What follows belongs to an exercise in optimizing a design on an open flow for small area; a production flow would make more cautious choices.
Function was checked by simulation only, so behaviour that the tests miss may differ from the original.
Some runs may be left out. An edit can pass the tests and still lose a function that they never use.
The flow treats the clock pin as an ideal source, which a real chip does not have.
Power figures rest on the tool's default switching activity, not on a simulated workload.

File: flow/config.mk
export PLATFORM = sky130hd
export DESIGN_NAME = uart_burn_spi_flash
export DESIGN_NICKNAME = uart_burn_spi_flash
export VERILOG_FILES = /design/flow/design.v
export SDC_FILE = /design/flow/constraint.sdc
export NUM_CORES = 4
export LEC_CHECK = 0
export CAP_MARGIN = 20
export CORE_MARGIN = 2
export CORE_UTILIZATION = 40
export PLACE_DENSITY = 0.6
export SLEW_MARGIN = 20
File: flow/constraint.sdc
create_clock -name core_clock -period 5.0 [get_ports {clk}]
set_input_delay 1.0000 -clock core_clock [delete_from_list [all_inputs] [get_ports {clk}]]
set_output_delay 1.0000 -clock core_clock [all_outputs]
set_load 0.01 [all_outputs]
File: flow/design.v
module w25_spi_master (
input clk,rst,
output reg  pin_mosi,pin_sclk,
input pin_miso,
input wr,
output busy,
input [7:0] din,
output reg [7:0] dout 
);
reg [1:0] d ; always @ (posedge clk) if (rst) d<=0; else d<=(d[1])?0:(d+1);
wire move = d == 0; 
reg [7:0] st ;
reg [7:0] out_r8; always@(posedge clk)  if (wr&st==10) out_r8 <= din ;
reg [7:0] in_r8 ; always@(posedge clk)  if (st==116  ) dout <= in_r8 ;
reg  pin_miso_r ; always@(posedge clk)  if (d==1) pin_miso_r<= pin_miso;
always@(posedge clk)  if (rst) st<=0; else case(st)
0  :  begin  st <= 10 ; pin_mosi<=0;pin_sclk<=0;end  
10 : begin   pin_mosi<=0;pin_sclk<=0; if (  wr  ) st<=20  ;end  
20 :   if ( move ) st<=21  ;
21 :   if ( move ) st<=100 ; 
100: begin   pin_sclk<=0;      pin_mosi<=  out_r8[7] ;  if (move) st<=st+1 ;    end 
101: begin   pin_sclk<=1;      pin_mosi<=  out_r8[7] ;  in_r8[7] <= pin_miso_r;if (move) st<=st+1 ;    end 
102: begin   pin_sclk<=0;      pin_mosi<=  out_r8[6] ;  if (move) st<=st+1 ;    end 
103: begin   pin_sclk<=1;      pin_mosi<=  out_r8[6] ;  in_r8[6] <= pin_miso_r;if (move) st<=st+1 ;    end 
104: begin   pin_sclk<=0;      pin_mosi<=  out_r8[5] ;  if (move) st<=st+1 ;    end 
105: begin   pin_sclk<=1;      pin_mosi<=  out_r8[5] ;  in_r8[5] <= pin_miso_r;if (move) st<=st+1 ;    end 
106: begin   pin_sclk<=0;      pin_mosi<=  out_r8[4] ;  if (move) st<=st+1 ;    end 
107: begin   pin_sclk<=1;      pin_mosi<=  out_r8[4] ;  in_r8[4] <= pin_miso_r;if (move) st<=st+1 ;    end 
108: begin   pin_sclk<=0;      pin_mosi<=  out_r8[3] ;  if (move) st<=st+1 ;    end 
109: begin   pin_sclk<=1;      pin_mosi<=  out_r8[3] ;  in_r8[3] <= pin_miso_r;if (move) st<=st+1 ;    end 
110: begin   pin_sclk<=0;      pin_mosi<=  out_r8[2] ;  if (move) st<=st+1 ;    end 
111: begin   pin_sclk<=1;      pin_mosi<=  out_r8[2] ;  in_r8[2] <= pin_miso_r;if (move) st<=st+1 ;    end 
112: begin   pin_sclk<=0;      pin_mosi<=  out_r8[1] ;  if (move) st<=st+1 ;    end 
113: begin   pin_sclk<=1;      pin_mosi<=  out_r8[1] ;  in_r8[1] <= pin_miso_r;if (move) st<=st+1 ;    end 
114: begin   pin_sclk<=0;      pin_mosi<=  out_r8[0] ;  if (move) st<=st+1 ;    end 
115: begin   pin_sclk<=1;      pin_mosi<=  out_r8[0] ;  in_r8[0] <= pin_miso_r;if (move) st<=st+1 ;    end 
116: begin   pin_sclk<=0; if (move)  st<=st+1;end 
117: begin                if (move)  st<=10; end
default st<=0;
endcase
assign busy = (wr==1) || (st!=10) ;
endmodule 
module async_transmitter(
	input clk,
	input rst,
	input TxD_start,
	input [7:0] TxD_data,
	output TxD,
	output TxD_busy
);
parameter ClkFrequency = 33333*1000;  
parameter Baud = 115200;
generate
endgenerate
wire BitTick;
BaudTickGen #(ClkFrequency, Baud) tickgen(.clk(clk), .rst(rst), .enable(TxD_busy), .tick(BitTick));
reg [3:0] TxD_state;
wire TxD_ready = (TxD_state==0);
assign TxD_busy =  ( ~ TxD_ready ) | TxD_start ;  
reg [7:0] TxD_shift;
always @(posedge clk)
if(rst) begin
	TxD_shift <= 0;
	TxD_state <= 0;
end else
begin
	if(TxD_ready & TxD_start)
		TxD_shift <= TxD_data;
	else
	if(TxD_state[3] & BitTick)
		TxD_shift <= (TxD_shift >> 1);
	case(TxD_state)
		4'b0000: if(TxD_start) TxD_state <= 4'b0100;
		4'b0100: if(BitTick) TxD_state <= 4'b1000;   
		4'b1000: if(BitTick) TxD_state <= 4'b1001;   
		4'b1001: if(BitTick) TxD_state <= 4'b1010;   
		4'b1010: if(BitTick) TxD_state <= 4'b1011;   
		4'b1011: if(BitTick) TxD_state <= 4'b1100;   
		4'b1100: if(BitTick) TxD_state <= 4'b1101;   
		4'b1101: if(BitTick) TxD_state <= 4'b1110;   
		4'b1110: if(BitTick) TxD_state <= 4'b1111;   
		4'b1111: if(BitTick) TxD_state <= 4'b0010;   
		4'b0010: if(BitTick) TxD_state <= 4'b0011;   
		4'b0011: if(BitTick) TxD_state <= 4'b0000;   
		default: if(BitTick) TxD_state <= 4'b0000;
	endcase
end
assign TxD = (TxD_state<4) | (TxD_state[3] & TxD_shift[0]);   
endmodule
module async_receiver(
	input clk,
	input rst,
	input RxD,
	output reg RxD_data_ready,
	output reg [7:0] RxD_data,   
	output RxD_idle,   
	output reg RxD_endofpacket   
);
parameter ClkFrequency = 33333*1000;  
parameter Baud = 115200;
parameter Oversampling = 8;   
generate 
endgenerate
reg [3:0] RxD_state;
wire OversamplingTick;
BaudTickGen #(ClkFrequency, Baud, Oversampling) tickgen(.clk(clk), .rst(rst), .enable(1'b1), .tick(OversamplingTick));
reg [1:0] RxD_sync;
always @(posedge clk) if(rst) RxD_sync <= 2'b11; else if(OversamplingTick) RxD_sync <= {RxD_sync[0], RxD};
reg [1:0] Filter_cnt;
reg RxD_bit;
always @(posedge clk)
if(rst) begin
	Filter_cnt <= 2'b11;
	RxD_bit <= 1'b1;
end else
if(OversamplingTick)
begin
	if(RxD_sync[1]==1'b1 && Filter_cnt!=2'b11) Filter_cnt <= Filter_cnt + 1'd1;
	else 
	if(RxD_sync[1]==1'b0 && Filter_cnt!=2'b00) Filter_cnt <= Filter_cnt - 1'd1;
	if(Filter_cnt==2'b11) RxD_bit <= 1'b1;
	else
	if(Filter_cnt==2'b00) RxD_bit <= 1'b0;
end
function integer log2(input integer v); begin log2=0; while(v>>log2) log2=log2+1; end endfunction
localparam l2o = log2(Oversampling);
reg [l2o-2:0] OversamplingCnt;
always @(posedge clk) if(rst) OversamplingCnt <= 0; else if(OversamplingTick) OversamplingCnt <= (RxD_state==0) ? 1'd0 : OversamplingCnt + 1'd1;
wire sampleNow = OversamplingTick && (OversamplingCnt==Oversampling/2-1);
always @(posedge clk)
if(rst) RxD_state <= 4'b0000; else
case(RxD_state)
	4'b0000: if(~RxD_bit) RxD_state <=     4'b0001 ;   
	4'b0001: if(sampleNow) RxD_state <= 4'b1000;   
	4'b1000: if(sampleNow) RxD_state <= 4'b1001;   
	4'b1001: if(sampleNow) RxD_state <= 4'b1010;   
	4'b1010: if(sampleNow) RxD_state <= 4'b1011;   
	4'b1011: if(sampleNow) RxD_state <= 4'b1100;   
	4'b1100: if(sampleNow) RxD_state <= 4'b1101;   
	4'b1101: if(sampleNow) RxD_state <= 4'b1110;   
	4'b1110: if(sampleNow) RxD_state <= 4'b1111;   
	4'b1111: if(sampleNow) RxD_state <= 4'b0010;   
	4'b0010: if(sampleNow) RxD_state <= 4'b0000;   
	default: RxD_state <= 4'b0000;
endcase
always @(posedge clk)
if(rst) RxD_data <= 0; else
if(sampleNow && RxD_state[3]) RxD_data <= {RxD_bit, RxD_data[7:1]};
always @(posedge clk)
if(rst) RxD_data_ready <= 0; else
begin
	RxD_data_ready <= (sampleNow && RxD_state==4'b0010 && RxD_bit);   
end
reg [l2o+1:0] GapCnt;
always @(posedge clk) if (rst) GapCnt<=0; else if (RxD_state!=0) GapCnt<=0; else if(OversamplingTick & ~GapCnt[log2(Oversampling)+1]) GapCnt <= GapCnt + 1'h1;
assign RxD_idle = GapCnt[l2o+1];
always @(posedge clk) if (rst) RxD_endofpacket <= 0; else RxD_endofpacket <= OversamplingTick & ~GapCnt[l2o+1] & &GapCnt[l2o:0];
endmodule
module ASSERTION_ERROR();
endmodule
module BaudTickGen(
	input clk, rst, enable,
	output tick   
);
parameter ClkFrequency = 25000000;
parameter Baud = 115200;
parameter Oversampling = 1;
function integer log2(input integer v); begin log2=0; while(v>>log2) log2=log2+1; end endfunction
localparam AccWidth = log2(ClkFrequency/Baud)+8;   
reg [AccWidth:0] Acc;
localparam ShiftLimiter = log2(Baud*Oversampling >> (31-AccWidth));   
localparam Inc = ((Baud*Oversampling << (AccWidth-ShiftLimiter))+(ClkFrequency>>(ShiftLimiter+1)))/(ClkFrequency>>ShiftLimiter);
always @(posedge clk) if(rst) Acc <= 0; else if(enable) Acc <= Acc[AccWidth-1:0] + Inc[AccWidth:0]; else Acc <= Inc[AccWidth:0];
assign tick = Acc[AccWidth];
endmodule
module uart_burn_spi_flash (
input clk,rxd,rst ,
output txd,
input spi_miso,
output spi_mosi,spi_sck,
input [31:0]in32,
output reg [31:0] out32 
);
parameter ClkFrequency = 33333*1000;  
parameter Baud = 115200*8; 
reg [7:0] st ;
reg [15:0] c,len ;
wire tx_busy, spi_master_busy ;
wire [7:0] rx_u8 ;
wire rx_ready ;
always @ (posedge clk) if (rst) st<=0; else case (st)
0 : st <=5 ;
5 : st<=10 ; 
10 : if (rx_ready) st <= ( rx_u8=='h55)?11:5; 
11 : if (rx_ready) st <= ( rx_u8=='haa)?12:5; 
12 : if (rx_ready) st <= ( rx_u8=='h5a)?13:5; 
13 : if (rx_ready) case (rx_u8)
     20: st<=20 ;    
	  30: st<=30 ;    
	  40: st<=40 ;    
	  50: st<=50 ;    
	  60: st<=60 ;    
	  default st<= 5;endcase 
	  20: if (rx_ready) st<=21;  
	  21: if (rx_ready) st<=22;  
	  22: if (rx_ready) st<=23;  
	  23: if (rx_ready) st<=24;  
	  24: st <= 25 ;
	  25: st <= 26 ;
	  26: st <= 27 ;  
	  27: st <= 5  ;
	  30: if (~tx_busy) st <= 31 ;  
	  31: if (~tx_busy) st <= 32 ;  
	  32: if (~tx_busy) st <= 33 ;  
	  33: if (~tx_busy) st <= 34 ;  
	  34: st <= 35 ;
	  35: st <= 36 ;
	  36: st <= 37 ;
	  37: st <= 5  ;
	  40 : if (rx_ready) st<=41;
	  41 : st<=42;  
	  42 : if (~spi_master_busy) st<=43;
	  43 : if (~tx_busy) st<=44;
	  44: st <= 45 ;
	  45: st <= 5  ;
	  50: if (rx_ready) st <= 51 ;  
	  51: if (rx_ready) st <= 52 ;  
	  52: st <= 53 ;
	  53:  if (rx_ready)  st<=54;     
      54:  if (~spi_master_busy) st<=55;
	  55:  st<=56; 
	  56:  if (c == len )  st<=59 ;else st<=53;
	  58:  st<= 59;
	  59:  st<= 5;
	  60: if ( rx_ready ) st <= 61 ;  
	  61: if ( rx_ready ) st <= 62 ;  
	  62: if (~spi_master_busy) st <= 63 ; 
	  63: if (~spi_master_busy) st<=65;
	  65: if (~tx_busy) st<=70 ;
	  70: if (c==len) st<=71;else st<=62 ;
	  71: st<=5;
	  default st <= 0 ; 
	  endcase 
reg spi_wr ;
reg [7:0] spi_din ;
always@(posedge clk) if (rst) out32[8*3+7:8*3+0] <= 8'hff; else if (st==20 && rx_ready==1)out32[8*3+7:8*3+0] <= rx_u8;
always@(posedge clk) if (rst) out32[8*2+7:8*2+0] <= 8'hff; else if (st==21 && rx_ready==1)out32[8*2+7:8*2+0] <= rx_u8;
always@(posedge clk) if (rst) out32[8*1+7:8*1+0] <= 8'hff; else if (st==22 && rx_ready==1)out32[8*1+7:8*1+0] <= rx_u8;
always@(posedge clk) if (rst) out32[8*0+7:8*0+0] <= 8'hff; else if (st==23 && rx_ready==1)out32[8*0+7:8*0+0] <= rx_u8;
always@(posedge clk ) case (st) 50,60 : c <= 0 ;55 : c <= c + 1 ;62 : if (~spi_master_busy) c<=1+c; endcase  
always@(posedge clk ) case (st) 50,60:if (rx_ready)  len[15:8] <= rx_u8;   endcase 
always@(posedge clk ) case (st) 51,61:if (rx_ready)  len[7:0] <= rx_u8;    endcase 
always@(posedge clk ) case (st) 
40,53:   begin spi_wr<=rx_ready;spi_din<=rx_u8 ; end  
62   :   begin spi_wr<= ~spi_master_busy ; spi_din<= 8'hff ; end  
default  begin spi_wr<=0; end
endcase 
reg [7:0]  tx_d;
reg tx_wr ;
wire [7:0] spi_q;
always@(posedge clk) case (st)
30 : begin tx_wr<=~tx_busy; tx_d<= in32[8*3+7:8*3+0] ;end   
31 : begin tx_wr<=~tx_busy; tx_d<= in32[8*2+7:8*2+0] ;end   
32 : begin tx_wr<=~tx_busy; tx_d<= in32[8*1+7:8*1+0] ;end   
33 : begin tx_wr<=~tx_busy; tx_d<= in32[8*0+7:8*0+0] ;end   
65 : begin tx_wr<=~tx_busy; tx_d<= spi_q ;end   
43  : begin tx_wr<=~tx_busy; tx_d<= spi_q ;end      
default  tx_wr <= 0; endcase 
w25_spi_master w25_spi_master (
.clk       (  clk      ) , 
.rst       (  rst      ) , 
.pin_mosi  (  spi_mosi ) , 
.pin_sclk  (  spi_sck  ) , 
.pin_miso  (  spi_miso ) , 
.wr        (  spi_wr   ) , 
.busy      (  spi_master_busy ) ,
.din       (  spi_din  ) , 
.dout      (  spi_q    )   
);
async_transmitter #(  .ClkFrequency(ClkFrequency) ,.Baud(Baud))  async_transmitter (
	.clk(clk),
	.rst(rst),
	.TxD_start(tx_wr),
	.TxD_data(tx_d),
	.TxD(txd),
	.TxD_busy(tx_busy)
);
async_receiver #(  .ClkFrequency(ClkFrequency) ,.Baud(Baud))  async_receiver(
	.clk(clk),
	.rst(rst),
	.RxD(rxd),
	.RxD_data_ready (rx_ready),
	.RxD_data(rx_u8)   
 );
endmodule
File: flow/run.sh
#!/bin/bash
# synth_recipe.tcl (not shown) runs the flow's synth.tcl, then flattens the netlist and writes it again
# the make line also repeats each setting of config.mk as NAME=value (left out here)
make -C /OpenROAD-flow-scripts/flow DESIGN_CONFIG=/design/flow/config.mk WORK_HOME=/design/flow/orfs CLKGATE_MAP_FILE= SYNTH_SCRIPT=/design/flow/synth_recipe.tcl finish
Run 1, the metal 1 layer:
Cells faint in the background.
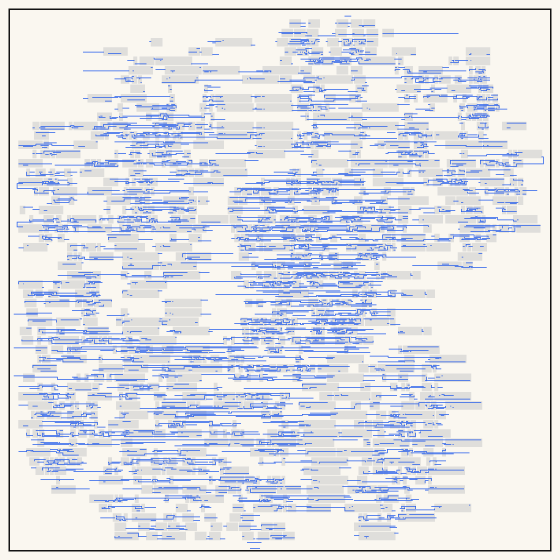
share of all routed wire: 45%
main direction: horizontal
wire length on this layer: 10,000 um
longest straight run: 55.7 um
global routing usage on met1: 0.236
WL final: 22,100 um
via count: 7,550

Run 1, signal wires on met2:
Cells faint in the background.
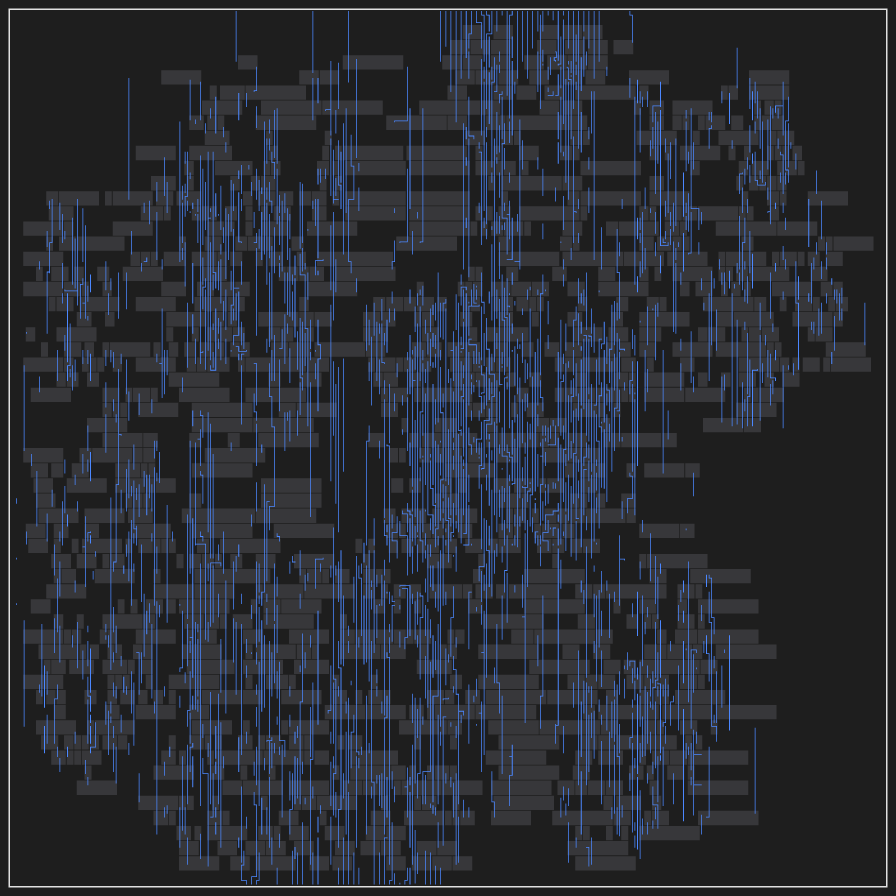
share of all routed wire: 48%
nets with wire on the layer: 882
main direction: vertical
wire length on this layer: 10,600 um
longest straight run: 43.5 um
GR Util met2: 0.301

==> results.toml, run 1 <==
[outcome]
status = "complete, no violations"

[place]
post-place-ws_ps = 2540
placed_area_um2 = 10300
io_buffers = 70
dpl.hpwl_um = 15000

[cells_and_area]
drive_above_1_share = 0.0616
seq_area_um2 = 4470
clkbuf_count = 21
nonClockInverterCount = 24
largest_reg_flops = 32
final_cells = 1406
largest_registers = "out32: 32 flops, c: 16 flops, len: 16 flops"
antenna_cells = 0
nMultiInputCombCells = 767
fin_nets = 1123
n_sequential_cell = 186
nFillCells = 2207
dominant_cells = "multi-input gates"

[die]
rows = 56
die_height_um = 158
die_w_um = 158
ios = 71
core_area_um2 = 23300
tap_cells = 319

[synth]
synth-async-reset-ratio = 0
ys_seq_area_frac = 0.474
ys_warn_count = 6
yosys.area_share.xor_xnor = 0.0501
synth-simple-area-share = 0.271
synth_edf_count = 75
synth_nets = 1093
yosys_most_used_dff = "dfxtp_1"
synth_cell_types = 79
synth_compound_area_frac = 0.134

[cts]
cts_setup_buffers = 0
clk_pin_slew_ps = 70
cts_tree = "yes"
post_cts_resized = 0
clock_sinks = 186
root_buffer = "clkbuf_16"
cts_hold_buf = 0
clk-insertion-delay-late_ps = 440
cts_buffers = 17
clockBufferDepth = 2
cts_max_level = 4

[grt]
grt_max_degree = 64
antenna_found_initial = 0
overflow = 0
grt_pass1_vias = 7220
grt.total_usage = 0.183

[critical_path]
startpoint = "async_transmitter.TxD_state[3]"
critPathTopFamily = "buffers and inverters"
rrSetupSlack_ps = 2530
crit_type = "reg -> out"
end_kind = "primary output"
arrival_ps = 1660
r2r_cells = 5
path_buf_inv = 1
r2r_end = "tx_d[7]"
cp-endpoint = "txd"
cp.depth = 3

[worst_hold_path]
worstHoldPathType = "reg -> reg"

[sta]
relSlewSlack = 0.313
finalSetupTns_ps = 0
setup_viol = 0
fmax_mhz = 375
layout_min_cycle_time_ps = 2660
final_max_slew_viol_count = 0
hold_viol_final = 0

[route]
top_layer = "met4"
wl_met1_um = 10000
drc = 0
postRouteAntennaNets = 0
dr_wl_met2_um = 10600
wl_per_cell_um = 15.7
dr_wl_met3_um = 935
via_per_inst = 5.37
drt_pre_antenna_iters = 6

[flow_run]
drv_cap = 0

[power_and_ir_drop]
ir_drop_mv = 0.207
totalPowerFinal_mw = 3.49
power.density_nw_per_um2 = 319
Run 1, signal wires on met3:
Scale bar: 50 um.
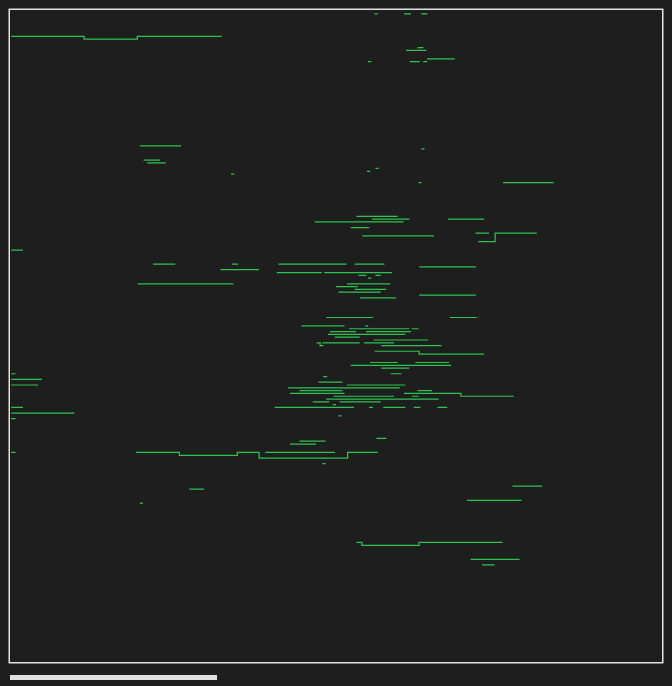
wire length on this layer: 935 um
share of all routed wire: 4.2%
nets with wire on the layer: 70
longest straight run: 26.9 um
main direction: horizontal
M3 GR Usage: 0.0375

run 1: how the worst min path moves through the flow:
stage | from | end | cells past startpoint
finish | w25_spi_master.in_r8[5] | w25_spi_master.dout[5] | 0
global route | w25_spi_master.in_r8[4] | w25_spi_master.dout[4] | 0
CTS | w25_spi_master.in_r8[5] | w25_spi_master.dout[5] | 0
detailed placement | w25_spi_master.in_r8[2] | w25_spi_master.dout[2] | 0
global placement | w25_spi_master.in_r8[6] | w25_spi_master.dout[6] | 0
floorplan | w25_spi_master.in_r8[0] | w25_spi_master.dout[0] | 0
run 1: placed cells by master, fill, tap and decap left out, types with 13 or more instances in the layout:
| master | instances |
|---|---|
| ha_1 | 13 |
| nand3b_1 | 37 |
| dfxtp_1 | 111 |
| xor2_1 | 42 |
| edfxtp_1 | 75 |
| nand2_1 | 146 |
| nand4_1 | 15 |
| a22oi_1 | 15 |
| o21ai_0 | 31 |
| nor2_1 | 131 |
| a31oi_1 | 15 |
| clkbuf_16 | 19 |
| clkdlybuf4s50_1 | 69 |
| inv_1 | 24 |
| nor3_1 | 21 |
| nand2b_1 | 19 |
| nor2b_1 | 19 |
| a21oi_1 | 52 |
| and3_1 | 13 |
| nand3_1 | 25 |
run 1: power by group:
group	total, mW	internal [mW]	switching [mW]
Sequential	1.65	1.61	0.0390
Combinational	0.448	0.178	0.269
Clock	1.39	0.777	0.616
run 1: synthesized netlist by cell type (all sizes together) (5+ instances only):
library cell | count | area (um^2)
o22ai | 8 | 50.1
xor2 | 42 | 368
or2 | 11 | 68.8
buf | 23 | 121
nor3b | 10 | 75.1
ha | 13 | 163
nor2 | 132 | 503
dfxtp | 111 | 2220
inv | 24 | 90.1
mux2i | 11 | 110
a22oi | 15 | 113
nor4 | 10 | 83.8
nand4 | 16 | 115
nand2b | 19 | 119
o21ai | 34 | 170
nor3 | 21 | 105
nand3b | 38 | 289
nor2b | 19 | 119
and3 | 14 | 92.6
clkbuf | 44 | 165
a31oi | 17 | 136
or3 | 12 | 75.1
a21oi | 52 | 260
nand3 | 25 | 125
nand2 | 146 | 548
nand4b | 5 | 43.8
edfxtp | 75 | 2250
xnor2 | 12 | 105
a222oi | 8 | 80.1
o31ai | 6 | 45.0
and2 | 6 | 37.5
run 1: kinds of logic after synthesis:
group | count (synthesis)
other cells | 1
fa+ha+maj | 13
compound gates | 185
xor+xnor | 54
flops | 186
simple gates | 501
buf+inv | 91
mux | 13
==> run 2: changes to the inputs <==
==> flow/design.v (replaced) <==
module uart_burn_spi_flash (
input clk,rxd,rst ,
output txd,
input spi_miso,
output spi_mosi,spi_sck,
input [31:0]in32,
output reg [31:0] out32
);
localparam H0   = 5'b00000, H1   = 5'b00001, H2   = 5'b00010, H3   = 5'b00011;
localparam D20  = 5'b001_00;                   
localparam D40  = 5'b01000, D50  = 5'b01001;
localparam L50H = 5'b01010, L50L = 5'b01011;
localparam L60H = 5'b01110, L60L = 5'b01111;
localparam T30  = 5'b100_00;                   
localparam T40  = 5'b10100, T60  = 5'b10101;
localparam R0   = 5'b11000, R1   = 5'b11001, R2 = 5'b11010;
localparam [5:0] CIDLE = 6'd19;                
reg s1, s2;                                    
always @(posedge clk) begin s1 <= rxd; s2 <= s1; end
reg [4:0]  st;
reg        run;                                
reg [5:0]  c;                                  
reg [3:0]  n;                                  
reg [7:0]  sr;                                 
reg        txd_r, sck_r;
reg [15:0] cnt;                                
wire rxm  = ~st[4];
wire txm  = st[4] & ~st[3];
wire fill = rst | (st[4] & st[3]);
wire wrap = (c == 6'd35);
wire ev   = run & wrap;
wire dbit = ev & (n != 4'd0) & (n <= 4'd8);
wire rxdone = ev & rxm & (n == 4'd9);
wire txdone = ev & txm & (n == 4'd10);
wire cnt0 = (cnt == 16'd0);
wire lenst = (st[4:3] == 2'b01) & st[1];       
wire spi_rx = (st == D40) | (st == D50) | (st == L60L);
wire spi_act = run & ((spi_rx & (n == 4'd9)) | ((st == T60) & (n == 4'd10) & ~cnt0));
wire spi_shift = spi_act & (c[1:0] == 2'b11) & ~c[5];
wire [15:0] cnt_dec = {cnt[7:0], cnt[15:8]} - 16'd1;
always @(posedge clk) begin
	if (!run) c <= CIDLE; else c <= wrap ? 6'd0 : c + 6'd1;
	if (!run) n <= 4'd0; else if (wrap) n <= n + 4'd1;
end
always @(posedge clk)
	if (rst) run <= 1'b0;
	else if (!run) run <= (rxm & ~s2) | txm;
	else if (rxdone | txdone) run <= 1'b0;
always @(posedge clk)
	if (dbit) sr <= {rxm ? s2 : 1'b1, sr[7:1]};
	else if (spi_shift) sr <= {sr[6:0], spi_miso};
	else if (ev & (st[4:2] == 3'b100) & (n == 4'd0))
		case (st[1:0])
		2'd0: sr <= in32[31:24];
		2'd1: sr <= in32[23:16];
		2'd2: sr <= in32[15:8];
		default: sr <= in32[7:0];
		endcase
always @(posedge clk)
	if (!run) txd_r <= 1'b1;
	else if (ev & txm) txd_r <= (n == 4'd0) ? 1'b0 : (n >= 4'd9) ? 1'b1 : sr[0];
always @(posedge clk) sck_r <= spi_act & (c[1] ^ c[0]) & ~c[5];
always @(posedge clk)
	if (dbit & rxm & lenst) cnt <= {s2, cnt[15:1]};
	else if ((rxdone & ((st == D50) | (st == L60L))) | (txdone & (st == T60) & ~cnt0))
		cnt <= {cnt_dec[7:0], cnt_dec[15:8]};
always @(posedge clk)
	if (fill | (rxdone & (st[4:2] == 3'b001))) out32 <= {out32[23:0], sr | {8{fill}}};
always @(posedge clk)
	if (rst) st <= R0;
	else case (st)
	R0: st <= R1;
	R1: st <= R2;
	R2: st <= H0;
	H0: if (rxdone) st <= (sr == 8'h55) ? H1 : H0;
	H1: if (rxdone) st <= (sr == 8'haa) ? H2 : H0;
	H2: if (rxdone) st <= (sr == 8'h5a) ? H3 : H0;
	H3: if (rxdone) case (sr)
		8'd20: st <= D20;
		8'd30: st <= T30;
		8'd40: st <= D40;
		8'd50: st <= L50H;
		8'd60: st <= L60H;
		default: st <= H0;
		endcase
	5'b00100, 5'b00101, 5'b00110: if (rxdone) st <= st + 5'd1;
	5'b00111: if (rxdone) st <= H0;
	5'b10000, 5'b10001, 5'b10010: if (txdone) st <= st + 5'd1;
	5'b10011: if (txdone) st <= H0;
	D40: if (rxdone) st <= T40;
	T40: if (txdone) st <= H0;
	L50H: if (rxdone) st <= L50L;
	L50L: if (rxdone) st <= D50;
	D50: if (cnt0) st <= H0;
	L60H: if (rxdone) st <= L60L;
	L60L: if (rxdone) st <= T60;
	T60: if (txdone & cnt0) st <= H0;
	default: st <= H0;
	endcase
assign txd = txd_r;
assign spi_sck = sck_r;
assign spi_mosi = sr[7] | (st == L60L);
endmodule
==> run 2 against run 1 <==
Compared with the run above: global-route usage shrank 1.3 points; via count fell by 56%; combinational power is 52% higher; sequential share of layout area decreased by 0.41 points; highest routed layer unchanged.
==> results.toml, run 2 <==
[die]
die_height_um = 106
die_w_um = 106
rows = 37
core_area_um2 = 10200

[synth]
synth-async-reset-ratio = 0
yosys.area.top_type = "edfxtp_1"
yosys_most_used_dff = "edfxtp_1"
synth_edf_count = 56
ys_seq_area_frac = 0.502
yosysTopAreaCellShare = 0.405
ys_warn_count = 1
synth_most_common_cell = "edfxtp_1"
synth_commonest_cells = "edfxtp_1, nor2_1, nand2_1"
synthTopCellsByArea = "edfxtp_1, dfxtp_1, nor2_1"
synth_cell_types = 61
synth_nets = 455

[sta]
worst_hold_slack_ps = 337
hold_viol_final = 0
final_max_slew_viol_count = 0
layout_min_cycle_time_ps = 3510
finalSetupTns_ps = 0
setup_viol = 0
relSlewSlack = 0.525
fmax_mhz = 285

[route]
postRouteAntennaNets = 0
drt_pre_antenna_iters = 5
wl_per_cell_um = 15.0
via_per_inst = 5.40
drc = 0

[cts]
cts_setup_buffers = 0
clk_pin_slew_ps = 80
clock_sinks = 76
root_buffer = "clkbuf_8"
cts_max_level = 3
cts_tree = "yes"
cts_buffers = 9
clockBufferDepth = 2
clk-insertion-delay-late_ps = 360
cts_hold_buf = 0
post_cts_resized = 0

[place]
dpl.hpwl_um = 6680
placed_area_um2 = 4960
post-place-ws_ps = 1940

[cells_and_area]
largest_reg_flops = 32
syn2layout_area_growth_pct = 23.8
fin_nets = 519
final_cells = 611
antenna_cells = 0
mostFrequentLayoutCells = "clkdlybuf4s50_1, edfxtp_1, nor2_1"
layout_commonest_cell = "clkdlybuf4s50_1"
drive_above_1_share = 0.0611
largest_registers = "out32: 32 flops, cnt: 16 flops, sr: 8 flops"

[power_and_ir_drop]
ir_drop_mv = 0.162
totalPowerFinal_mw = 2.01
power.density_nw_per_um2 = 390

[critical_path]
crit_type = "reg -> out"
path_buf_inv = 2
arrival_ps = 2510
end_kind = "primary output"
critPathTopFamily = "flip-flops"

[worst_hold_path]
worstHoldPathType = "reg -> reg"

[grt]
overflow = 0
grt_max_degree = 34
antenna_found_initial = 0
grt_pass1_vias = 3123
grt.total_usage = 0.170

[flow_run]
drv_cap = 0

[outcome]
status = "complete, no violations"
-- run 2: where the power goes --
group | leakage [nW] | switching, mW | internal (mW) | total, mW
clock network | 0.0829 | 0.252 | 0.186 | 0.438
registers | 0.700 | 0.0902 | 0.799 | 0.890
logic | 1.12 | 0.361 | 0.319 | 0.680
total | 1.90 | 0.704 | 1.30 | 2.01
-- run 2: metal layers --
metal,routed length [um],GRT usage,vias to the layer above,share of wire
li1,-,-,1637,-
met4,163,0.0789,0,0.018
met5,0,0,-,0
met3,547,0.0284,12,0.060
met1,4200,0.225,1545,0.46
met2,4270,0.270,108,0.47
-- run 2: kinds of logic (layout without fill, tap and decap cells) --
kind of cell	after synthesis	after routing	synth area share
flip-flops	76	76	0.502
adder cells (fa/ha/maj)	13	13	0.0392
XOR/XNOR	22	22	0.0464
AND/OR/NAND/NOR	177	177	0.239
multiplexers	3	3	0.00723
AO/OA/AOI/OAI	83	83	0.135
buffers and inverters	32	101	0.0322
-- run 2: final cells by class --
type | instances | area, um^2
Tap cell | 136 | 170
Inverter | 12 | 45.0
Sequential cell | 76 | 2080
Timing Repair Buffer | 73 | 723
Multi-Input combinational cell | 298 | 1940
Clock inverter | 7 | 57.6
Fill cell | 923 | 5040
Clock buffer | 9 | 124
-- run 2: path summary, 6_finish.rpt --
kind / from / endpoint / slack (ps) / cells after the start
min: s1 / s2 / 340 / 0
max reg2reg: st[0] / sr[1] / 2340 / 6
max: st[4] / spi_mosi / 1490 / 4
min reg2reg: s1 / s2 / 340 / 0
-- run 2: worst reg2reg max path, delay by kind of cell (launching register included) --
family	cells	cell delay, ps
adder cells (fa/ha/maj)	1	550
buffers and inverters	1	130
flip-flops	1	460
AO/OA/AOI/OAI	1	420
AND/OR/NAND/NOR	3	780
Run 2, the metal 1 layer:
Cells faint in the background.
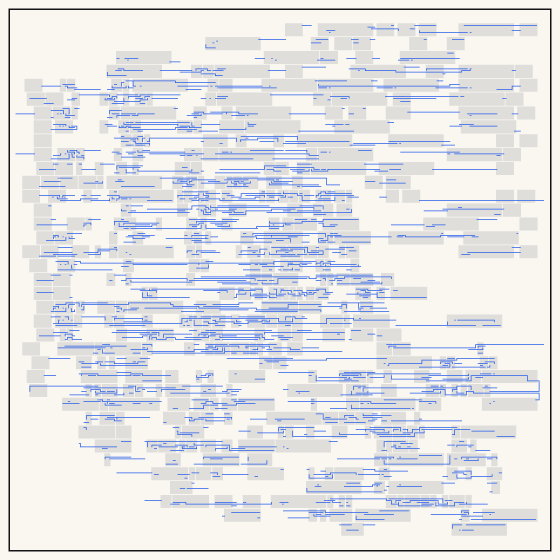
main direction: horizontal
share of all routed wire: 46%
nets with wire on the layer: 454
via count: 3,302
WL final: 9180 um

Run 2, nets reached from selected ports:
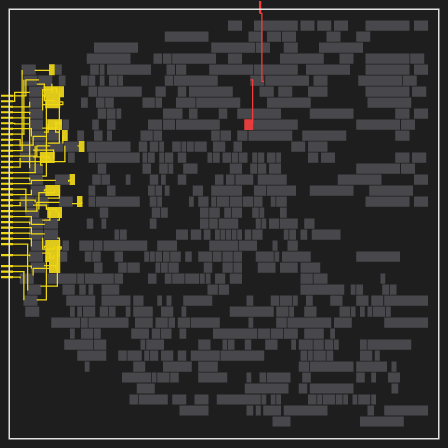
[spi_mosi] red | bits: 1 | direction: output | end cells: 1 | buffers: 1 | wire: 29.7 um
[in32] yellow | bits: 32 | direction: input | end cells: 16 | buffers: 32 | wire: 464 um
io pins: 71
IO buf count: 70

==> run 3: changes to the inputs <==
==> flow/design.v (replaced) <==
module uart_burn_spi_flash (
input clk,rxd,rst ,
output txd,
input spi_miso,
output spi_mosi,spi_sck,
input [31:0]in32,
output reg [31:0] out32
);
localparam HDR = 3'b000, RST = 3'b001;
localparam C20 = 3'b010, C30 = 3'b011, C40 = 3'b101, C50 = 3'b110, C60 = 3'b111;
reg s1, s2;                                    
always @(posedge clk) begin s1 <= rxd; s2 <= s1; end
reg [2:0]  mode;
reg [1:0]  k;
reg        run;                                
reg [1:0]  g;                                  
reg [3:0]  q;                                  
reg [3:0]  n;                                  
reg [7:0]  sr;                                 
reg        txd_r, sck_r;
reg [15:0] cnt;                                
reg        bw;                                 
wire m20 = (mode == C20), m30 = (mode == C30), m40 = (mode == C40);
wire m50 = (mode == C50), m60 = (mode == C60), mhdr = (mode == HDR), mrst = (mode == RST);
wire txm  = m30 | (m40 & k[0]) | (m60 & k[1]);
wire rxm  = ~txm & ~mrst;
wire g3   = g[1] & ~g[0];
wire wrap = g3 & q[3];
wire ev   = run & wrap;
wire dbit = ev & n[3];
wire done = ev & (n[3:1] == 3'd0) & (n[0] == txm);
wire cnt0 = (cnt == 16'd0);
wire spi_act = run & ((~txm & (n == 4'd0) & ((m40 & ~k[0]) | (m50 & k[1]) | (m60 & k[0])))
                    | (m60 & (k == 2'd2) & (n == 4'd1)));
wire win  = spi_act & ~q[3];                   
wire dwin = ~q[3] & (q[2] ^ q[1]);
wire hmatch = (k == 2'd0) ? (sr == 8'h55) : (k == 2'd1) ? (sr == 8'haa) : (sr == 8'h5a);
wire cmdok  = (sr == 8'd20) | (sr == 8'd30) | (sr == 8'd40) | (sr == 8'd50) | (sr == 8'd60);
always @(posedge clk)
	if (!run) begin
		g <= 2'b10; q <= 4'd4; n <= 4'd7;
	end else begin
		g <= {g[0], ~g[1]};
		if (g3) q <= q[3] ? 4'd0 : q + 4'd1;
		if (wrap) n <= n + 4'd1;
	end
always @(posedge clk)
	if (rst) run <= 1'b0;
	else if (!run) run <= (rxm & ~s2) | txm;
	else if (done) run <= 1'b0;
always @(posedge clk)
	if (dbit) sr <= {s2, sr[7:1]};
	else if (win & g3) sr <= {sr[6:0], spi_miso};
	else if (ev & m30 & (n == 4'd7))
		case (k)
		2'd0: sr <= in32[31:24];
		2'd1: sr <= in32[23:16];
		2'd2: sr <= in32[15:8];
		default: sr <= in32[7:0];
		endcase
always @(posedge clk)
	if (!run) txd_r <= 1'b1;
	else if (ev & txm) txd_r <= n[3] ? sr[0] : ~n[2];
always @(posedge clk) sck_r <= win & g[0];
always @(posedge clk)
	if (dbit & (m50 | m60) & ~k[1]) cnt <= {s2, cnt[15:1]};
	else if (win) cnt <= {cnt[0] ^ (bw & dwin), cnt[15:1]};
always @(posedge clk) bw <= ~dwin | (bw & ~cnt[0]);
wire fill = rst | mrst;
always @(posedge clk)
	if (fill | (done & m20)) out32 <= {out32[23:0], sr | {8{fill}}};
wire to_hdr = mrst ? (k == 2'd2)
            : mhdr ? ((k == 2'd3) ? ~cmdok : ~hmatch)
            : m50  ? (k[1] & cnt0)
            : m60  ? (k == 2'd3)
            : m40  ? k[0]
            : (k == 2'd3);
always @(posedge clk)
	if (rst) begin
		mode <= RST; k <= 2'd0;
	end else if (mrst | done) begin
		if (to_hdr) begin
			mode <= HDR; k <= 2'd0;
		end else if (mhdr & (k == 2'd3)) begin
			mode <= sr[5:3]; k <= 2'd0;
		end else if (m60 & (k[1] ^ k[0]))
			k <= {1'b1, cnt0};
		else if (~(m50 & k[1]))
			k <= k + 2'd1;
	end
assign txd = txd_r;
assign spi_sck = sck_r;
assign spi_mosi = sr[7] | m60;
endmodule
==> flow/flow/run.sh (new file) <==
#!/bin/bash
# Standard ORFS layout (standard.sh) with a few extra ORFS variables from
# flow/extra.mk: smaller port buffers and a leaner clock tree.
set -e
cat flow/extra.mk >> config.mk
bash standard.sh > standard.log 2>&1
==> flow/flow/extra.mk (new file) <==
export BUFFER_PORTS_ARGS = -buffer_cell sky130_fd_sc_hd__buf_1
export CTS_ARGS = -sink_clustering_enable -repair_clock_nets -dont_use_dummy_load -buf_list sky130_fd_sc_hd__clkbuf_8
==> flow/standard.sh (new file) <==
#!/bin/bash
# synth_recipe.tcl (not shown) runs the flow's synth.tcl, then flattens the netlist and writes it again
# the make line also repeats each setting of config.mk as NAME=value (left out here)
make -C /OpenROAD-flow-scripts/flow DESIGN_CONFIG=/design/flow/config.mk WORK_HOME=/design/flow/orfs CLKGATE_MAP_FILE= SYNTH_SCRIPT=/design/flow/synth_recipe.tcl "${@:-finish}"
--- a/flow/config.mk
+++ b/flow/config.mk
@@ -12 +12,3 @@
 export SLEW_MARGIN = 20
+export BUFFER_PORTS_ARGS = -buffer_cell sky130_fd_sc_hd__buf_1
+export CTS_ARGS = -sink_clustering_enable -repair_clock_nets -dont_use_dummy_load -buf_list sky130_fd_sc_hd__clkbuf_8
removed: flow/run.sh
==> run 3 against run 2 <==
Compared with the run above: still clean on timing, DRC and antenna; sequential cell count up 1; fmax increased by 19%; hold slack got worse by 3.4 ps; total power fell by 25%; die area fell by 13%; critical path type is now reg -> reg.
==> results.toml, run 3 <==
[critical_path]
end_kind = "flip-flop"
r2r_cells = 5
arrival_ps = 2910
rrSetupSlack_ps = 2050
reg2reg_from = "k[0]"
critPathTopFamily = "compound AO/OA/AOI/OAI gates"
worstSetupStartpointType = "flip-flop"
path_buf_inv = 1
crit_type = "reg -> reg"
r2r_end = "sr[6]"

[place]
dpl.hpwl_um = 5140
io_buffers = 70
placed_area_um2 = 3940

[grt]
antenna_found_initial = 0
grt_pass1_vias = 2431
overflow = 0
grt_max_degree = 33
grt.total_usage = 0.156

[synth]
synth_commonest_cells = "edfxtp_1, nand2_1, nor2_1"
synth-async-reset-ratio = 0
synthTopCellsByArea = "edfxtp_1, dfxtp_1, mux2i_1"
ys_seq_area_frac = 0.582
yosys_most_used_dff = "edfxtp_1"
yosysTopAreaCellShare = 0.466
synth_most_common_cell = "edfxtp_1"
ys_warn_count = 1
synth_nets = 351
synth_cell_types = 55
synth_edf_count = 56
yosys.area.top_type = "edfxtp_1"

[sta]
setup_viol = 0
relSlewSlack = 0.311
final_max_slew_viol_count = 0
finalSetupTns_ps = 0
worst_hold_slack_ps = 334
layout_min_cycle_time_ps = 2950
fmax_mhz = 339
hold_viol_final = 0

[route]
wl_per_cell_um = 15.2
via_per_inst = 5.33
drt_pre_antenna_iters = 4
drc = 0
drt_wl_total_um = 7230
vias = 2535
postRouteAntennaNets = 0

[cts]
cts_max_level = 3
clock_sinks = 77
cts_tree = "yes"
cts_buffers = 9
cts_hold_buf = 0
clk_pin_slew_ps = 80
cts_setup_buffers = 0
root_buffer = "clkbuf_8"
clockBufferDepth = 2
clk-insertion-delay-late_ps = 350

[cells_and_area]
layout_commonest_cell = "buf_1"
syn2layout_area_growth_pct = 12.5
mostFrequentLayoutCells = "buf_1, edfxtp_1, nor2_1, nand2_1, dfxtp_1"
largest_registers = "out32: 32 flops, cnt: 16 flops, sr: 8 flops"
final_cells = 476
antenna_cells = 0
largest_reg_flops = 32
fin_nets = 416
drive_above_1_share = 0.0625

[worst_hold_path]
worstHoldPathType = "reg -> reg"
hold-path-endpoint = "s2"
worstHoldStart = "s1"
hold_depth = 0

[power_and_ir_drop]
internal-power_mw = 1.06
netSwitchingPower_uw = 436
totalPowerFinal_mw = 1.50
pwr-share-seq = 0.522
power.density_nw_per_um2 = 369
combPwrFrac = 0.243
ir_drop_mv = 0.148
sw_frac_of_total = 0.291
clkPwrFrac = 0.235

[flow_run]
drv_cap = 0

[die]
ios = 71
rows = 34
core_area_um2 = 8720

[outcome]
status = "complete, no violations"
-- run 3: cell count changes after synthesis, sizes merged, moves of 8 or more --
cell	previous run	this run
a21oi	23	15
nand3	20	3
nand2b	15	1
xnor2	13	5
nand4	17	3
nor2	46	22
xor2	9	0
mux2i	3	17
a31oi	10	2
-- run 3: per-stage QoR --
stage / setup WS [ps] / utilization
2_1_floorplan: 95.1 / -
3_3_place_gp: 1940 / 0.452
3_5_place_dp: 1850 / 0.452
4_1_cts: 1840 / 0.466
5_1_grt: 1820 / 0.466
6_report: 2050 / 0.466
-- run 3: logic make-up (layout without fill, tap and decap cells) --
logic type	count (synthesis)	after routing	share of synthesized area
flops	77	77	0.582
mux	18	18	0.0503
simple gates	106	106	0.162
fa+ha+maj	11	11	0.0374
buf+inv	36	99	0.0444
xor+xnor	5	5	0.0121
compound gates	52	52	0.112
-- run 3: area by class of cell --
cell class / instances / area [um^2]
sequential: 77 / 2100
tap: 108 / 135
timing repair buffer: 72 / 278
inverter: 18 / 67.6
clock buffer: 9 / 124
fill: 790 / 4660
multi-input combinational: 192 / 1360
-- run 3: worst max path at each step --
stage	start	end	slack [ps]	depth (start not counted)
floorplan	k[0]	out32[0]	100	4
CTS	k[0]	sr[4]	1840	5
global route	k[0]	sr[5]	1820	5
finish	k[0]	sr[6]	2050	5
global placement	k[0]	sr[2]	1940	5
detailed placement	k[0]	sr[3]	1850	5
-- run 3: power by group through the flow --
stage	clock network, mW	logic [mW]	registers [mW]
after global placement	0	0.367	0.795
after CTS	0.364	0.367	0.784
after global routing	0.391	0.412	0.791
after floorplan	0	0.269	0.796
final	0.352	0.364	0.783
after detailed placement	0	0.365	0.798
-- run 3: layer usage --
layer  up-vias  GRT usage  part of all wire
li1       1260          -                 -
met5         -          0                 0
met2        73      0.240              0.45
met3         8     0.0404             0.057
met1      1194      0.215              0.48
met4         0     0.0506             0.013
Run 3, finished layout with every layer on:
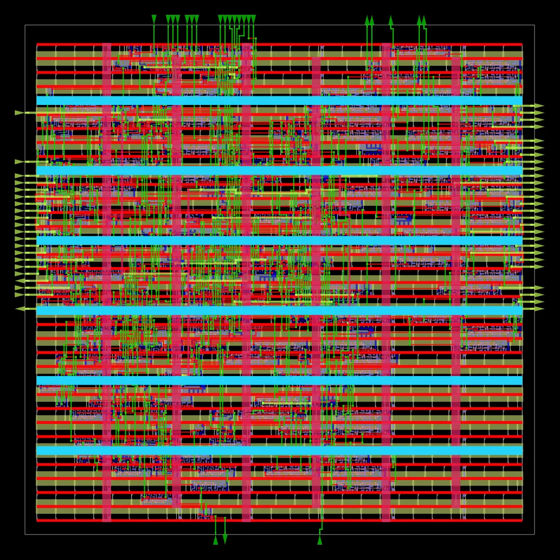
Layout Utilization: 0.466
Die W: 99.0 um

Run 3, nets reached from selected ports:
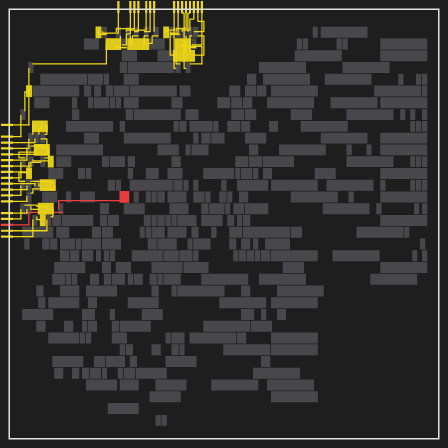
[in32] yellow | bits: 32 | direction: input | end cells: 16 | buffers: 32 | wire: 402 um
[spi_mosi] red | bits: 1 | direction: output | end cells: 1 | buffers: 1 | wire: 32.3 um

==> run 4: changes to the inputs <==
==> flow/flow/extra.mk (replaced) <==
export BUFFER_PORTS_ARGS = -buffer_cell sky130_fd_sc_hd__buf_1
export CTS_ARGS = -sink_clustering_enable -repair_clock_nets -dont_use_dummy_load -sink_clustering_size 40 -sink_clustering_max_diameter 300 -buf_list sky130_fd_sc_hd__clkbuf_16
--- a/flow/config.mk
+++ b/flow/config.mk
@@ -13,2 +13,2 @@
 export BUFFER_PORTS_ARGS = -buffer_cell sky130_fd_sc_hd__buf_1
-export CTS_ARGS = -sink_clustering_enable -repair_clock_nets -dont_use_dummy_load -buf_list sky130_fd_sc_hd__clkbuf_8
+export CTS_ARGS = -sink_clustering_enable -repair_clock_nets -dont_use_dummy_load -sink_clustering_size 40 -sink_clustering_max_diameter 300 -buf_list sky130_fd_sc_hd__clkbuf_16
==> run 4 against run 3 <==
Compared with the run above: clock power grew about 50%; die area is the same; largest cell class unchanged; hold slack lost 5.0 ps; still clean on timing, DRC and antenna; critical path type unchanged.
==> results.toml, run 4 <==
[outcome]
status = "complete, no violations"

[die]
die_w_um = 99.0
rows = 34
core_area_um2 = 8720
ios = 71

[grt]
met2_usage = 0.240
grt_max_degree = 33
antenna_found_initial = 0
globalRouteMet1Util = 0.217
grt_pass1_vias = 2428

[sta]
finalSetupTns_ps = 0
setup_viol = 0
hold_viol_final = 0
timing.final.ws_setup_ps = 2050
layout_min_cycle_time_ps = 2950
relSlewSlack = 0.317

[cells_and_area]
antenna_cells = 0
largest_registers = "out32: 32 flops, cnt: 16 flops, sr: 8 flops"
largest_reg_flops = 32

[synth]
synthTopCellsByArea = "edfxtp_1, dfxtp_1, mux2i_1"
ys_warn_count = 1
yosys_most_used_dff = "edfxtp_1"
synth_cell_types = 55
synth_nets = 351
synth_edf_count = 56

[worst_hold_path]
worstHoldPathType = "reg -> reg"
worstHoldStart = "s1"
hold_depth = 0

[route]
via_per_inst = 5.31
vias = 2527
postRouteAntennaNets = 0
drt_pre_antenna_iters = 5

[critical_path]
r2r_end = "sr[4]"
end_kind = "flip-flop"
arrival_ps = 2900

[place]
dpl.hpwl_um = 5140
io_buffers = 70

[cts]
clockBufferDepth = 2
clk-insertion-delay-late_ps = 330
cts_tree = "yes"
root_buffer = "clkbuf_16"
cts_max_level = 3
clock_sinks = 77
[run 4: cell counts after synthesis]
No cell type changed its count.
[run 4: logic make-up (layout without fill, tap and decap cells)]
logic type	after synthesis	after routing	synth area share
buffers and inverters	36	99	0.0444
XOR/XNOR	5	5	0.0121
flip-flops	77	77	0.582
multiplexers	18	18	0.0503
AND/OR/NAND/NOR	106	106	0.162
adder cells (fa/ha/maj)	11	11	0.0374
AO/OA/AOI/OAI	52	52	0.112
[run 4: how the worst max path moves through the flow]
| stage | slack (ps) | from | endpoint |
|---|---|---|---|
| floorplan | 100 | k[0] | out32[0] |
| global placement | 1940 | k[0] | sr[2] |
| detailed placement | 1850 | k[0] | sr[3] |
| CTS | 1840 | k[0] | sr[4] |
| global route | 1820 | k[0] | sr[5] |
| finish | 2050 | k[0] | sr[4] |
[run 4: per-layer routing]
metal	vias to the layer above	share of wire
met4	0	0.0084
li1	1267	-
met2	64	0.45
met1	1187	0.49
met3	9	0.054
met5	-	0
[run 4: critical path, stage by stage, from the launching register on]
cell and delay [ps]:
dfxtp_1 490, inv_1 130, ha_1 370, and3_1 250, o211ai_1 800, o21ai_1 530
[run 4: stage by stage]
stage / instance area (um^2) / hold WS [ps]
2_1_floorplan: 3610 / 310
3_3_place_gp: 3940 / 316
3_5_place_dp: 3940 / 314
4_1_cts: 4160 / 335
5_1_grt: 4160 / 336
6_report: 4160 / 329
[run 4: area by class of cell]
| cell class | count | area (um^2) |
|---|---|---|
| Clock buffer | 9 | 225 |
| Multi-Input combinational cell | 192 | 1360 |
| Inverter | 18 | 67.6 |
| Sequential cell | 77 | 2100 |
| Tap cell | 108 | 135 |
| Timing Repair Buffer | 72 | 278 |
| Fill cell | 775 | 4560 |
[run 4: where the power goes]
part | internal, mW | switching [mW]
registers | 0.745 | 0.0403
logic | 0.159 | 0.204
clock network | 0.315 | 0.214
Run 4, nets reached from selected ports:
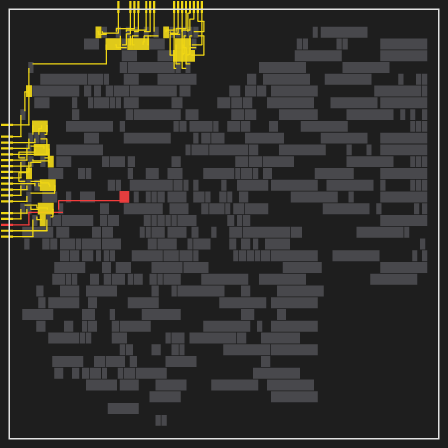
[in32] yellow | bits: 32 | direction: input | end cells: 16 | buffers: 32 | wire: 396 um
[spi_mosi] red | bits: 1 | direction: output | end cells: 1 | buffers: 1 | wire: 32.3 um

Run 4, finished layout with every layer on:
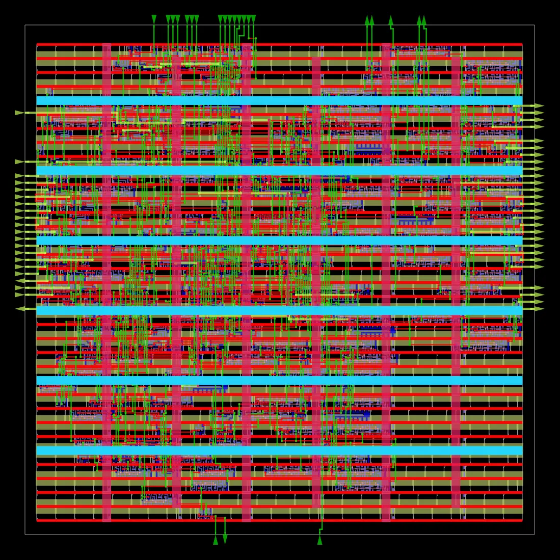
fin cells: 476
Layout Utilization: 0.477
die area: 9800 um^2
die height: 99.0 um

==> run 5: changes to the inputs <==
--- a/flow/design.v
+++ b/flow/design.v
@@ -36,3 +36,6 @@
 wire dwin = ~q[3] & (q[2] ^ q[1]);
-wire hmatch = (k == 2'd0) ? (sr == 8'h55) : (k == 2'd1) ? (sr == 8'haa) : (sr == 8'h5a);
+reg  hm;
+wire ebit = n[0] ^ (k == 2'd0) ^ (k[1] & n[2]);
+always @(posedge clk) if (!run) hm <= 1'b1; else if (dbit) hm <= hm & (s2 == ebit);
+wire hmatch = hm;
 wire cmdok  = (sr == 8'd20) | (sr == 8'd30) | (sr == 8'd40) | (sr == 8'd50) | (sr == 8'd60);
@@ -53,12 +56,7 @@
 	else if (win & g3) sr <= {sr[6:0], spi_miso};
-	else if (ev & m30 & (n == 4'd7))
-		case (k)
-		2'd0: sr <= in32[31:24];
-		2'd1: sr <= in32[23:16];
-		2'd2: sr <= in32[15:8];
-		default: sr <= in32[7:0];
-		endcase
+wire [31:0] in32r = {in32[7:0], in32[15:8], in32[23:16], in32[31:24]};
+wire tbit = m30 ? in32r[{k, n[2:0]}] : sr[0];
 always @(posedge clk)
 	if (!run) txd_r <= 1'b1;
-	else if (ev & txm) txd_r <= n[3] ? sr[0] : ~n[2];
+	else if (ev & txm) txd_r <= n[3] ? tbit : ~n[2];
 always @(posedge clk) sck_r <= win & g[0];
==> flow/flow/extra.mk (replaced) <==
export BUFFER_PORTS_ARGS = -buffer_cell sky130_fd_sc_hd__buf_1
export CTS_ARGS = -sink_clustering_enable -repair_clock_nets -dont_use_dummy_load -buf_list sky130_fd_sc_hd__clkbuf_8
--- a/flow/config.mk
+++ b/flow/config.mk
@@ -13,2 +13,2 @@
 export BUFFER_PORTS_ARGS = -buffer_cell sky130_fd_sc_hd__buf_1
-export CTS_ARGS = -sink_clustering_enable -repair_clock_nets -dont_use_dummy_load -sink_clustering_size 40 -sink_clustering_max_diameter 300 -buf_list sky130_fd_sc_hd__clkbuf_16
+export CTS_ARGS = -sink_clustering_enable -repair_clock_nets -dont_use_dummy_load -buf_list sky130_fd_sc_hd__clkbuf_8
==> run 5 against run 4 <==
Compared with the run above: still clean on timing, DRC and antenna; combinational power down 37%; cell count fell by 8.0%; synthesized cell count decreased by 14%; fmax grew 8.2%; design area is 5.3% lower; clock power fell by 33%; setup slack gained 220 ps; critical path depth is 1 lower; critical path type unchanged; largest power group unchanged.
==> results.toml, run 5 <==
[cts]
clockBufferDepth = 2
clock_sinks = 78
cts_tree = "yes"
cts_max_level = 3
cts_setup_buffers = 0
cts_buffers = 9
post_cts_resized = 0

[sta]
relSlewSlack = 0.345
hold_viol_final = 0
setup_viol = 0
finalSetupTns_ps = 0
final_max_slew_viol_count = 0
layout_min_cycle_time_ps = 2730

[synth]
yosys.area.top_type = "edfxtp_1"
synth_cell_types = 52
ys_warn_count = 1
synth_edf_count = 56
synth_commonest_cells = "edfxtp_1, dfxtp_1, nand2_1"
synthTopCellsByArea = "edfxtp_1, dfxtp_1, mux4_2"

[critical_path]
rrSetupSlack_ps = 2270
worstSetupStartpointType = "flip-flop"
arrival_ps = 2680
reg2reg_from = "n[0]"
crit_type = "reg -> reg"

[place]
dpl.hpwl_um = 4640
io_buffers = 70

[cells_and_area]
fin_nets = 376
antenna_cells = 0
nFillCells = 802
largest_reg_flops = 32
layout_commonest_cell = "buf_1"

[outcome]
status = "complete, no violations"

[power_and_ir_drop]
netSwitchingPower_uw = 373
clkPwrFrac = 0.256
ir_drop_mv = 0.163

[die]
die_area_um2 = 9470

[route]
postRouteAntennaNets = 0
drt_pre_antenna_iters = 4
drc = 0

[grt]
busiest_layer = "met2"
grt.total_usage = 0.143
grt_max_degree = 33
grt_pass1_vias = 2235

[flow_run]
drv_cap = 0

[worst_hold_path]
worstHoldPathType = "reg -> reg"
run 5: cell count changes after synthesis, moves of 6 or more:
cell / delta
mux2_2: +7
nand2b_1: +9
or3_1: -6
mux4_2: +9
nor2_1: -14
a222oi_1: -8
mux2i_1: -13
run 5: routing by layer:
layer / wire [um] / part of all wire
met5: 0 / 0
met4: 127 / 0.019
met3: 280 / 0.043
met2: 3020 / 0.46
met1: 3120 / 0.48
run 5: cell families (layout without fill, tap and decap cells):
logic type / count (synthesis) / count (layout) / share of synthesized area
adder cells (fa/ha/maj): 9 / 9 / 0.0316
AND/OR/NAND/NOR: 87 / 87 / 0.143
flip-flops: 78 / 78 / 0.609
buffers and inverters: 23 / 91 / 0.0341
XOR/XNOR: 6 / 6 / 0.0151
AO/OA/AOI/OAI: 38 / 38 / 0.0708
multiplexers: 21 / 21 / 0.0956
run 5: layout make-up:
| type | instances | area, um^2 | area share |
|---|---|---|---|
| sequential | 78 | 2120 | 0.538 |
| multi-input combinational | 161 | 1250 | 0.318 |
| clock buffer | 9 | 124 | 0.0314 |
| tap | 108 | 135 | 0.0343 |
| inverter | 12 | 45.0 | 0.0114 |
| timing repair buffer | 70 | 263 | 0.0667 |
run 5: worst max-delay path: stages, from the launching register on:
cell,delay (ps)
dfxtp_1,830
inv_1,140
nor4_1,300
mux2i_1,240
o21ai_4,810
run 5: power by group through the flow:
| stage | combinational, mW | clock, mW | sequential, mW |
|---|---|---|---|
| after floorplan | 0.167 | 0 | 0.808 |
| after global placement | 0.233 | 0 | 0.811 |
| after detailed placement | 0.234 | 0 | 0.814 |
| after CTS | 0.235 | 0.367 | 0.799 |
| after global routing | 0.261 | 0.392 | 0.808 |
| final | 0.230 | 0.353 | 0.799 |
run 5: how the worst max path moves through the flow:
stage / endpoint / slack, ps / depth (start not counted)
floorplan: out32[0] / 1100 / 6
global placement: sr[1] / 2160 / 6
detailed placement: sr[2] / 2120 / 6
CTS: sr[6] / 2090 / 6
global route: out32[30] / 1860 / 4
finish: out32[30] / 2270 / 4
run 5: metrics by stage:
stage	power, mW	utilization	setup slack, ps	hold WS [ps]	instances
after floorplan	0.975	-	1100	310	262
after global placement	1.04	0.444	2160	360	429
after detailed placement	1.05	0.444	2120	332	429
after CTS	1.40	0.459	2090	361	438
after global routing	1.46	0.459	1860	367	438
final	1.38	0.459	2270	363	438
Run 5, finished layout with every layer on:
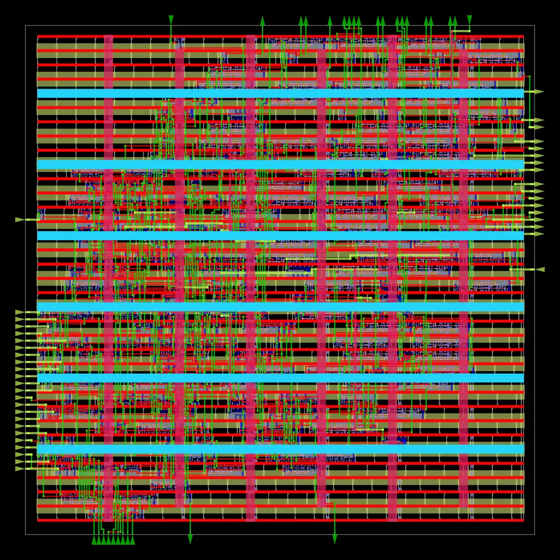
fin cells: 438
die height: 97.3 um
row count: 34
Finished Cell Area: 3940 um^2

Run 5, the metal 1 layer:
Cells faint in the background.
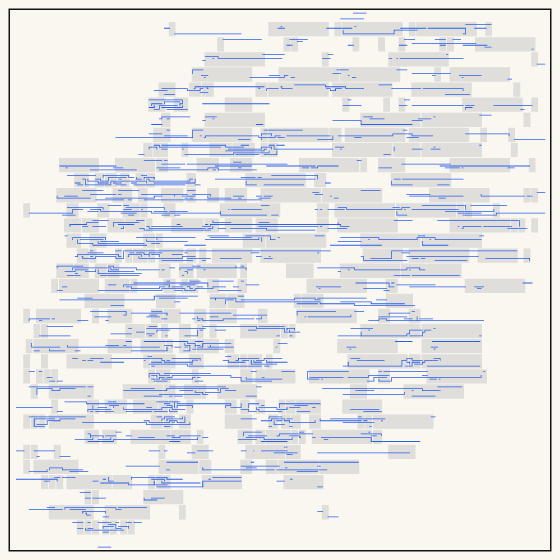
longest straight run: 37.3 um
nets with wire on the layer: 325
via count: 2,293
WL final: 6550 um

==> run 6: changes to the inputs <==
==> flow/flow/run.sh (replaced) <==
#!/bin/bash
# Layout flow: the standard synthesis, then the combinational logic
# between the registers is re-mapped by ABC with an area-oriented script
# (the registers, their names and cell types are kept as they are), then the
# standard ORFS layout (standard.sh) with the extra ORFS variables of
# flow/extra.mk: sky130_fd_sc_hd__buf_1 port buffers and a clock tree
# without dummy loads.
set -euo pipefail
cat flow/extra.mk >> config.mk
bash standard.sh synth > synth.log 2>&1
R=orfs/results/$FLOW_PLATFORM/uart_burn_spi_flash/base
LIB=$FLOW_HOME/platforms/$FLOW_PLATFORM/lib/sky130_fd_sc_hd__tt_025C_1v80.lib
YOSYS=$(command -v yosys || echo $FLOW_HOME/../tools/install/yosys/bin/yosys)
cp $R/1_2_yosys.v std_synth.v
python3 flow/mkmap.py $LIB > cellmap.v
DU=""
for c in probe_p_8 probec_p_8 lpflow_bleeder_1 lpflow_clkbufkapwr_1 lpflow_clkbufkapwr_16 \
  lpflow_clkbufkapwr_2 lpflow_clkbufkapwr_4 lpflow_clkbufkapwr_8 lpflow_clkinvkapwr_1 \
  lpflow_clkinvkapwr_16 lpflow_clkinvkapwr_2 lpflow_clkinvkapwr_4 lpflow_clkinvkapwr_8 \
  lpflow_decapkapwr_12 lpflow_decapkapwr_3 lpflow_decapkapwr_4 lpflow_decapkapwr_6 \
  lpflow_decapkapwr_8 lpflow_inputiso0n_1 lpflow_inputiso0p_1 lpflow_inputiso1n_1 \
  lpflow_inputiso1p_1 lpflow_inputisolatch_1 lpflow_isobufsrc_1 lpflow_isobufsrc_16 \
  lpflow_isobufsrc_2 lpflow_isobufsrc_4 lpflow_isobufsrc_8 lpflow_isobufsrckapwr_16 \
  lpflow_lsbuf_lh_hl_isowell_tap_1 lpflow_lsbuf_lh_hl_isowell_tap_2 \
  lpflow_lsbuf_lh_hl_isowell_tap_4 lpflow_lsbuf_lh_isowell_4 lpflow_lsbuf_lh_isowell_tap_1 \
  lpflow_lsbuf_lh_isowell_tap_2 lpflow_lsbuf_lh_isowell_tap_4; do
  DU="$DU -dont_use sky130_fd_sc_hd__$c"
done
cat > resyn.ys <<EOF
read_liberty -lib $LIB
read_verilog std_synth.v
hierarchy -top $FLOW_TOP
techmap -map cellmap.v
techmap
opt -purge
abc -script flow/resyn.abc -liberty $LIB $DU
opt_clean -purge
hilomap -singleton -hicell sky130_fd_sc_hd__conb_1 HI -locell sky130_fd_sc_hd__conb_1 LO
splitnets
opt_clean -purge
check -assert -mapped
stat -liberty $LIB
write_verilog -noattr -nohex -nodec resyn.v
EOF
$YOSYS -l resyn.log -s resyn.ys > /dev/null 2>&1
cp resyn.v $R/1_2_yosys.v
bash standard.sh > standard.log 2>&1
==> flow/flow/mkmap.py (new file) <==
# Writes a Yosys techmap file that turns every combinational cell of a
# liberty file into plain logic (its output pins' "function" attributes).
import re, sys
t = open(sys.argv[1]).read()
out = []
for m in re.finditer(r'\n\s*cell\s*\(\s*"?(\w+)"?\s*\)\s*\{', t):
    name = m.group(1); start = m.end(); d = 1; i = start
    while d > 0:
        c = t[i]
        if c == '{': d += 1
        elif c == '}': d -= 1
        i += 1
    body = t[start:i]
    if re.search(r'\b(ff|latch|statetable)\s*\(', body): continue
    pins = []
    for pm in re.finditer(r'\bpin\s*\(\s*"?(\w+)"?\s*\)\s*\{', body):
        pn = pm.group(1); s = pm.end(); d = 1; j = s
        while d > 0:
            c = body[j]
            if c == '{': d += 1
            elif c == '}': d -= 1
            j += 1
        pb = body[s:j]
        dr = re.search(r'direction\s*:\s*"?(\w+)"?', pb)
        fn = re.search(r'\bfunction\s*:\s*"([^"]*)"', pb)
        pins.append((pn, dr.group(1) if dr else None, fn.group(1) if fn else None))
    outs = [p for p in pins if p[1] == 'output']
    ins = [p for p in pins if p[1] == 'input']
    if not outs or not ins or any(p[2] is None for p in outs): continue
    s = "module %s(%s);\n" % (name, ', '.join([p[0] for p in ins] + [p[0] for p in outs]))
    for p in ins: s += "  input %s;\n" % p[0]
    for p in outs:
        f = p[2].replace('!', '~').replace('+', '|').replace('*', '&')
        f = re.sub(r'(\w)\s+(?=[\w(~])', r'\1 & ', f)
        s += "  output %s;\n  assign %s = %s;\n" % (p[0], p[0], f)
    out.append(s + "endmodule\n")
out.append("module sky130_fd_sc_hd__conb_1(HI, LO);\n  output HI; output LO;\n"
           "  assign HI = 1'b1; assign LO = 1'b0;\nendmodule\n")
sys.stdout.write(''.join(out))
==> flow/flow/resyn.abc (new file) <==
strash
&get -n
&deepsyn -I 20 -J 10
&put
dch -f
map -a
topo
mfs2
strash
dch -f
map -a
topo
mfs2
strash
dch -f
map -a
==> run 6 against run 5 <==
Compared with the run above: still clean; sequential power is 2.5% lower; global-route usage increased by 1.2 points; clock skew fell by 7.8 ps; synthesized area shrank 10%; clock power rose by 1%; register-to-register slack gained 130 ps; sequential cell count unchanged; core utilization increased by 2.0 points; die area fell by 9.9%; design area fell by 7.2%; critical path depth is 5 higher; hold slack got worse by 36 ps.
==> results.toml, run 6 <==
[route]
drt_pre_antenna_iters = 4
via_per_inst = 5.15
wl_per_cell_um = 13.5

[cells_and_area]
nFillCells = 719
multi_input_area_um2 = 882
largest_registers = "out32: 32 flops, cnt: 16 flops, sr: 8 flops"
layout_commonest_cell = "buf_1"
drive_above_1_share = 0.0324
final_util = 0.478
mostFrequentLayoutCells = "buf_1, edfxtp_1, nand2_1"
syn2layout_area_growth_pct = 17.1

[cts]
cts_hold_buf = 0
clockBufferDepth = 2
cts_setup_buffers = 0
root_buffer = "clkbuf_8"
clk_pin_slew_ps = 60
post_cts_resized = 0

[sta]
fmax_mhz = 384
layout_min_cycle_time_ps = 2600
final_max_slew_viol_count = 0
setup_viol = 0
timing.final.ws_setup_ps = 2400

[place]
io_buffers = 70
dpl.hpwl_um = 4550
post-place-ws_ps = 2540

[critical_path]
crit_path_frequent_cell = "clkinv_1"
end_kind = "flip-flop"
cp.depth = 9
crit_type = "reg -> reg"
max_stage_delay_ps = 550
cp-endpoint = "k[1]"
r2r_end = "k[1]"
reg2reg_from = "k[0]"
arrival_ps = 2880
worstSetupStartpointType = "flip-flop"

[outcome]
status = "complete, no violations"

[grt]
grt_pass1_vias = 2222
antenna_found_initial = 0
overflow = 0

[die]
die_height_um = 92.4
rows = 32
ios = 71
die_area_um2 = 8530
core_area_um2 = 7650

[power_and_ir_drop]
netSwitchingPower_uw = 372
power.density_nw_per_um2 = 369
ir_drop_mv = 0.154
sw_frac_of_total = 0.276
pwr-share-seq = 0.577
combPwrFrac = 0.159

[synth]
synth_nets = 325
ys_warn_count = 1

[worst_hold_path]
worstHoldPathType = "reg -> reg"
==> run 6: worst min path at each step <==
stage	slack (ps)	from	to
after floorplan	310	s1	s2
after global placement	310	s1	s2
after detailed placement	320	s1	s2
after CTS	330	s1	s2
after global routing	350	s1	s2
final	330	s1	s2
==> run 6: final cells by class <==
| cell class | instances | share of cell area |
|---|---|---|
| flip-flops and latches | 78 | 0.580 |
| multi-input cells | 177 | 0.241 |
| repair buffers | 72 | 0.0752 |
| inverters | 34 | 0.0349 |
| well taps | 102 | 0.0349 |
| clock buffers | 9 | 0.0339 |
==> run 6: power by group through the flow <==
stage | sequential (mW) | combinational [mW] | clock [mW]
2_1_floorplan | 0.802 | 0.134 | 0
3_3_place_gp | 0.791 | 0.212 | 0
3_5_place_dp | 0.793 | 0.210 | 0
4_1_cts | 0.779 | 0.212 | 0.364
5_1_grt | 0.785 | 0.237 | 0.390
6_report | 0.779 | 0.214 | 0.358
==> run 6: stage by stage <==
| step | hold slack [ps] | area [um^2] | instances | power (mW) |
|---|---|---|---|---|
| after detailed placement | 316 | 3530 | 463 | 1.00 |
| after floorplan | 310 | 3120 | 289 | 0.936 |
| final | 327 | 3660 | 472 | 1.35 |
| after CTS | 330 | 3660 | 472 | 1.36 |
| after global placement | 313 | 3530 | 462 | 1.00 |
| after global routing | 348 | 3660 | 472 | 1.41 |
==> run 6: routing by layer <==
metal	GRT usage	routed length (um)
met1	0.205	2870
met5	0	0
met3	0.0342	448
met2	0.229	2840
met4	0.102	241
Run 6, signal wires on met3:
Scale bar: 20 um.
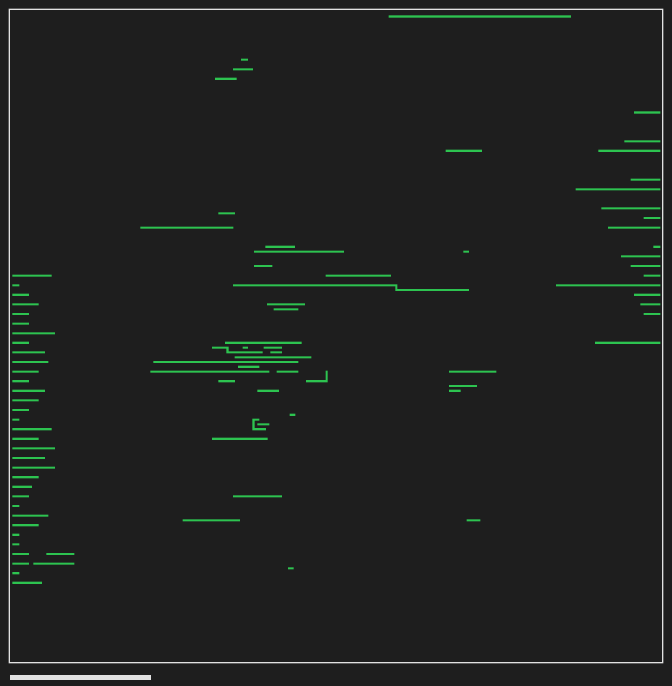
main direction: horizontal
longest straight run: 25.5 um
share of all routed wire: 7.0%
WL final: 6390 um
M3 GR Usage: 0.0342
via count: 2,429

Run 6, the metal 1 layer:
Cells faint in the background.
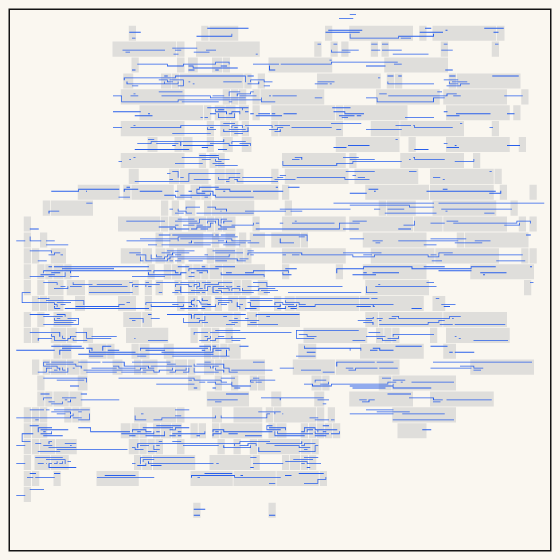
longest straight run: 26.2 um
main direction: horizontal
global routing usage on met1: 0.205

==> run 7: changes to the inputs <==
--- a/flow/design.v
+++ b/flow/design.v
@@ -36,6 +36,3 @@
 wire dwin = ~q[3] & (q[2] ^ q[1]);
-reg  hm;
-wire ebit = n[0] ^ (k == 2'd0) ^ (k[1] & n[2]);
-always @(posedge clk) if (!run) hm <= 1'b1; else if (dbit) hm <= hm & (s2 == ebit);
-wire hmatch = hm;
+wire hmatch = (k == 2'd0) ? (sr == 8'h55) : (k == 2'd1) ? (sr == 8'haa) : (sr == 8'h5a);
 wire cmdok  = (sr == 8'd20) | (sr == 8'd30) | (sr == 8'd40) | (sr == 8'd50) | (sr == 8'd60);
@@ -56,7 +53,12 @@
 	else if (win & g3) sr <= {sr[6:0], spi_miso};
-wire [31:0] in32r = {in32[7:0], in32[15:8], in32[23:16], in32[31:24]};
-wire tbit = m30 ? in32r[{k, n[2:0]}] : sr[0];
+	else if (ev & m30 & (n == 4'd7))
+		case (k)
+		2'd0: sr <= in32[31:24];
+		2'd1: sr <= in32[23:16];
+		2'd2: sr <= in32[15:8];
+		default: sr <= in32[7:0];
+		endcase
 always @(posedge clk)
 	if (!run) txd_r <= 1'b1;
-	else if (ev & txm) txd_r <= n[3] ? tbit : ~n[2];
+	else if (ev & txm) txd_r <= n[3] ? sr[0] : ~n[2];
 always @(posedge clk) sck_r <= win & g[0];
==> run 7 against run 6 <==
Compared with the run above: clock skew decreased by 15 ps; highest routed layer unchanged; first-iteration DRC count grew 65%; count of clock-buffer cells in the layout unchanged.
==> results.toml, run 7 <==
[cells_and_area]
drive_above_1_share = 0.0331
largest_registers = "out32: 32 flops, cnt: 16 flops, sr: 8 flops"
largest_reg_flops = 32
fin_nets = 400
largest_register = "out32"
final_util = 0.476
mostFrequentLayoutCells = "buf_1, edfxtp_1, nand2_1"
antenna_cells = 0
layout_commonest_cell = "buf_1"
syn2layout_area_growth_pct = 17.1
final_cells = 464
design_area_um2 = 3620

[critical_path]
max_stage_delay_ps = 560
worstSetupStartpointType = "flip-flop"
crit_path_max_fanout = 11
path_buf_inv = 1
critPathTopFamily = "simple AND/OR/NAND/NOR gates"
end_kind = "flip-flop"
crit_path_frequent_cell = "nor2_1"
cp_cell_sequence = "clkinv_1 > nor2_1 > nand2_1 > nor4_1 > nand2_1 > nor2_1 > nor2_1 > o31ai_2"
slowest_stage = "nor2_1"
arrival_ps = 2630
crit_type = "reg -> reg"
required_ps = 4970

[cts]
clock_sinks = 77
cts_buffers = 9
cts_setup_buffers = 0
clockBufferDepth = 2
cts_max_level = 3
clk-insertion-delay-late_ps = 340
clk_pin_slew_ps = 70
cts_hold_buf = 0
post_cts_resized = 0
root_buffer = "clkbuf_8"
cts_tree = "yes"

[power_and_ir_drop]
p_leak_nw = 1.08
ir_drop_mv = 0.132
power.density_nw_per_um2 = 385

[synth]
avgSynthCellArea_um2 = 11.0
synth_nets = 318
syn-cell-area_um2 = 3090
synth_cells = 282
ys_warn_count = 1

[die]
die_w_um = 92.0
ios = 71
core_area_um2 = 7610
die_height_um = 92.0
start_util = 0.407

[grt]
grt_first_pass_wirelength_um = 10200
overflow = 0
grt_pass1_vias = 2164
grt.total_usage = 0.158
antenna_found_initial = 0
grt_max_degree = 33

[route]
drt_pre_antenna_iters = 5
via_per_inst = 5.12
wl_per_cell_um = 13.7
drc = 0
postRouteAntennaNets = 0
drtIter0Drc = 165

[sta]
worst_hold_slack_ps = 328
finalSetupTns_ps = 0
rsz0062_at_grt = "false"
finalClockSkew_ps = 11.6
layout_min_cycle_time_ps = 2660
final_max_slew_viol_count = 0
setup_viol = 0
relSlewSlack = 0.533
post-route-period-util = 0.532
fmax_mhz = 376
tightestPinTransition_ps = 697
hold_viol_final = 0

[place]
dp_cells = 455
io_buffers = 70
dpl.hpwl_um = 4720
placed_area_um2 = 3500
gp_congestion = 0.946

[worst_hold_path]
worstHoldPathType = "reg -> reg"

[flow_run]
drv_cap = 0

[outcome]
status = "complete, no violations"
[run 7: report_power, final]
group	internal, mW	switching, mW
clock	0.160	0.185
combinational	0.101	0.178
sequential	0.746	0.0240
[run 7: cell type report]
cell class	count	area, um^2
flip-flops and latches	77	2100
well taps	102	128
repair buffers	71	270
multi-input cells	170	870
fillers	751	3980
clock buffers	9	124
inverters	35	131
[run 7: metrics by stage]
| stage | power, mW | setup WS, ps |
|---|---|---|
| floorplan | 0.978 | 1100 |
| global placement | 1.06 | 2340 |
| CTS | 1.40 | 2220 |
| detailed placement | 1.06 | 2270 |
| finish | 1.39 | 2340 |
| global route | 1.47 | 1950 |
[run 7: metal layers]
metal  part of all wire  track usage
met1               0.49        0.215
met5                  0            0
met3              0.056       0.0337
met2               0.44        0.227
met4              0.023        0.107
[run 7: worst reg2reg max path, cell delays in order (launching register included)]
cell and delay (ps):
dfxtp_1 370, clkinv_1 210, nor2_1 140, nand2_1 80, nor4_1 260, nand2_1 130
nor2_1 560, nor2_1 270, o31ai_2 260
[run 7: worst paths after layout]
check,depth (start not counted),slack [ps],start,end
setup / recovery,8,2340,run,sr[6]
hold / removal,0,330,s1,s2
setup reg to reg,8,2340,run,sr[6]
hold reg to reg,0,330,s1,s2
Run 7, M4 wires:
Scale bar: 20 um. Cells faint in the background.
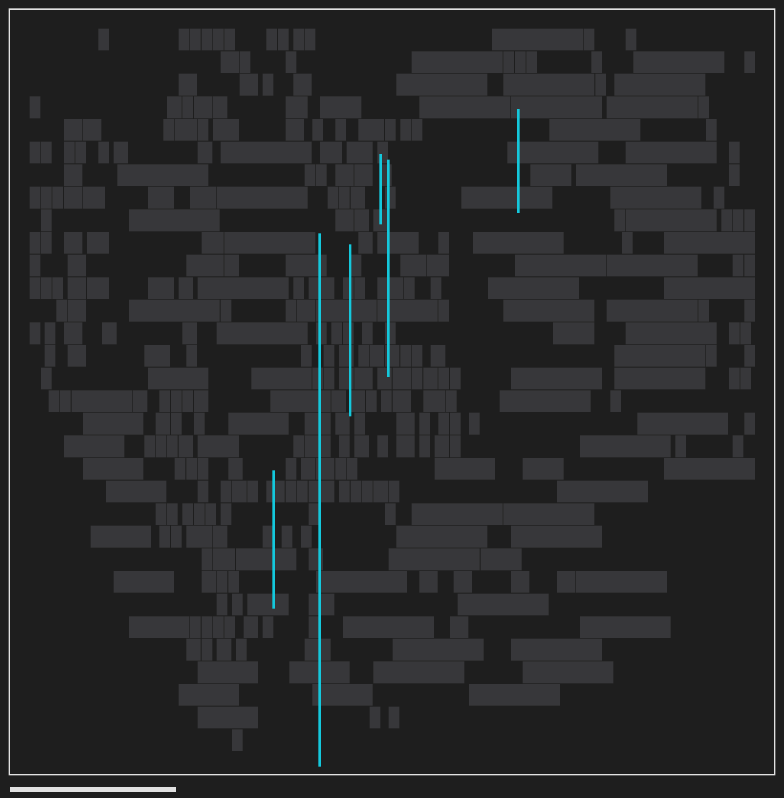
share of all routed wire: 2.3%
wire length on this layer: 147 um
main direction: vertical
longest straight run: 63.9 um
nets with wire on the layer: 5
via count: 2,374
WL final: 6380 um

Run 7, finished layout with every layer on:
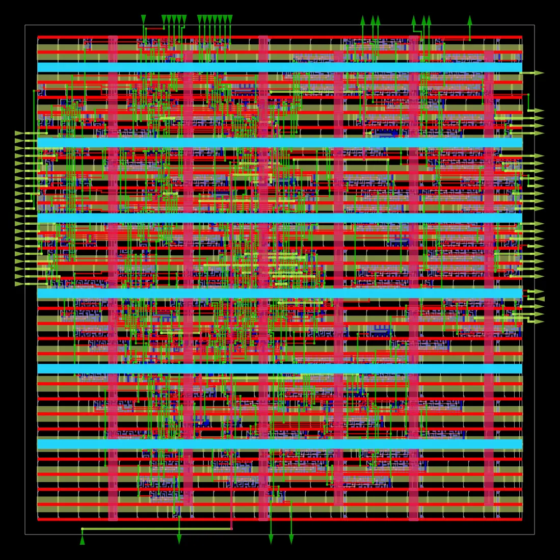
die area: 8450 um^2
row count: 32

==> run 8: changes to the inputs <==
--- a/flow/flow/run.sh
+++ b/flow/flow/run.sh
@@ -6,5 +6,6 @@
 # flow/extra.mk: sky130_fd_sc_hd__buf_1 port buffers and a clock tree
-# without dummy loads.
+# built by flow/ctree.tcl.
 set -euo pipefail
 cat flow/extra.mk >> config.mk
+echo "export PRE_CTS_TCL = $PWD/flow/ctree.tcl" >> config.mk
 bash standard.sh synth > synth.log 2>&1
==> flow/flow/ctree.tcl (new file) <==
# Clock tree built by hand before CTS (run as PRE_CTS_TCL): the register
# clock pins are split into groups by k-means on their placement, each group
# gets one leaf buffer at its centroid, and one root buffer drives the leaves.
# clock_tree_synthesis then finds the clock already buffered and adds nothing.
# manual clock tree: k-means the register clock pins into NLEAF groups,
# one leaf buffer per group at its centroid, one root buffer at the centroid
# of the leaves.
proc build_clock_tree {nleaf leafcell rootcell} {
  set block [ord::get_db_block]
  set sinks {}
  foreach pin [get_pins -of_objects [get_nets clk]] {
    if {[get_property $pin direction] != "input"} continue
    set it [sta::sta_to_db_pin $pin]
    set inst [$it getInst]
    set bb [$inst getBBox]
    lappend sinks [list $pin [expr {([$bb xMin]+[$bb xMax])/2.0}] [expr {([$bb yMin]+[$bb yMax])/2.0}]]
  }
  # init centroids: spread along sorted x then y
  set n [llength $sinks]
  set srt [lsort -real -index 1 $sinks]
  set cents {}
  for {set i 0} {$i < $nleaf} {incr i} {
    set s [lindex $srt [expr {int(($i+0.5)*$n/$nleaf)}]]
    lappend cents [list [lindex $s 1] [lindex $s 2]]
  }
  for {set iter 0} {$iter < 50} {incr iter} {
    set groups {}
    for {set i 0} {$i < $nleaf} {incr i} { lappend groups {} }
    foreach s $sinks {
      set best 0; set bd 1e30
      for {set i 0} {$i < $nleaf} {incr i} {
        set c [lindex $cents $i]
        set d [expr {abs([lindex $s 1]-[lindex $c 0]) + abs([lindex $s 2]-[lindex $c 1])}]
        if {$d < $bd} { set bd $d; set best $i }
      }
      lset groups $best [concat [lindex $groups $best] [list $s]]
    }
    set cents {}
    foreach g $groups {
      set sx 0; set sy 0
      foreach s $g { set sx [expr {$sx+[lindex $s 1]}]; set sy [expr {$sy+[lindex $s 2]}] }
      set k [llength $g]; if {$k == 0} { set k 1 }
      lappend cents [list [expr {$sx/$k}] [expr {$sy/$k}]]
    }
  }
  set dbu [$block getDbUnitsPerMicron]
  set i 0
  set rx 0; set ry 0
  foreach g $groups c $cents {
    set pins {}
    foreach s $g {
      lappend pins [lindex $s 0]
    }
    insert_buffer -buffer_cell $leafcell -net clk -load_pins $pins -buffer_name clkleaf_$i -net_name clknet_leaf_$i \
      -location [list [expr {[lindex $c 0]/$dbu}] [expr {[lindex $c 1]/$dbu}]]
    puts "leaf $i: [llength $g] sinks"
    set rx [expr {$rx+[lindex $c 0]}]; set ry [expr {$ry+[lindex $c 1]}]
    incr i
  }
  insert_buffer -buffer_cell $rootcell -net clk -buffer_name clkroot -net_name clknet_root \
    -location [list [expr {$rx/$nleaf/$dbu}] [expr {$ry/$nleaf/$dbu}]]
}

build_clock_tree 5 sky130_fd_sc_hd__clkbuf_8 sky130_fd_sc_hd__clkbuf_4
==> flow/flow/extra.mk (replaced) <==
export BUFFER_PORTS_ARGS = -buffer_cell sky130_fd_sc_hd__buf_1
export CTS_ARGS = -clk_nets clk -dont_use_dummy_load
--- a/flow/config.mk
+++ b/flow/config.mk
@@ -9,6 +9,7 @@
 export CORE_MARGIN = 2
-export CORE_UTILIZATION = 40
-export PLACE_DENSITY = 0.6
+export CORE_UTILIZATION = 70
+export PLACE_DENSITY = 0.85
 export SLEW_MARGIN = 20
 export BUFFER_PORTS_ARGS = -buffer_cell sky130_fd_sc_hd__buf_1
-export CTS_ARGS = -sink_clustering_enable -repair_clock_nets -dont_use_dummy_load -buf_list sky130_fd_sc_hd__clkbuf_8
+export CTS_ARGS = -clk_nets clk -dont_use_dummy_load
+export PRE_CTS_TCL = /design/flow/flow/ctree.tcl
==> run 8 against run 7 <==
Compared with the run above: sequential share of layout area up 1.9 points; register-to-register slack lost 60 ps; sequential power hardly changed; routed wire length increased by 4.3%; synthesized area unchanged; first-iteration DRC count fell by 9.7%; global-route usage increased by 11 points; clock power fell by 23%; combinational power is 2% higher; total power shrank 5.0%; die area shrank 41%; critical endpoint is now sr[0]; largest cell class unchanged; highest routed layer unchanged.
==> results.toml, run 8 <==
[outcome]
status = "complete, no violations"

[power_and_ir_drop]
clkPwrFrac = 0.201
pwr-share-seq = 0.584
p_leak_nw = 1.06
internal-power_uw = 945
netSwitchingPower_uw = 380

[critical_path]
required_ps = 5040
arrival_ps = 2760
crit_type = "reg -> reg"
crit_path_frequent_cell = "nor2_1"
worstSetupStartpointType = "flip-flop"
crit_path_max_fanout = 11
max_stage_delay_ps = 530

[route]
drc = 0
wl_per_cell_um = 16.2
via_per_inst = 5.99
dr_wl_met3_um = 721

[cts]
cts_hold_buf = 0
post_cts_resized = 0
cts_setup_buffers = 0

[cells_and_area]
largest_register = "out32"
syn2layout_area_growth_pct = 13.4
layout_commonest_cell = "buf_1"
largest_reg_flops = 32
fin_nets = 397
mostFrequentLayoutCells = "buf_1, edfxtp_1, nand2_1"

[sta]
tightestPinTransition_ps = 1020
worst_hold_slack_ps = 334
post-route-period-util = 0.543
fmax_mhz = 368
setup_viol = 0

[grt]
grt.total_usage = 0.271
antenna_found_initial = 0

[synth]
ys_warn_count = 1
avgSynthCellArea_um2 = 11.0

[flow_run]
drv_cap = 0

[place]
gp_congestion = 0.948
dpl.hpwl_um = 4820

[die]
rows = 24
ios = 71
-- run 8: cell count changes in the layout (fill, tap and decap cells not counted) --
cell	change
clkbuf_4	+1
clkbuf_8	-4
o31ai_1	+1
o31ai_2	-1
-- run 8: final timing paths --
check,from,end,slack (ps),cells past startpoint
setup / recovery,k[1],sr[0],2280,8
hold / removal,s1,s2,330,0
setup reg to reg,k[1],sr[0],2280,8
hold reg to reg,s1,s2,330,0
-- run 8: layer usage --
layer | up-vias | track usage
met5 | - | 0
met3 | 26 | 0.0375
met2 | 161 | 0.452
met1 | 1084 | 0.370
li1 | 1190 | -
met4 | 0 | 0.0897
-- run 8: power groups by stage --
stage,sequential [mW],clock (mW),combinational [mW]
after CTS,0.787,0.206,0.278
after global placement,0.782,0,0.269
after global routing,0.778,0.286,0.320
final,0.773,0.267,0.285
after floorplan,0.795,0,0.183
after detailed placement,0.786,0,0.276
-- run 8: worst max-delay path: cells and delay by family, from the launching register on --
family          cells  cell delay (ps)
flops               1              420
simple gates        5             1290
buf+inv             1              230
compound gates      2              430
-- run 8: cell type report, without the clock buffers --
cell class              instances  area, um^2
inverters                      35         131
fillers                       230         785
flip-flops and latches         77        2100
multi-input cells             170         865
well taps                      52        65.1
repair buffers                 71         270
-- run 8: stage by stage --
stage	area (um^2)	worst slack [ps]	total power, mW	util	cells
after floorplan	3090	1100	0.978	-	282
after global placement	3430	2420	1.05	0.800	405
after detailed placement	3430	2350	1.06	0.800	405
after CTS	3510	2330	1.27	0.817	411
after global routing	3510	1950	1.38	0.817	411
final	3510	2280	1.32	0.817	411
Run 8, the metal 1 layer:
Cells faint in the background.
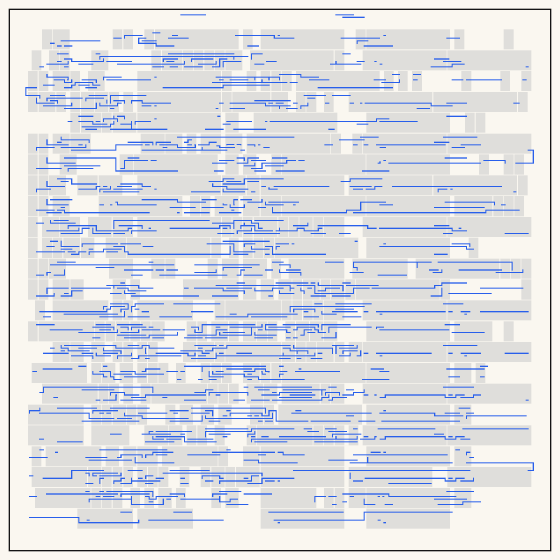
longest straight run: 23.0 um
share of all routed wire: 38%
nets with wire on the layer: 338
WL final: 6660 um
via count: 2,461
global routing usage on met1: 0.370

Run 8, signal wires on met2:
Cells faint in the background.
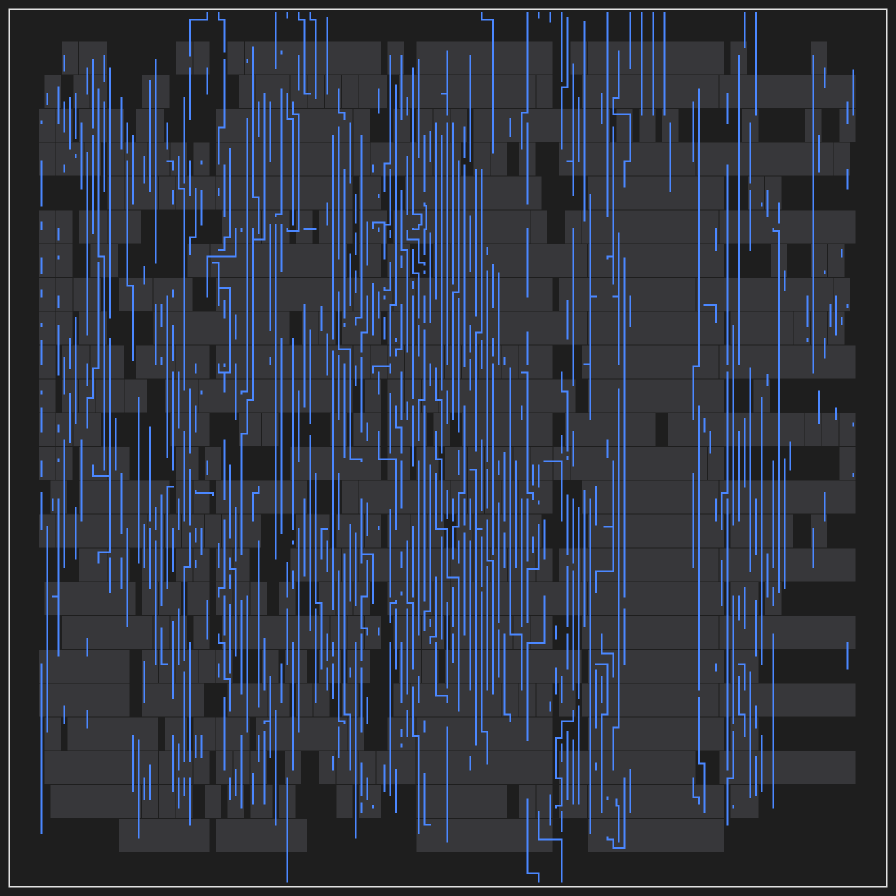
nets with wire on the layer: 323
longest straight run: 29.1 um
wire length on this layer: 3,170 um
GR Util met2: 0.452

==> run 9: changes to the inputs <==
--- a/flow/config.mk
+++ b/flow/config.mk
@@ -9,4 +9,4 @@
 export CORE_MARGIN = 2
-export CORE_UTILIZATION = 70
-export PLACE_DENSITY = 0.85
+export CORE_UTILIZATION = 40
+export PLACE_DENSITY = 0.6
 export SLEW_MARGIN = 20
==> run 9 against run 8 <==
Compared with the run above: sequential cell count is the same; combinational power decreased by 2%; routed wire length decreased by 6.0%; synthesized cell count unchanged; setup slack improved by 83 ps; design area up 1.9%; clock power is essentially flat; largest cell class unchanged; global-route usage shrank 13 points.
==> results.toml, run 9 <==
[outcome]
status = "complete, no violations"

[cells_and_area]
layout_commonest_cell = "buf_1"
antenna_cells = 0
largest_reg_flops = 32

[sta]
hold_viol_final = 0
rsz0062_at_grt = "false"
finalSetupTns_ps = 0
fmax_mhz = 380
finalClockSkew_ps = 25.3

[worst_hold_path]
worstHoldStart = "s1"
worstHoldPathType = "reg -> reg"
hold_depth = 0
hold-path-endpoint = "s2"

[die]
ios = 71
rows = 32
die_w_um = 92.0
start_util = 0.407
core_area_um2 = 7610

[power_and_ir_drop]
p_leak_nw = 1.06
power.density_nw_per_um2 = 367

[cts]
cts_setup_buffers = 0
cts_hold_buf = 0
post_cts_resized = 0
clk_pin_slew_ps = 90

[grt]
grt_pass1_vias = 2128
overflow = 0
grt_max_degree = 33
antenna_found_initial = 0
grt.total_usage = 0.142

[flow_run]
drv_cap = 0

[place]
dp_cells = 455

[synth]
syn-cell-area_um2 = 3090
ys_warn_count = 1
synth_nets = 318

[critical_path]
rrSetupSlack_ps = 2370
end_kind = "flip-flop"
worstSetupStartpointType = "flip-flop"
arrival_ps = 2670
required_ps = 5030
crit_type = "reg -> reg"
reg2reg_from = "k[1]"

[route]
drtIter0Drc = 169
postRouteAntennaNets = 0
drc = 0
## run 9: cell count changes in the layout (fill, tap and decap cells not counted)
cell     before  now
o31ai_1       2    1
o31ai_2       0    1
## run 9: critical path, cell delays in order, from the launching register on
cell	delay [ps]
dfxtp_1	380
clkinv_1	200
nor2_1	190
a31oi_1	110
nor4_1	180
nand2_1	130
nor2_1	550
nor2_1	270
o31ai_2	260
## run 9: stage by stage
step	power, mW	area [um^2]	hold slack, ps	util	setup slack (ps)
after floorplan	0.978	3090	310	-	1100
after CTS	1.27	3570	318	0.470	2240
after detailed placement	1.06	3500	318	0.460	2270
after global routing	1.39	3580	350	0.470	1980
final	1.31	3580	332	0.470	2370
after global placement	1.06	3500	312	0.460	2340
## run 9: layout make-up, without the clock buffers
cell class | count | area [um^2] | area share
multi-input cells | 170 | 870 | 0.243
inverters | 35 | 131 | 0.0367
well taps | 102 | 128 | 0.0357
repair buffers | 71 | 270 | 0.0756
flip-flops and latches | 77 | 2100 | 0.588
## run 9: worst max-delay path by stage
stage / startpoint / slack (ps) / to / cells after the start
after floorplan: mode[2] / 1100 / out32[0] / 10
after global placement: run / 2340 / sr[1] / 8
after detailed placement: run / 2270 / sr[2] / 8
after CTS: run / 2240 / sr[0] / 8
after global routing: run / 1980 / sr[1] / 9
final: k[1] / 2370 / sr[6] / 8
## run 9: where the power goes
group | total [mW] | internal, mW | switching [mW]
clock network | 0.267 | 0.0991 | 0.168
logic | 0.278 | 0.101 | 0.176
registers | 0.769 | 0.745 | 0.0240
total | 1.31 | 0.945 | 0.368
## run 9: routing by layer
layer  GRT usage  share of wire  vias to the layer above  wire length [um]
li1            -              -                     1180                 -
met1       0.211           0.47                     1054              2970
met2       0.227           0.44                       82              2760
met3      0.0140          0.061                       13               379
met4      0.0361          0.023                        0               143
met5           0              0                        -                 0
Run 9, finished layout with every layer on:
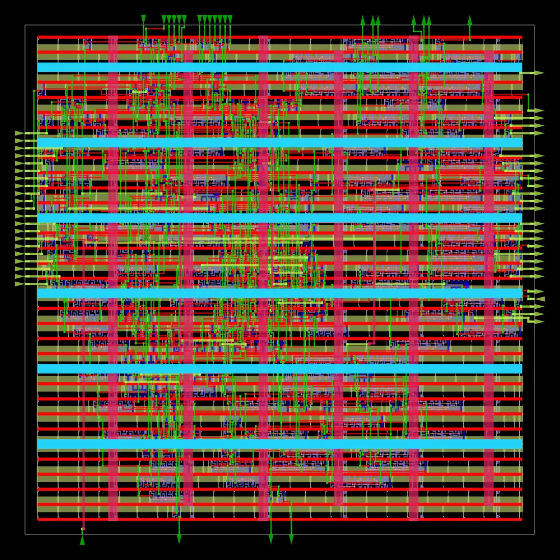
die height: 92.0 um
WL final: 6250 um
Layout Utilization: 0.470
fin cells: 461
Finished Cell Area: 3580 um^2

Run 9, M4 wires:
Scale bar: 20 um. Cells faint in the background.
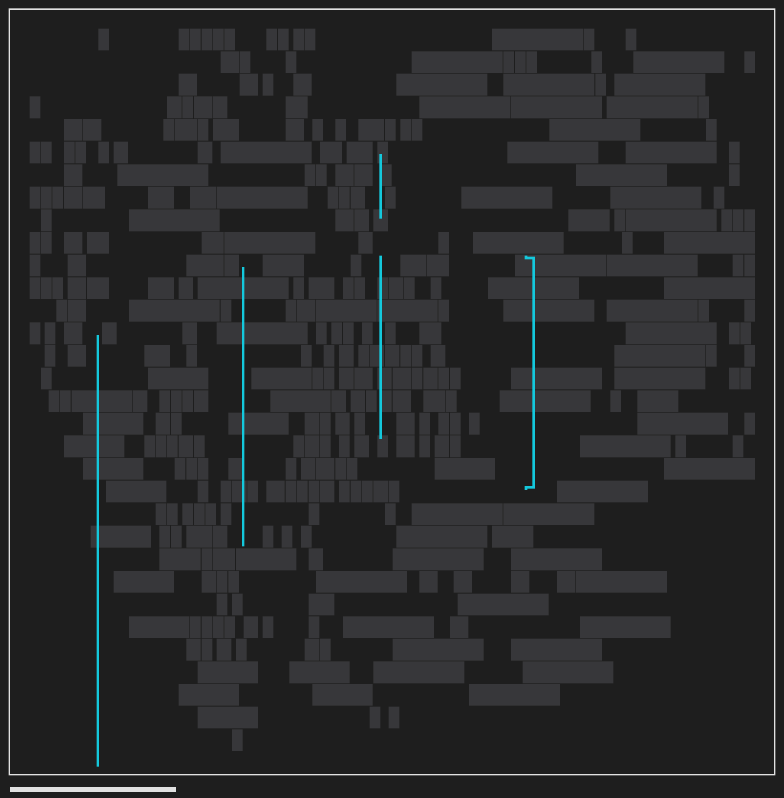
longest straight run: 51.7 um
wire length on this layer: 144 um
share of all routed wire: 2.3%
via count: 2,329

==> run 10: changes to the inputs <==
--- a/flow/design.v
+++ b/flow/design.v
@@ -14,3 +14,2 @@
 reg [1:0]  k;
-reg        run;                                
 reg [1:0]  g;                                  
@@ -26,2 +25,3 @@
 wire rxm  = ~txm & ~mrst;
+wire run  = (n != 4'd6);                       
 wire g3   = g[1] & ~g[0];
@@ -40,3 +40,3 @@
 	if (!run) begin
-		g <= 2'b10; q <= 4'd4; n <= 4'd7;
+		g <= 2'b10; q <= 4'd4;
 	end else begin
@@ -44,8 +44,8 @@
 		if (g3) q <= q[3] ? 4'd0 : q + 4'd1;
-		if (wrap) n <= n + 4'd1;
 	end
 always @(posedge clk)
-	if (rst) run <= 1'b0;
-	else if (!run) run <= (rxm & ~s2) | txm;
-	else if (done) run <= 1'b0;
+	if (rst) n <= 4'd6;
+	else if (!run) n <= {3'b011, (rxm & ~s2) | txm};
+	else if (done) n <= 4'd6;
+	else if (wrap) n <= n + 4'd1;
 always @(posedge clk)
==> run 10 against run 9 <==
Compared with the run above: hold slack worse by 2.2 ps; clock skew up 20 ps; synthesized cell count up 5.3%; synthesized area up 0.77%; cell count up 3.3%; setup slack worse by 680 ps; first-iteration DRC count down 50%; sequential cell count down 1; largest cell class unchanged.
==> results.toml, run 10 <==
[sta]
rsz0062_at_grt = "false"
final_max_slew_viol_count = 0
relSlewSlack = 0.432
setup_viol = 0
hold_viol_final = 0
layout_min_cycle_time_ps = 3320

[die]
die_height_um = 92.3
ios = 71
core_area_um2 = 7650
die_w_um = 92.3

[synth]
avgSynthCellArea_um2 = 10.5
synth_cells = 297
ys_warn_count = 1

[cells_and_area]
largest_register = "out32"
largest_registers = "out32: 32 flops, cnt: 16 flops, sr: 8 flops"
fin_nets = 412
syn2layout_area_growth_pct = 15.3
antenna_cells = 0
nFillCells = 741
mostFrequentLayoutCells = "buf_1, edfxtp_1, nor2_1"
layout_commonest_cell = "buf_1"
drive_above_1_share = 0.0214
largest_reg_flops = 32
multi_input_area_um2 = 890

[critical_path]
crit_path_max_fanout = 14
required_ps = 5050
crit_type = "reg -> reg"
arrival_ps = 3370
startpoint = "k[0]"
worstSetupStartpointType = "flip-flop"

[cts]
clk_pin_slew_ps = 70
post_cts_resized = 0
cts_setup_buffers = 0
cts_hold_buf = 0
clk-insertion-delay-late_ps = 420

[worst_hold_path]
worstHoldStart = "s1"

[flow_run]
drv_cap = 0

[route]
via_per_inst = 5.02
wl_per_cell_um = 13.8
drc = 0

[power_and_ir_drop]
ir_drop_mv = 0.143
p_leak_nw = 1.08

[place]
gp_congestion = 0.858
dp_cells = 470
dpl.hpwl_um = 4990

[outcome]
status = "complete, no violations"

[grt]
grt_max_degree = 33
grt_first_pass_wirelength_um = 10600
antenna_found_initial = 0
grt_pass1_vias = 2153
## run 10: cell count changes in the layout (fill, tap and decap cells not counted), moves of 2 or more
cell / previous run / this run
nor3_1: 7 / 28
nor2_1: 33 / 45
o22ai_1: 18 / 9
o21ai_0: 20 / 14
clkinv_1: 35 / 40
a21oi_1: 9 / 13
nand2_1: 41 / 37
o21a_1: 4 / 0
o221ai_1: 0 / 4
a221oi_1: 4 / 2
a32oi_1: 0 / 2
nand4_1: 6 / 4
o211ai_1: 1 / 3
## run 10: final timing paths
path / to / slack [ps] / cells past startpoint
worst max register to register: sr[1] / 1680 / 8
worst min-delay path: s2 / 330 / 0
worst min register to register: s2 / 330 / 0
worst max-delay path: sr[1] / 1680 / 8
## run 10: per-layer routing
| layer | track usage | part of all wire | vias to the layer above |
|---|---|---|---|
| met3 | 0.0195 | 0.060 | 11 |
| li1 | - | - | 1225 |
| met4 | 0.0398 | 0.022 | 0 |
| met1 | 0.215 | 0.47 | 1065 |
| met2 | 0.243 | 0.45 | 90 |
| met5 | 0 | 0 | - |
## run 10: metrics by stage
step / setup WS [ps] / hold WS (ps) / utilization / cell area, um^2 / total power [mW]
after floorplan: 722 / 310 / - / 3120 / 0.991
after global placement: 1820 / 311 / 0.460 / 3520 / 1.08
after detailed placement: 1670 / 318 / 0.460 / 3520 / 1.08
after CTS: 1660 / 318 / 0.470 / 3600 / 1.28
after global routing: 1250 / 341 / 0.470 / 3600 / 1.42
final: 1680 / 329 / 0.470 / 3600 / 1.34
## run 10: critical path, stage by stage (launching register included)
cell and delay, ps:
dfxtp_1 590, clkinv_1 220, nor2_1 170, clkinv_1 270
a32oi_1 280, nand4_1 160, nor3_1 690, nor2_1 260
nand2_1 340
## run 10: layout make-up, without the clock buffers
| type | instances | area share |
|---|---|---|
| Sequential cell | 76 | 0.579 |
| Multi-Input combinational cell | 181 | 0.247 |
| Timing Repair Buffer | 71 | 0.0752 |
| Tap cell | 102 | 0.0355 |
| Inverter | 40 | 0.0418 |
## run 10: report_power, final
group          switching [mW]  total, mW  leakage (nW)  internal, mW
sequential             0.0390      0.781         0.636         0.742
combinational           0.182      0.281         0.400        0.0995
clock                   0.177      0.277        0.0406        0.0994
total                   0.398       1.34          1.08         0.941
Run 10, signal wires on met3:
Scale bar: 20 um.
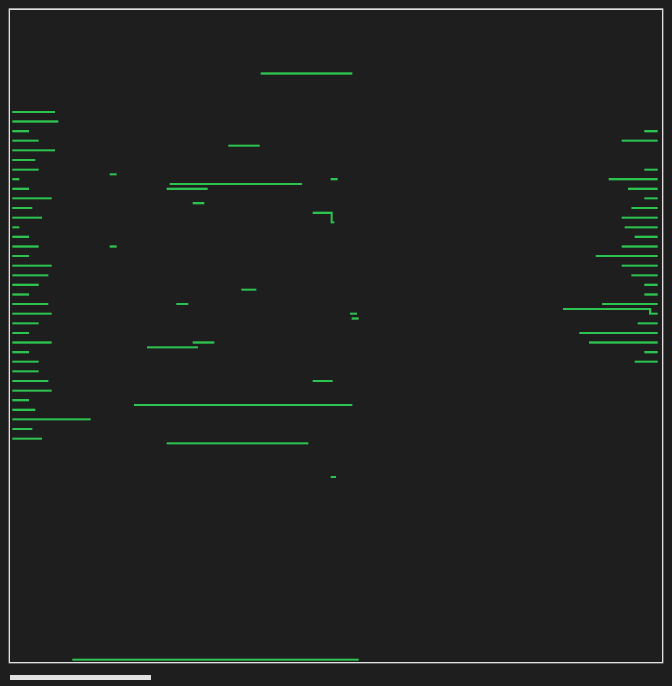
wire length on this layer: 396 um
share of all routed wire: 6.0%
main direction: horizontal
longest straight run: 40.2 um
via count: 2,391
WL final: 6570 um

Run 10, signal wires on met2:
Cells faint in the background.
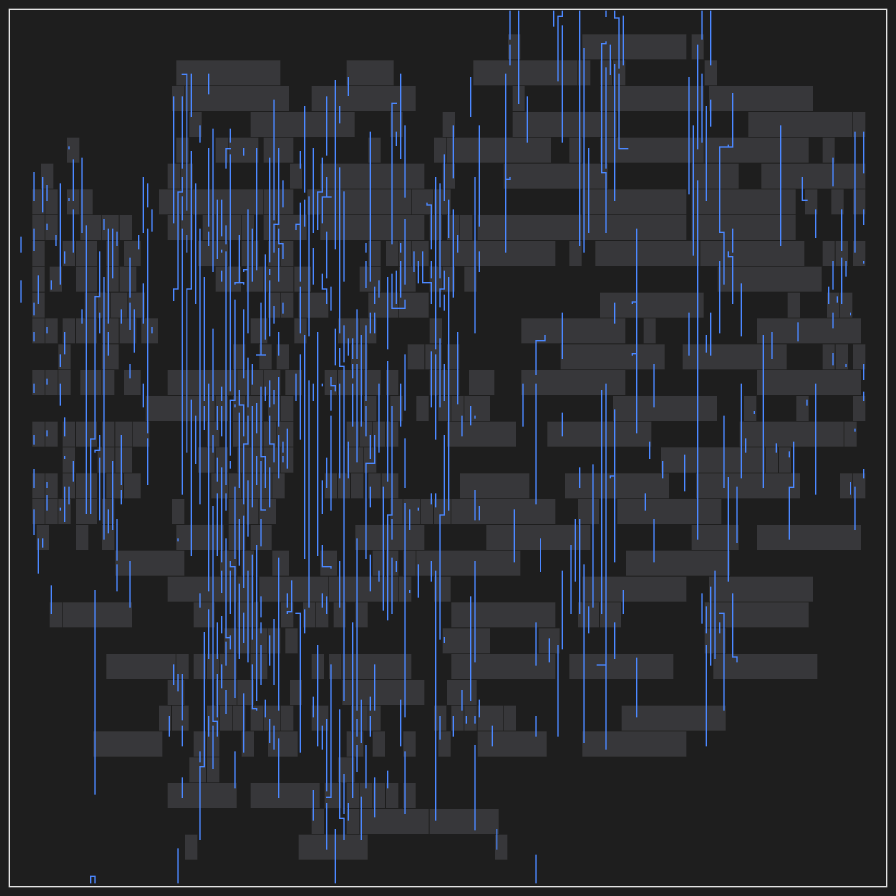
longest straight run: 38.4 um
share of all routed wire: 45%
GR Util met2: 0.243

==> run 11: changes to the inputs <==
--- a/flow/design.v
+++ b/flow/design.v
@@ -17,3 +17,5 @@
 reg [3:0]  n;                                  
-reg [7:0]  sr;                                 
+reg [7:0]  srx;                                
+localparam [7:0] SRP = 8'b11111111;            
+wire [7:0] sr = srx ^ SRP;                     
 reg        txd_r, sck_r;
@@ -51,10 +53,10 @@
 always @(posedge clk)
-	if (dbit) sr <= {s2, sr[7:1]};
-	else if (win & g3) sr <= {sr[6:0], spi_miso};
+	if (dbit) srx <= {s2, sr[7:1]} ^ SRP;
+	else if (win & g3) srx <= {sr[6:0], spi_miso} ^ SRP;
 	else if (ev & m30 & (n == 4'd7))
 		case (k)
-		2'd0: sr <= in32[31:24];
-		2'd1: sr <= in32[23:16];
-		2'd2: sr <= in32[15:8];
-		default: sr <= in32[7:0];
+		2'd0: srx <= in32[31:24] ^ SRP;
+		2'd1: srx <= in32[23:16] ^ SRP;
+		2'd2: srx <= in32[15:8] ^ SRP;
+		default: srx <= in32[7:0] ^ SRP;
 		endcase
--- a/flow/flow/run.sh
+++ b/flow/flow/run.sh
@@ -2,3 +2,3 @@
 # Layout flow: the standard synthesis, then the combinational logic
-# between the registers is re-mapped by ABC with an area-oriented script
+# between the registers is re-mapped by ABC with area-oriented scripts
 # (the registers, their names and cell types are kept as they are), then the
@@ -29,3 +29,6 @@
 done
-cat > resyn.ys <<EOF
+# three ABC scripts; the smallest result is used
+best=""; besta=""
+for scr in resyn resyn2 resyn3; do
+cat > $scr.ys <<EOF
 read_liberty -lib $LIB
@@ -36,3 +39,3 @@
 opt -purge
-abc -script flow/resyn.abc -liberty $LIB $DU
+abc -script flow/$scr.abc -liberty $LIB $DU
 opt_clean -purge
@@ -43,6 +46,12 @@
 stat -liberty $LIB
-write_verilog -noattr -nohex -nodec resyn.v
+write_verilog -noattr -nohex -nodec $scr.v
 EOF
-$YOSYS -l resyn.log -s resyn.ys > /dev/null 2>&1
-cp resyn.v $R/1_2_yosys.v
+  if $YOSYS -l $scr.log -s $scr.ys > /dev/null 2>&1; then
+    a=$(grep "Chip area" $scr.log | tail -1 | awk '{print $NF}')
+    echo "$scr: $a" >> resyn_choice.log
+    if [ -z "$besta" ] || python3 -c "import sys; sys.exit(0 if $a < $besta else 1)"; then best=$scr; besta=$a; fi
+  fi
+done
+echo "using $best" >> resyn_choice.log
+if [ -n "$best" ]; then cp $best.v $R/1_2_yosys.v; fi
 bash standard.sh > standard.log 2>&1
==> flow/flow/ctree.tcl (replaced) <==
# Clock tree built by hand before CTS (run as PRE_CTS_TCL): the register clock
# pins are split into NLEAF groups of at most CAP pins by a capacity-limited
# k-means on their placement; each group gets one leaf buffer at its
# centroid, sized to the smallest of LEAF_CELLS whose register clock pins see
# a slew under SLEW_LIMIT with placement parasitics; one root buffer drives
# the leaves.  clock_tree_synthesis (CTS_ARGS -clk_nets clk) then finds the
# clock already buffered and adds nothing.
set NLEAF 5
set CAP 17
set LEAF_CELLS {sky130_fd_sc_hd__clkbuf_4 sky130_fd_sc_hd__clkbuf_8 sky130_fd_sc_hd__clkbuf_16}
set ROOT_CELL sky130_fd_sc_hd__clkbuf_4
set SLEW_LIMIT 0.115

proc clock_sinks {} {
  set sinks {}
  foreach pin [get_pins -of_objects [get_nets clk]] {
    if {[get_property $pin direction] != "input"} continue
    set bb [[[sta::sta_to_db_pin $pin] getInst] getBBox]
    lappend sinks [list $pin [expr {([$bb xMin]+[$bb xMax])/2.0}] [expr {([$bb yMin]+[$bb yMax])/2.0}]]
  }
  return $sinks
}

proc cluster {sinks nleaf cap} {
  set n [llength $sinks]
  set srt [lsort -real -index 1 $sinks]
  set cents {}
  for {set i 0} {$i < $nleaf} {incr i} {
    set s [lindex $srt [expr {int(($i+0.5)*$n/$nleaf)}]]
    lappend cents [list [lindex $s 1] [lindex $s 2]]
  }
  for {set iter 0} {$iter < 40} {incr iter} {
    set pairs {}
    for {set j 0} {$j < $n} {incr j} {
      set s [lindex $sinks $j]
      for {set i 0} {$i < $nleaf} {incr i} {
        set c [lindex $cents $i]
        lappend pairs [list $j $i [expr {abs([lindex $s 1]-[lindex $c 0]) + abs([lindex $s 2]-[lindex $c 1])}]]
      }
    }
    set assign [lrepeat $n -1]
    set fill [lrepeat $nleaf 0]
    foreach p [lsort -real -index 2 $pairs] {
      lassign $p j i d
      if {[lindex $assign $j] >= 0 || [lindex $fill $i] >= $cap} continue
      lset assign $j $i
      lset fill $i [expr {[lindex $fill $i] + 1}]
    }
    set groups [lrepeat $nleaf {}]
    for {set j 0} {$j < $n} {incr j} {
      set i [lindex $assign $j]
      lset groups $i [concat [lindex $groups $i] [list [lindex $sinks $j]]]
    }
    set cents {}
    foreach g $groups {
      set sx 0; set sy 0
      foreach s $g { set sx [expr {$sx+[lindex $s 1]}]; set sy [expr {$sy+[lindex $s 2]}] }
      set k [llength $g]; if {$k == 0} { set k 1 }
      lappend cents [list [expr {$sx/$k}] [expr {$sy/$k}]]
    }
  }
  return [list $groups $cents]
}

proc worst_sink_slew {inst} {
  set worst 0
  set net [get_nets -of_objects [get_pins -of_objects $inst -filter "direction == output"]]
  foreach p [get_pins -of_objects $net] {
    if {[get_property $p direction] != "input"} continue
    set s [get_property $p slew_max]
    if {$s > $worst} { set worst $s }
  }
  return $worst
}

proc build_clock_tree {} {
  global NLEAF CAP LEAF_CELLS ROOT_CELL SLEW_LIMIT
  set dbu [[ord::get_db_block] getDbUnitsPerMicron]
  lassign [cluster [clock_sinks] $NLEAF $CAP] groups cents
  set rx 0; set ry 0; set i 0
  foreach g $groups c $cents {
    set pins {}
    foreach s $g { lappend pins [lindex $s 0] }
    insert_buffer -buffer_cell [lindex $LEAF_CELLS end] -net clk -load_pins $pins \
      -buffer_name clkleaf_$i -net_name clknet_leaf_$i \
      -location [list [expr {[lindex $c 0]/$dbu}] [expr {[lindex $c 1]/$dbu}]]
    puts "clock leaf $i: [llength $g] sinks"
    set rx [expr {$rx+[lindex $c 0]}]; set ry [expr {$ry+[lindex $c 1]}]
    incr i
  }
  insert_buffer -buffer_cell $ROOT_CELL -net clk -buffer_name clkroot -net_name clknet_root \
    -location [list [expr {$rx/$NLEAF/$dbu}] [expr {$ry/$NLEAF/$dbu}]]
  set_propagated_clock [all_clocks]
  foreach inst [get_cells clkleaf_*] {
    foreach cell $LEAF_CELLS {
      replace_cell $inst $cell
      estimate_parasitics -placement
      set w [worst_sink_slew $inst]
      if {$w <= $SLEW_LIMIT} break
    }
    puts "clock leaf [get_full_name $inst]: $cell, worst register clock slew $w"
  }
  unset_propagated_clock [all_clocks]
}

build_clock_tree
==> flow/flow/resyn2.abc (new file) <==
strash
&get -n
&deepsyn -I 40 -J 20
&put
dch -f
map -a
topo
mfs2
strash
dch -f
map -a
topo
mfs2
strash
dch -f
map -a
==> flow/flow/resyn3.abc (new file) <==
strash
dch -f
map -a
topo
mfs2
strash
dch -f
map -a
topo
mfs2
strash
dch -f
map -a
==> run 11 against run 10 <==
Compared with the run above: the run now fails in clock tree synthesis; synthesized area fell by 1.8%; synthesized cell count fell by 6.7%.
==> results.toml, run 11 <==
[synth]
avgSynthCellArea_um2 = 11.1
synth_nets = 313
syn-cell-area_um2 = 3060
ys_warn_count = 1
synth_cells = 277

[place]
dpl.hpwl_um = 4860
placed_area_um2 = 3480
gp_congestion = 0.880
io_buffers = 70
post-place-ws_ps = 1970

[outcome]
haltStage = "clock tree synthesis"
status = "did not finish"
error = "Error: cts.tcl, 6 can't read \"NLEAF\": no such variable"

[die]
die_w_um = 91.5
start_util = 0.418
die_height_um = 91.5
ios = 71
rows = 31
## run 11: worst min path at each step
| stage | startpoint | end |
|---|---|---|
| floorplan | s1 | s2 |
| global placement | s1 | s2 |
| detailed placement | s1 | s2 |
## run 11: power by group through the flow
stage          sequential (mW)  combinational [mW]  clock, mW
3_5_place_dp             0.784               0.273          0
3_3_place_gp             0.783               0.274          0
2_1_floorplan            0.793               0.176          0
## run 11: metrics by stage
step	std cells	power, mW
after floorplan	277	0.969
after global placement	447	1.06
after detailed placement	447	1.06
==> run 12: changes to the inputs <==
--- a/flow/flow/run.sh
+++ b/flow/flow/run.sh
@@ -29,5 +29,5 @@
 done
-# three ABC scripts; the smallest result is used
+# two ABC scripts; the smallest result is used
 best=""; besta=""
-for scr in resyn resyn2 resyn3; do
+for scr in resyn resyn3; do
 cat > $scr.ys <<EOF
--- a/flow/flow/ctree.tcl
+++ b/flow/flow/ctree.tcl
@@ -7,7 +7,7 @@
 # clock already buffered and adds nothing.
-set NLEAF 5
-set CAP 17
-set LEAF_CELLS {sky130_fd_sc_hd__clkbuf_4 sky130_fd_sc_hd__clkbuf_8 sky130_fd_sc_hd__clkbuf_16}
-set ROOT_CELL sky130_fd_sc_hd__clkbuf_4
-set SLEW_LIMIT 0.115
+set ::ctree_NLEAF 5
+set ::ctree_CAP 17
+set ::ctree_LEAF_CELLS {sky130_fd_sc_hd__clkbuf_4 sky130_fd_sc_hd__clkbuf_8 sky130_fd_sc_hd__clkbuf_16}
+set ::ctree_ROOT_CELL sky130_fd_sc_hd__clkbuf_4
+set ::ctree_SLEW_LIMIT 0.115
 
@@ -76,5 +76,4 @@
 proc build_clock_tree {} {
-  global NLEAF CAP LEAF_CELLS ROOT_CELL SLEW_LIMIT
   set dbu [[ord::get_db_block] getDbUnitsPerMicron]
-  lassign [cluster [clock_sinks] $NLEAF $CAP] groups cents
+  lassign [cluster [clock_sinks] $::ctree_NLEAF $::ctree_CAP] groups cents
   set rx 0; set ry 0; set i 0
@@ -83,3 +82,3 @@
     foreach s $g { lappend pins [lindex $s 0] }
-    insert_buffer -buffer_cell [lindex $LEAF_CELLS end] -net clk -load_pins $pins \
+    insert_buffer -buffer_cell [lindex $::ctree_LEAF_CELLS end] -net clk -load_pins $pins \
       -buffer_name clkleaf_$i -net_name clknet_leaf_$i \
@@ -90,7 +89,7 @@
   }
-  insert_buffer -buffer_cell $ROOT_CELL -net clk -buffer_name clkroot -net_name clknet_root \
-    -location [list [expr {$rx/$NLEAF/$dbu}] [expr {$ry/$NLEAF/$dbu}]]
+  insert_buffer -buffer_cell $::ctree_ROOT_CELL -net clk -buffer_name clkroot -net_name clknet_root \
+    -location [list [expr {$rx/$::ctree_NLEAF/$dbu}] [expr {$ry/$::ctree_NLEAF/$dbu}]]
   set_propagated_clock [all_clocks]
   foreach inst [get_cells clkleaf_*] {
-    foreach cell $LEAF_CELLS {
+    foreach cell $::ctree_LEAF_CELLS {
       replace_cell $inst $cell
@@ -98,3 +97,3 @@
       set w [worst_sink_slew $inst]
-      if {$w <= $SLEW_LIMIT} break
+      if {$w <= $::ctree_SLEW_LIMIT} break
     }
--- a/flow/config.mk
+++ b/flow/config.mk
@@ -7,7 +7,7 @@
 export LEC_CHECK = 0
-export CAP_MARGIN = 20
+export CAP_MARGIN = 0
 export CORE_MARGIN = 2
-export CORE_UTILIZATION = 40
-export PLACE_DENSITY = 0.6
-export SLEW_MARGIN = 20
+export CORE_UTILIZATION = 55
+export PLACE_DENSITY = 0.7
+export SLEW_MARGIN = 0
 export BUFFER_PORTS_ARGS = -buffer_cell sky130_fd_sc_hd__buf_1
removed: flow/flow/resyn2.abc
==> run 12 against run 11 <==
Compared with the run above: now clean on timing, DRC and antenna; synthesized cell count is the same; synthesized area did not move.
==> results.toml, run 12 <==
[synth]
ys_warn_count = 1
synth_nets = 313
synth_cells = 277
syn-cell-area_um2 = 3060

[sta]
finalSetupTns_ps = 0
tightestPinTransition_ps = 674
finalClockSkew_ps = 20.4
layout_min_cycle_time_ps = 3050
rsz0062_at_grt = "false"
setup_viol = 0
fmax_mhz = 327
final_max_slew_viol_count = 0

[critical_path]
rrSetupSlack_ps = 1950
startpoint = "mode[2]"
slowest_stage = "dfxtp_1"
worstSetupStartpointType = "flip-flop"
crit_type = "reg -> reg"
reg2reg_from = "mode[2]"
cp_cell_sequence = "clkinv_1 > nor4_1 > clkinv_1 > a21oi_1 > a31oi_1 > nor3_1 > nand2_1 > nor2_1 > nor2_1 > nand2_1"
end_kind = "flip-flop"
path_buf_inv = 2
crit_path_max_fanout = 9
cp.depth = 10
required_ps = 5080
max_stage_delay_ps = 490

[cells_and_area]
mostFrequentLayoutCells = "buf_1, edfxtp_1, nor2_1"
nFillCells = 448
largest_register = "out32"
multi_input_area_um2 = 868
final_util = 0.647
largest_reg_flops = 32
fin_nets = 392
syn2layout_area_growth_pct = 14.9
design_area_um2 = 3520
largest_registers = "out32: 32 flops, cnt: 16 flops, srx: 8 flops"
antenna_cells = 0
drive_above_1_share = 0.0226

[die]
rows = 27
core_area_um2 = 5440
die_area_um2 = 6180
ios = 71
die_height_um = 78.6
start_util = 0.563
die_w_um = 78.6

[power_and_ir_drop]
p_leak_nw = 1.05
power.density_nw_per_um2 = 373

[route]
drc = 0
wl_per_cell_um = 14.0
via_per_inst = 5.40

[place]
placed_area_um2 = 3440
dpl.hpwl_um = 4460
gp_congestion = 0.889
io_buffers = 70

[grt]
grt_pass1_vias = 2077
overflow = 0
antenna_found_initial = 0
grt.total_usage = 0.190
grt_first_pass_wirelength_um = 9630

[outcome]
status = "complete, no violations"

[cts]
post_cts_resized = 0
cts_hold_buf = 0
cts_setup_buffers = 0
clk-insertion-delay-late_ps = 400
clk_pin_slew_ps = 100

[worst_hold_path]
hold_depth = 0
worstHoldPathType = "reg -> reg"

[flow_run]
drv_cap = 0
[run 12: path summary, 6_finish.rpt]
kind	to
setup / recovery	srx[4]
hold / removal	s2
setup reg to reg	srx[4]
hold reg to reg	s2
[run 12: metal layers]
layer	up-vias	track usage	share of wire
li1	1170	-	-
met1	1025	0.281	0.47
met2	97	0.315	0.45
met3	8	0.0230	0.073
met4	0	0.0246	0.0099
met5	-	0	0
[run 12: stage by stage]
step	power, mW	hold slack [ps]	worst slack (ps)
2_1_floorplan	0.969	310	1460
3_3_place_gp	1.05	311	2050
3_5_place_dp	1.05	316	1990
4_1_cts	1.26	316	1960
5_1_grt	1.39	340	1400
6_report	1.31	333	1950
[run 12: layout make-up, without the clock buffers]
cell class | count | area share
tap | 72 | 0.0256
timing repair buffer | 71 | 0.0768
inverter | 35 | 0.0373
multi-input combinational | 166 | 0.247
sequential | 76 | 0.592
[run 12: power by group]
| part | internal [mW] | switching [mW] |
|---|---|---|
| Clock | 0.0992 | 0.169 |
| Sequential | 0.739 | 0.0306 |
| Combinational | 0.0950 | 0.179 |
Run 12, signal wires on met2:
Cells faint in the background.
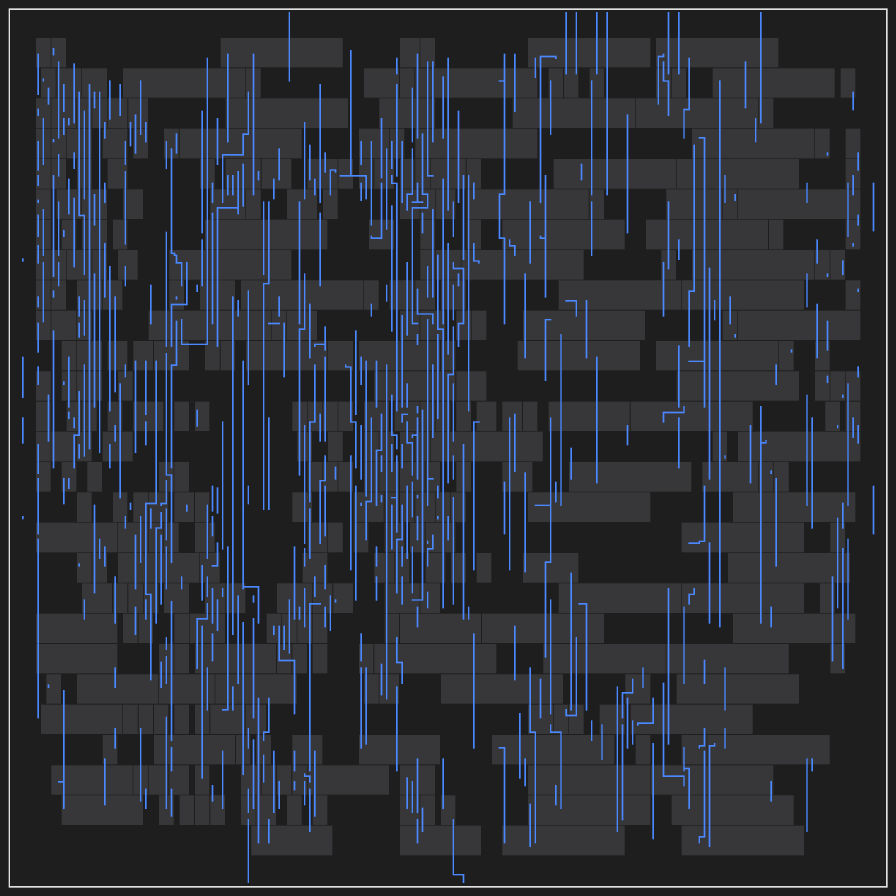
wire length on this layer: 2,660 um
longest straight run: 49.0 um
nets with wire on the layer: 314
share of all routed wire: 45%
main direction: vertical
WL final: 5950 um
GR Util met2: 0.315
via count: 2,300

Run 12, signal wires on met3:
Scale bar: 20 um.
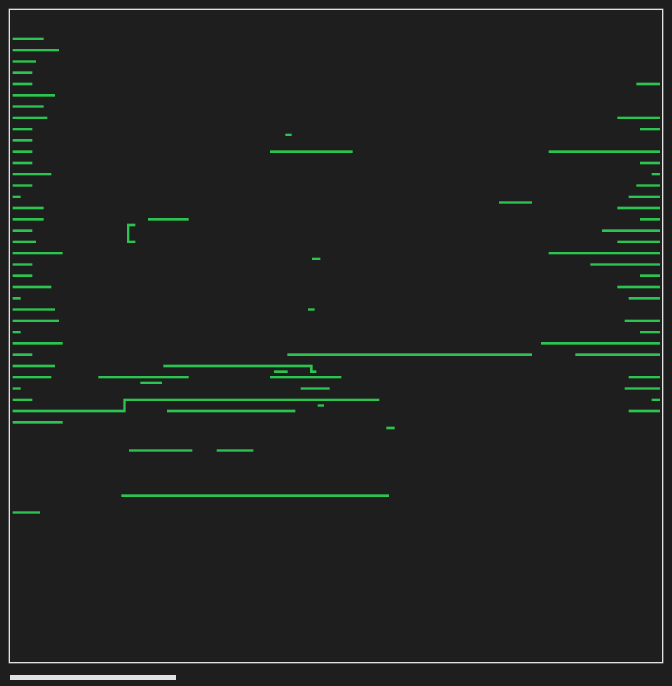
longest straight run: 32.0 um
share of all routed wire: 7.3%
main direction: horizontal
M3 GR Usage: 0.0230


==> gallery <==
Finished layout with every layer on.
shot_01.png
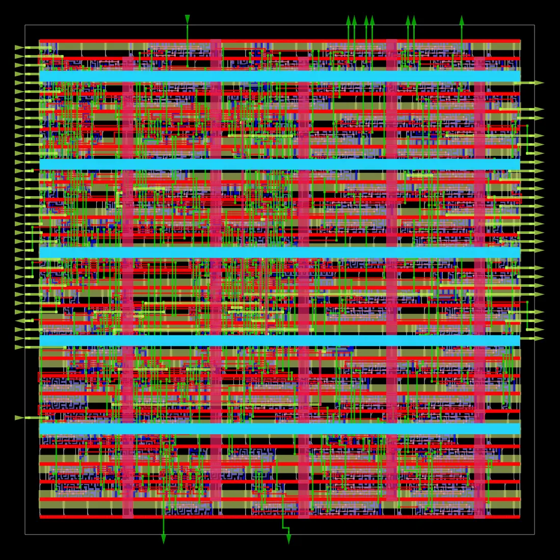
shot_02.png
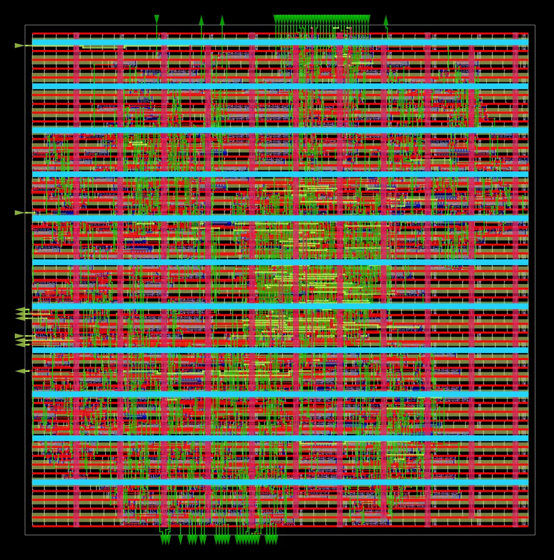
shot_03.png
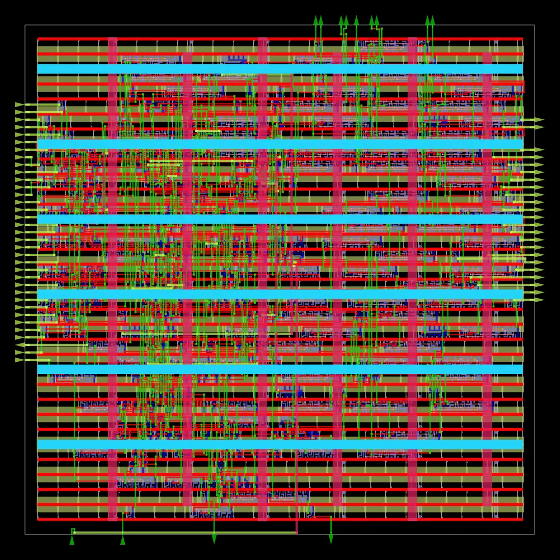
- smallest die: shot_01.png
- most wire: shot_02.png
run 12: shot_01.png
run 10: shot_03.png
run 1: shot_02.png


==> layout pictures side by side <==
The metal 1 layer.
Cells faint in the background.
picture 1
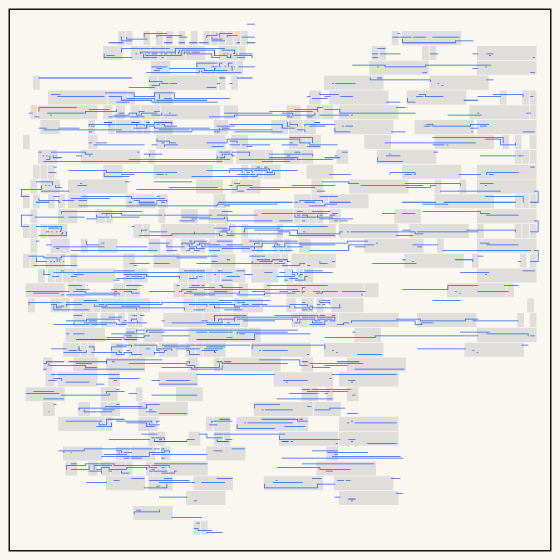
picture 2
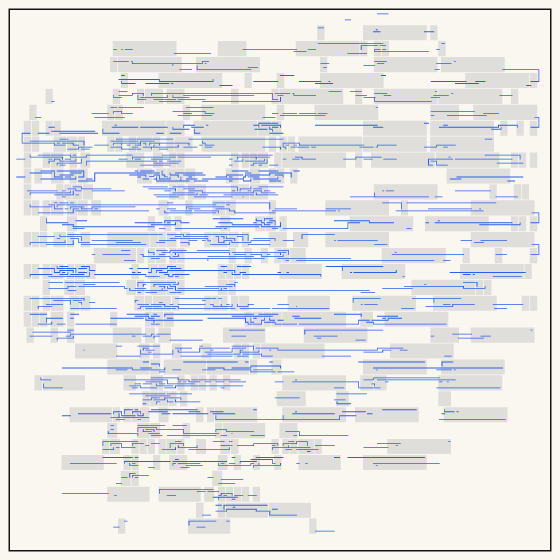
picture 3
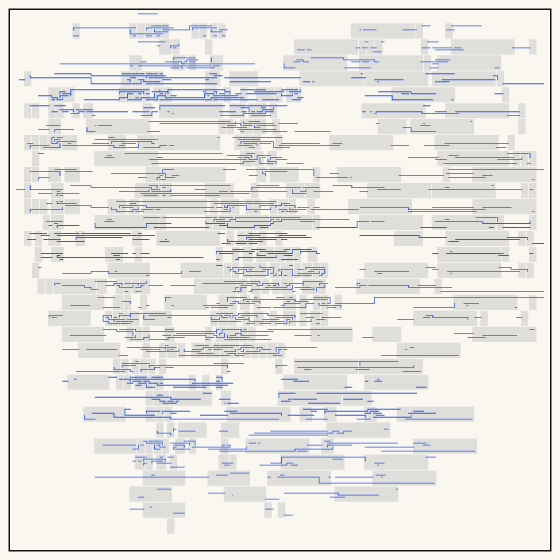
For run 7, see picture 3.
For run 3, see picture 1.
For run 10, see picture 2.

Key to picture 2:
longest straight run: 33.1 um
share of all routed wire: 47%
nets with wire on the layer: 348
main direction: horizontal

-- static timing again, ports no longer ideal --
The results above use ideal ports. As a check the final layouts listed here were re-extracted and re-timed, cells and wires unchanged. Step 1 sets driving cells, clkbuf_16 on the clock port and buf_2 on the other inputs (assumed; they add their load-dependent delay and slew). Step 2 also shifts input and output timing later by t, the mid clock arrival at the registers, as if the neighbouring blocks saw the same clock. Slacks: no drivers / after step 1 / after step 2; pairs: no drivers / after step 1.
run | shift t [ns] | slack for setup (ns) | worst data-port slew with drivers (ns) | pins driven straight from the clock port
run 1 | 0.479 | 2.337 / 2.291 / 2.529 | 0.06 | 1
run 2 | 0.395 | 1.494 / 1.460 / 1.855 | 0.04 | 1
run 3 | 0.368 | 2.047 / 2.047 / 2.047 | 0.04 | 1
run 4 | 0.357 | 2.046 / 2.046 / 2.046 | 0.04 | 1
run 5 | 0.363 | 2.270 / 2.270 / 2.230 | 0.03 | 1
run 6 | 0.375 | 2.397 / 2.371 / 2.397 | 0.05 | 1
run 7 | 0.370 | 2.342 / 2.342 / 2.342 | 0.05 | 1
run 8 | 0.411 | 2.284 / 2.284 / 2.284 | 0.03 | 1
run 9 | 0.416 | 2.367 / 2.367 / 2.367 | 0.05 | 1
run 10 | 0.420 | 1.684 / 1.684 / 1.684 | 0.03 | 1
run 12 | 0.409 | 1.946 / 1.946 / 1.946 | 0.03 | 1
After both steps every run listed still meets setup and hold. The setup slack of run 5, which loses most, moves by 0.000 ns with the drivers and by -0.040 ns with both steps.
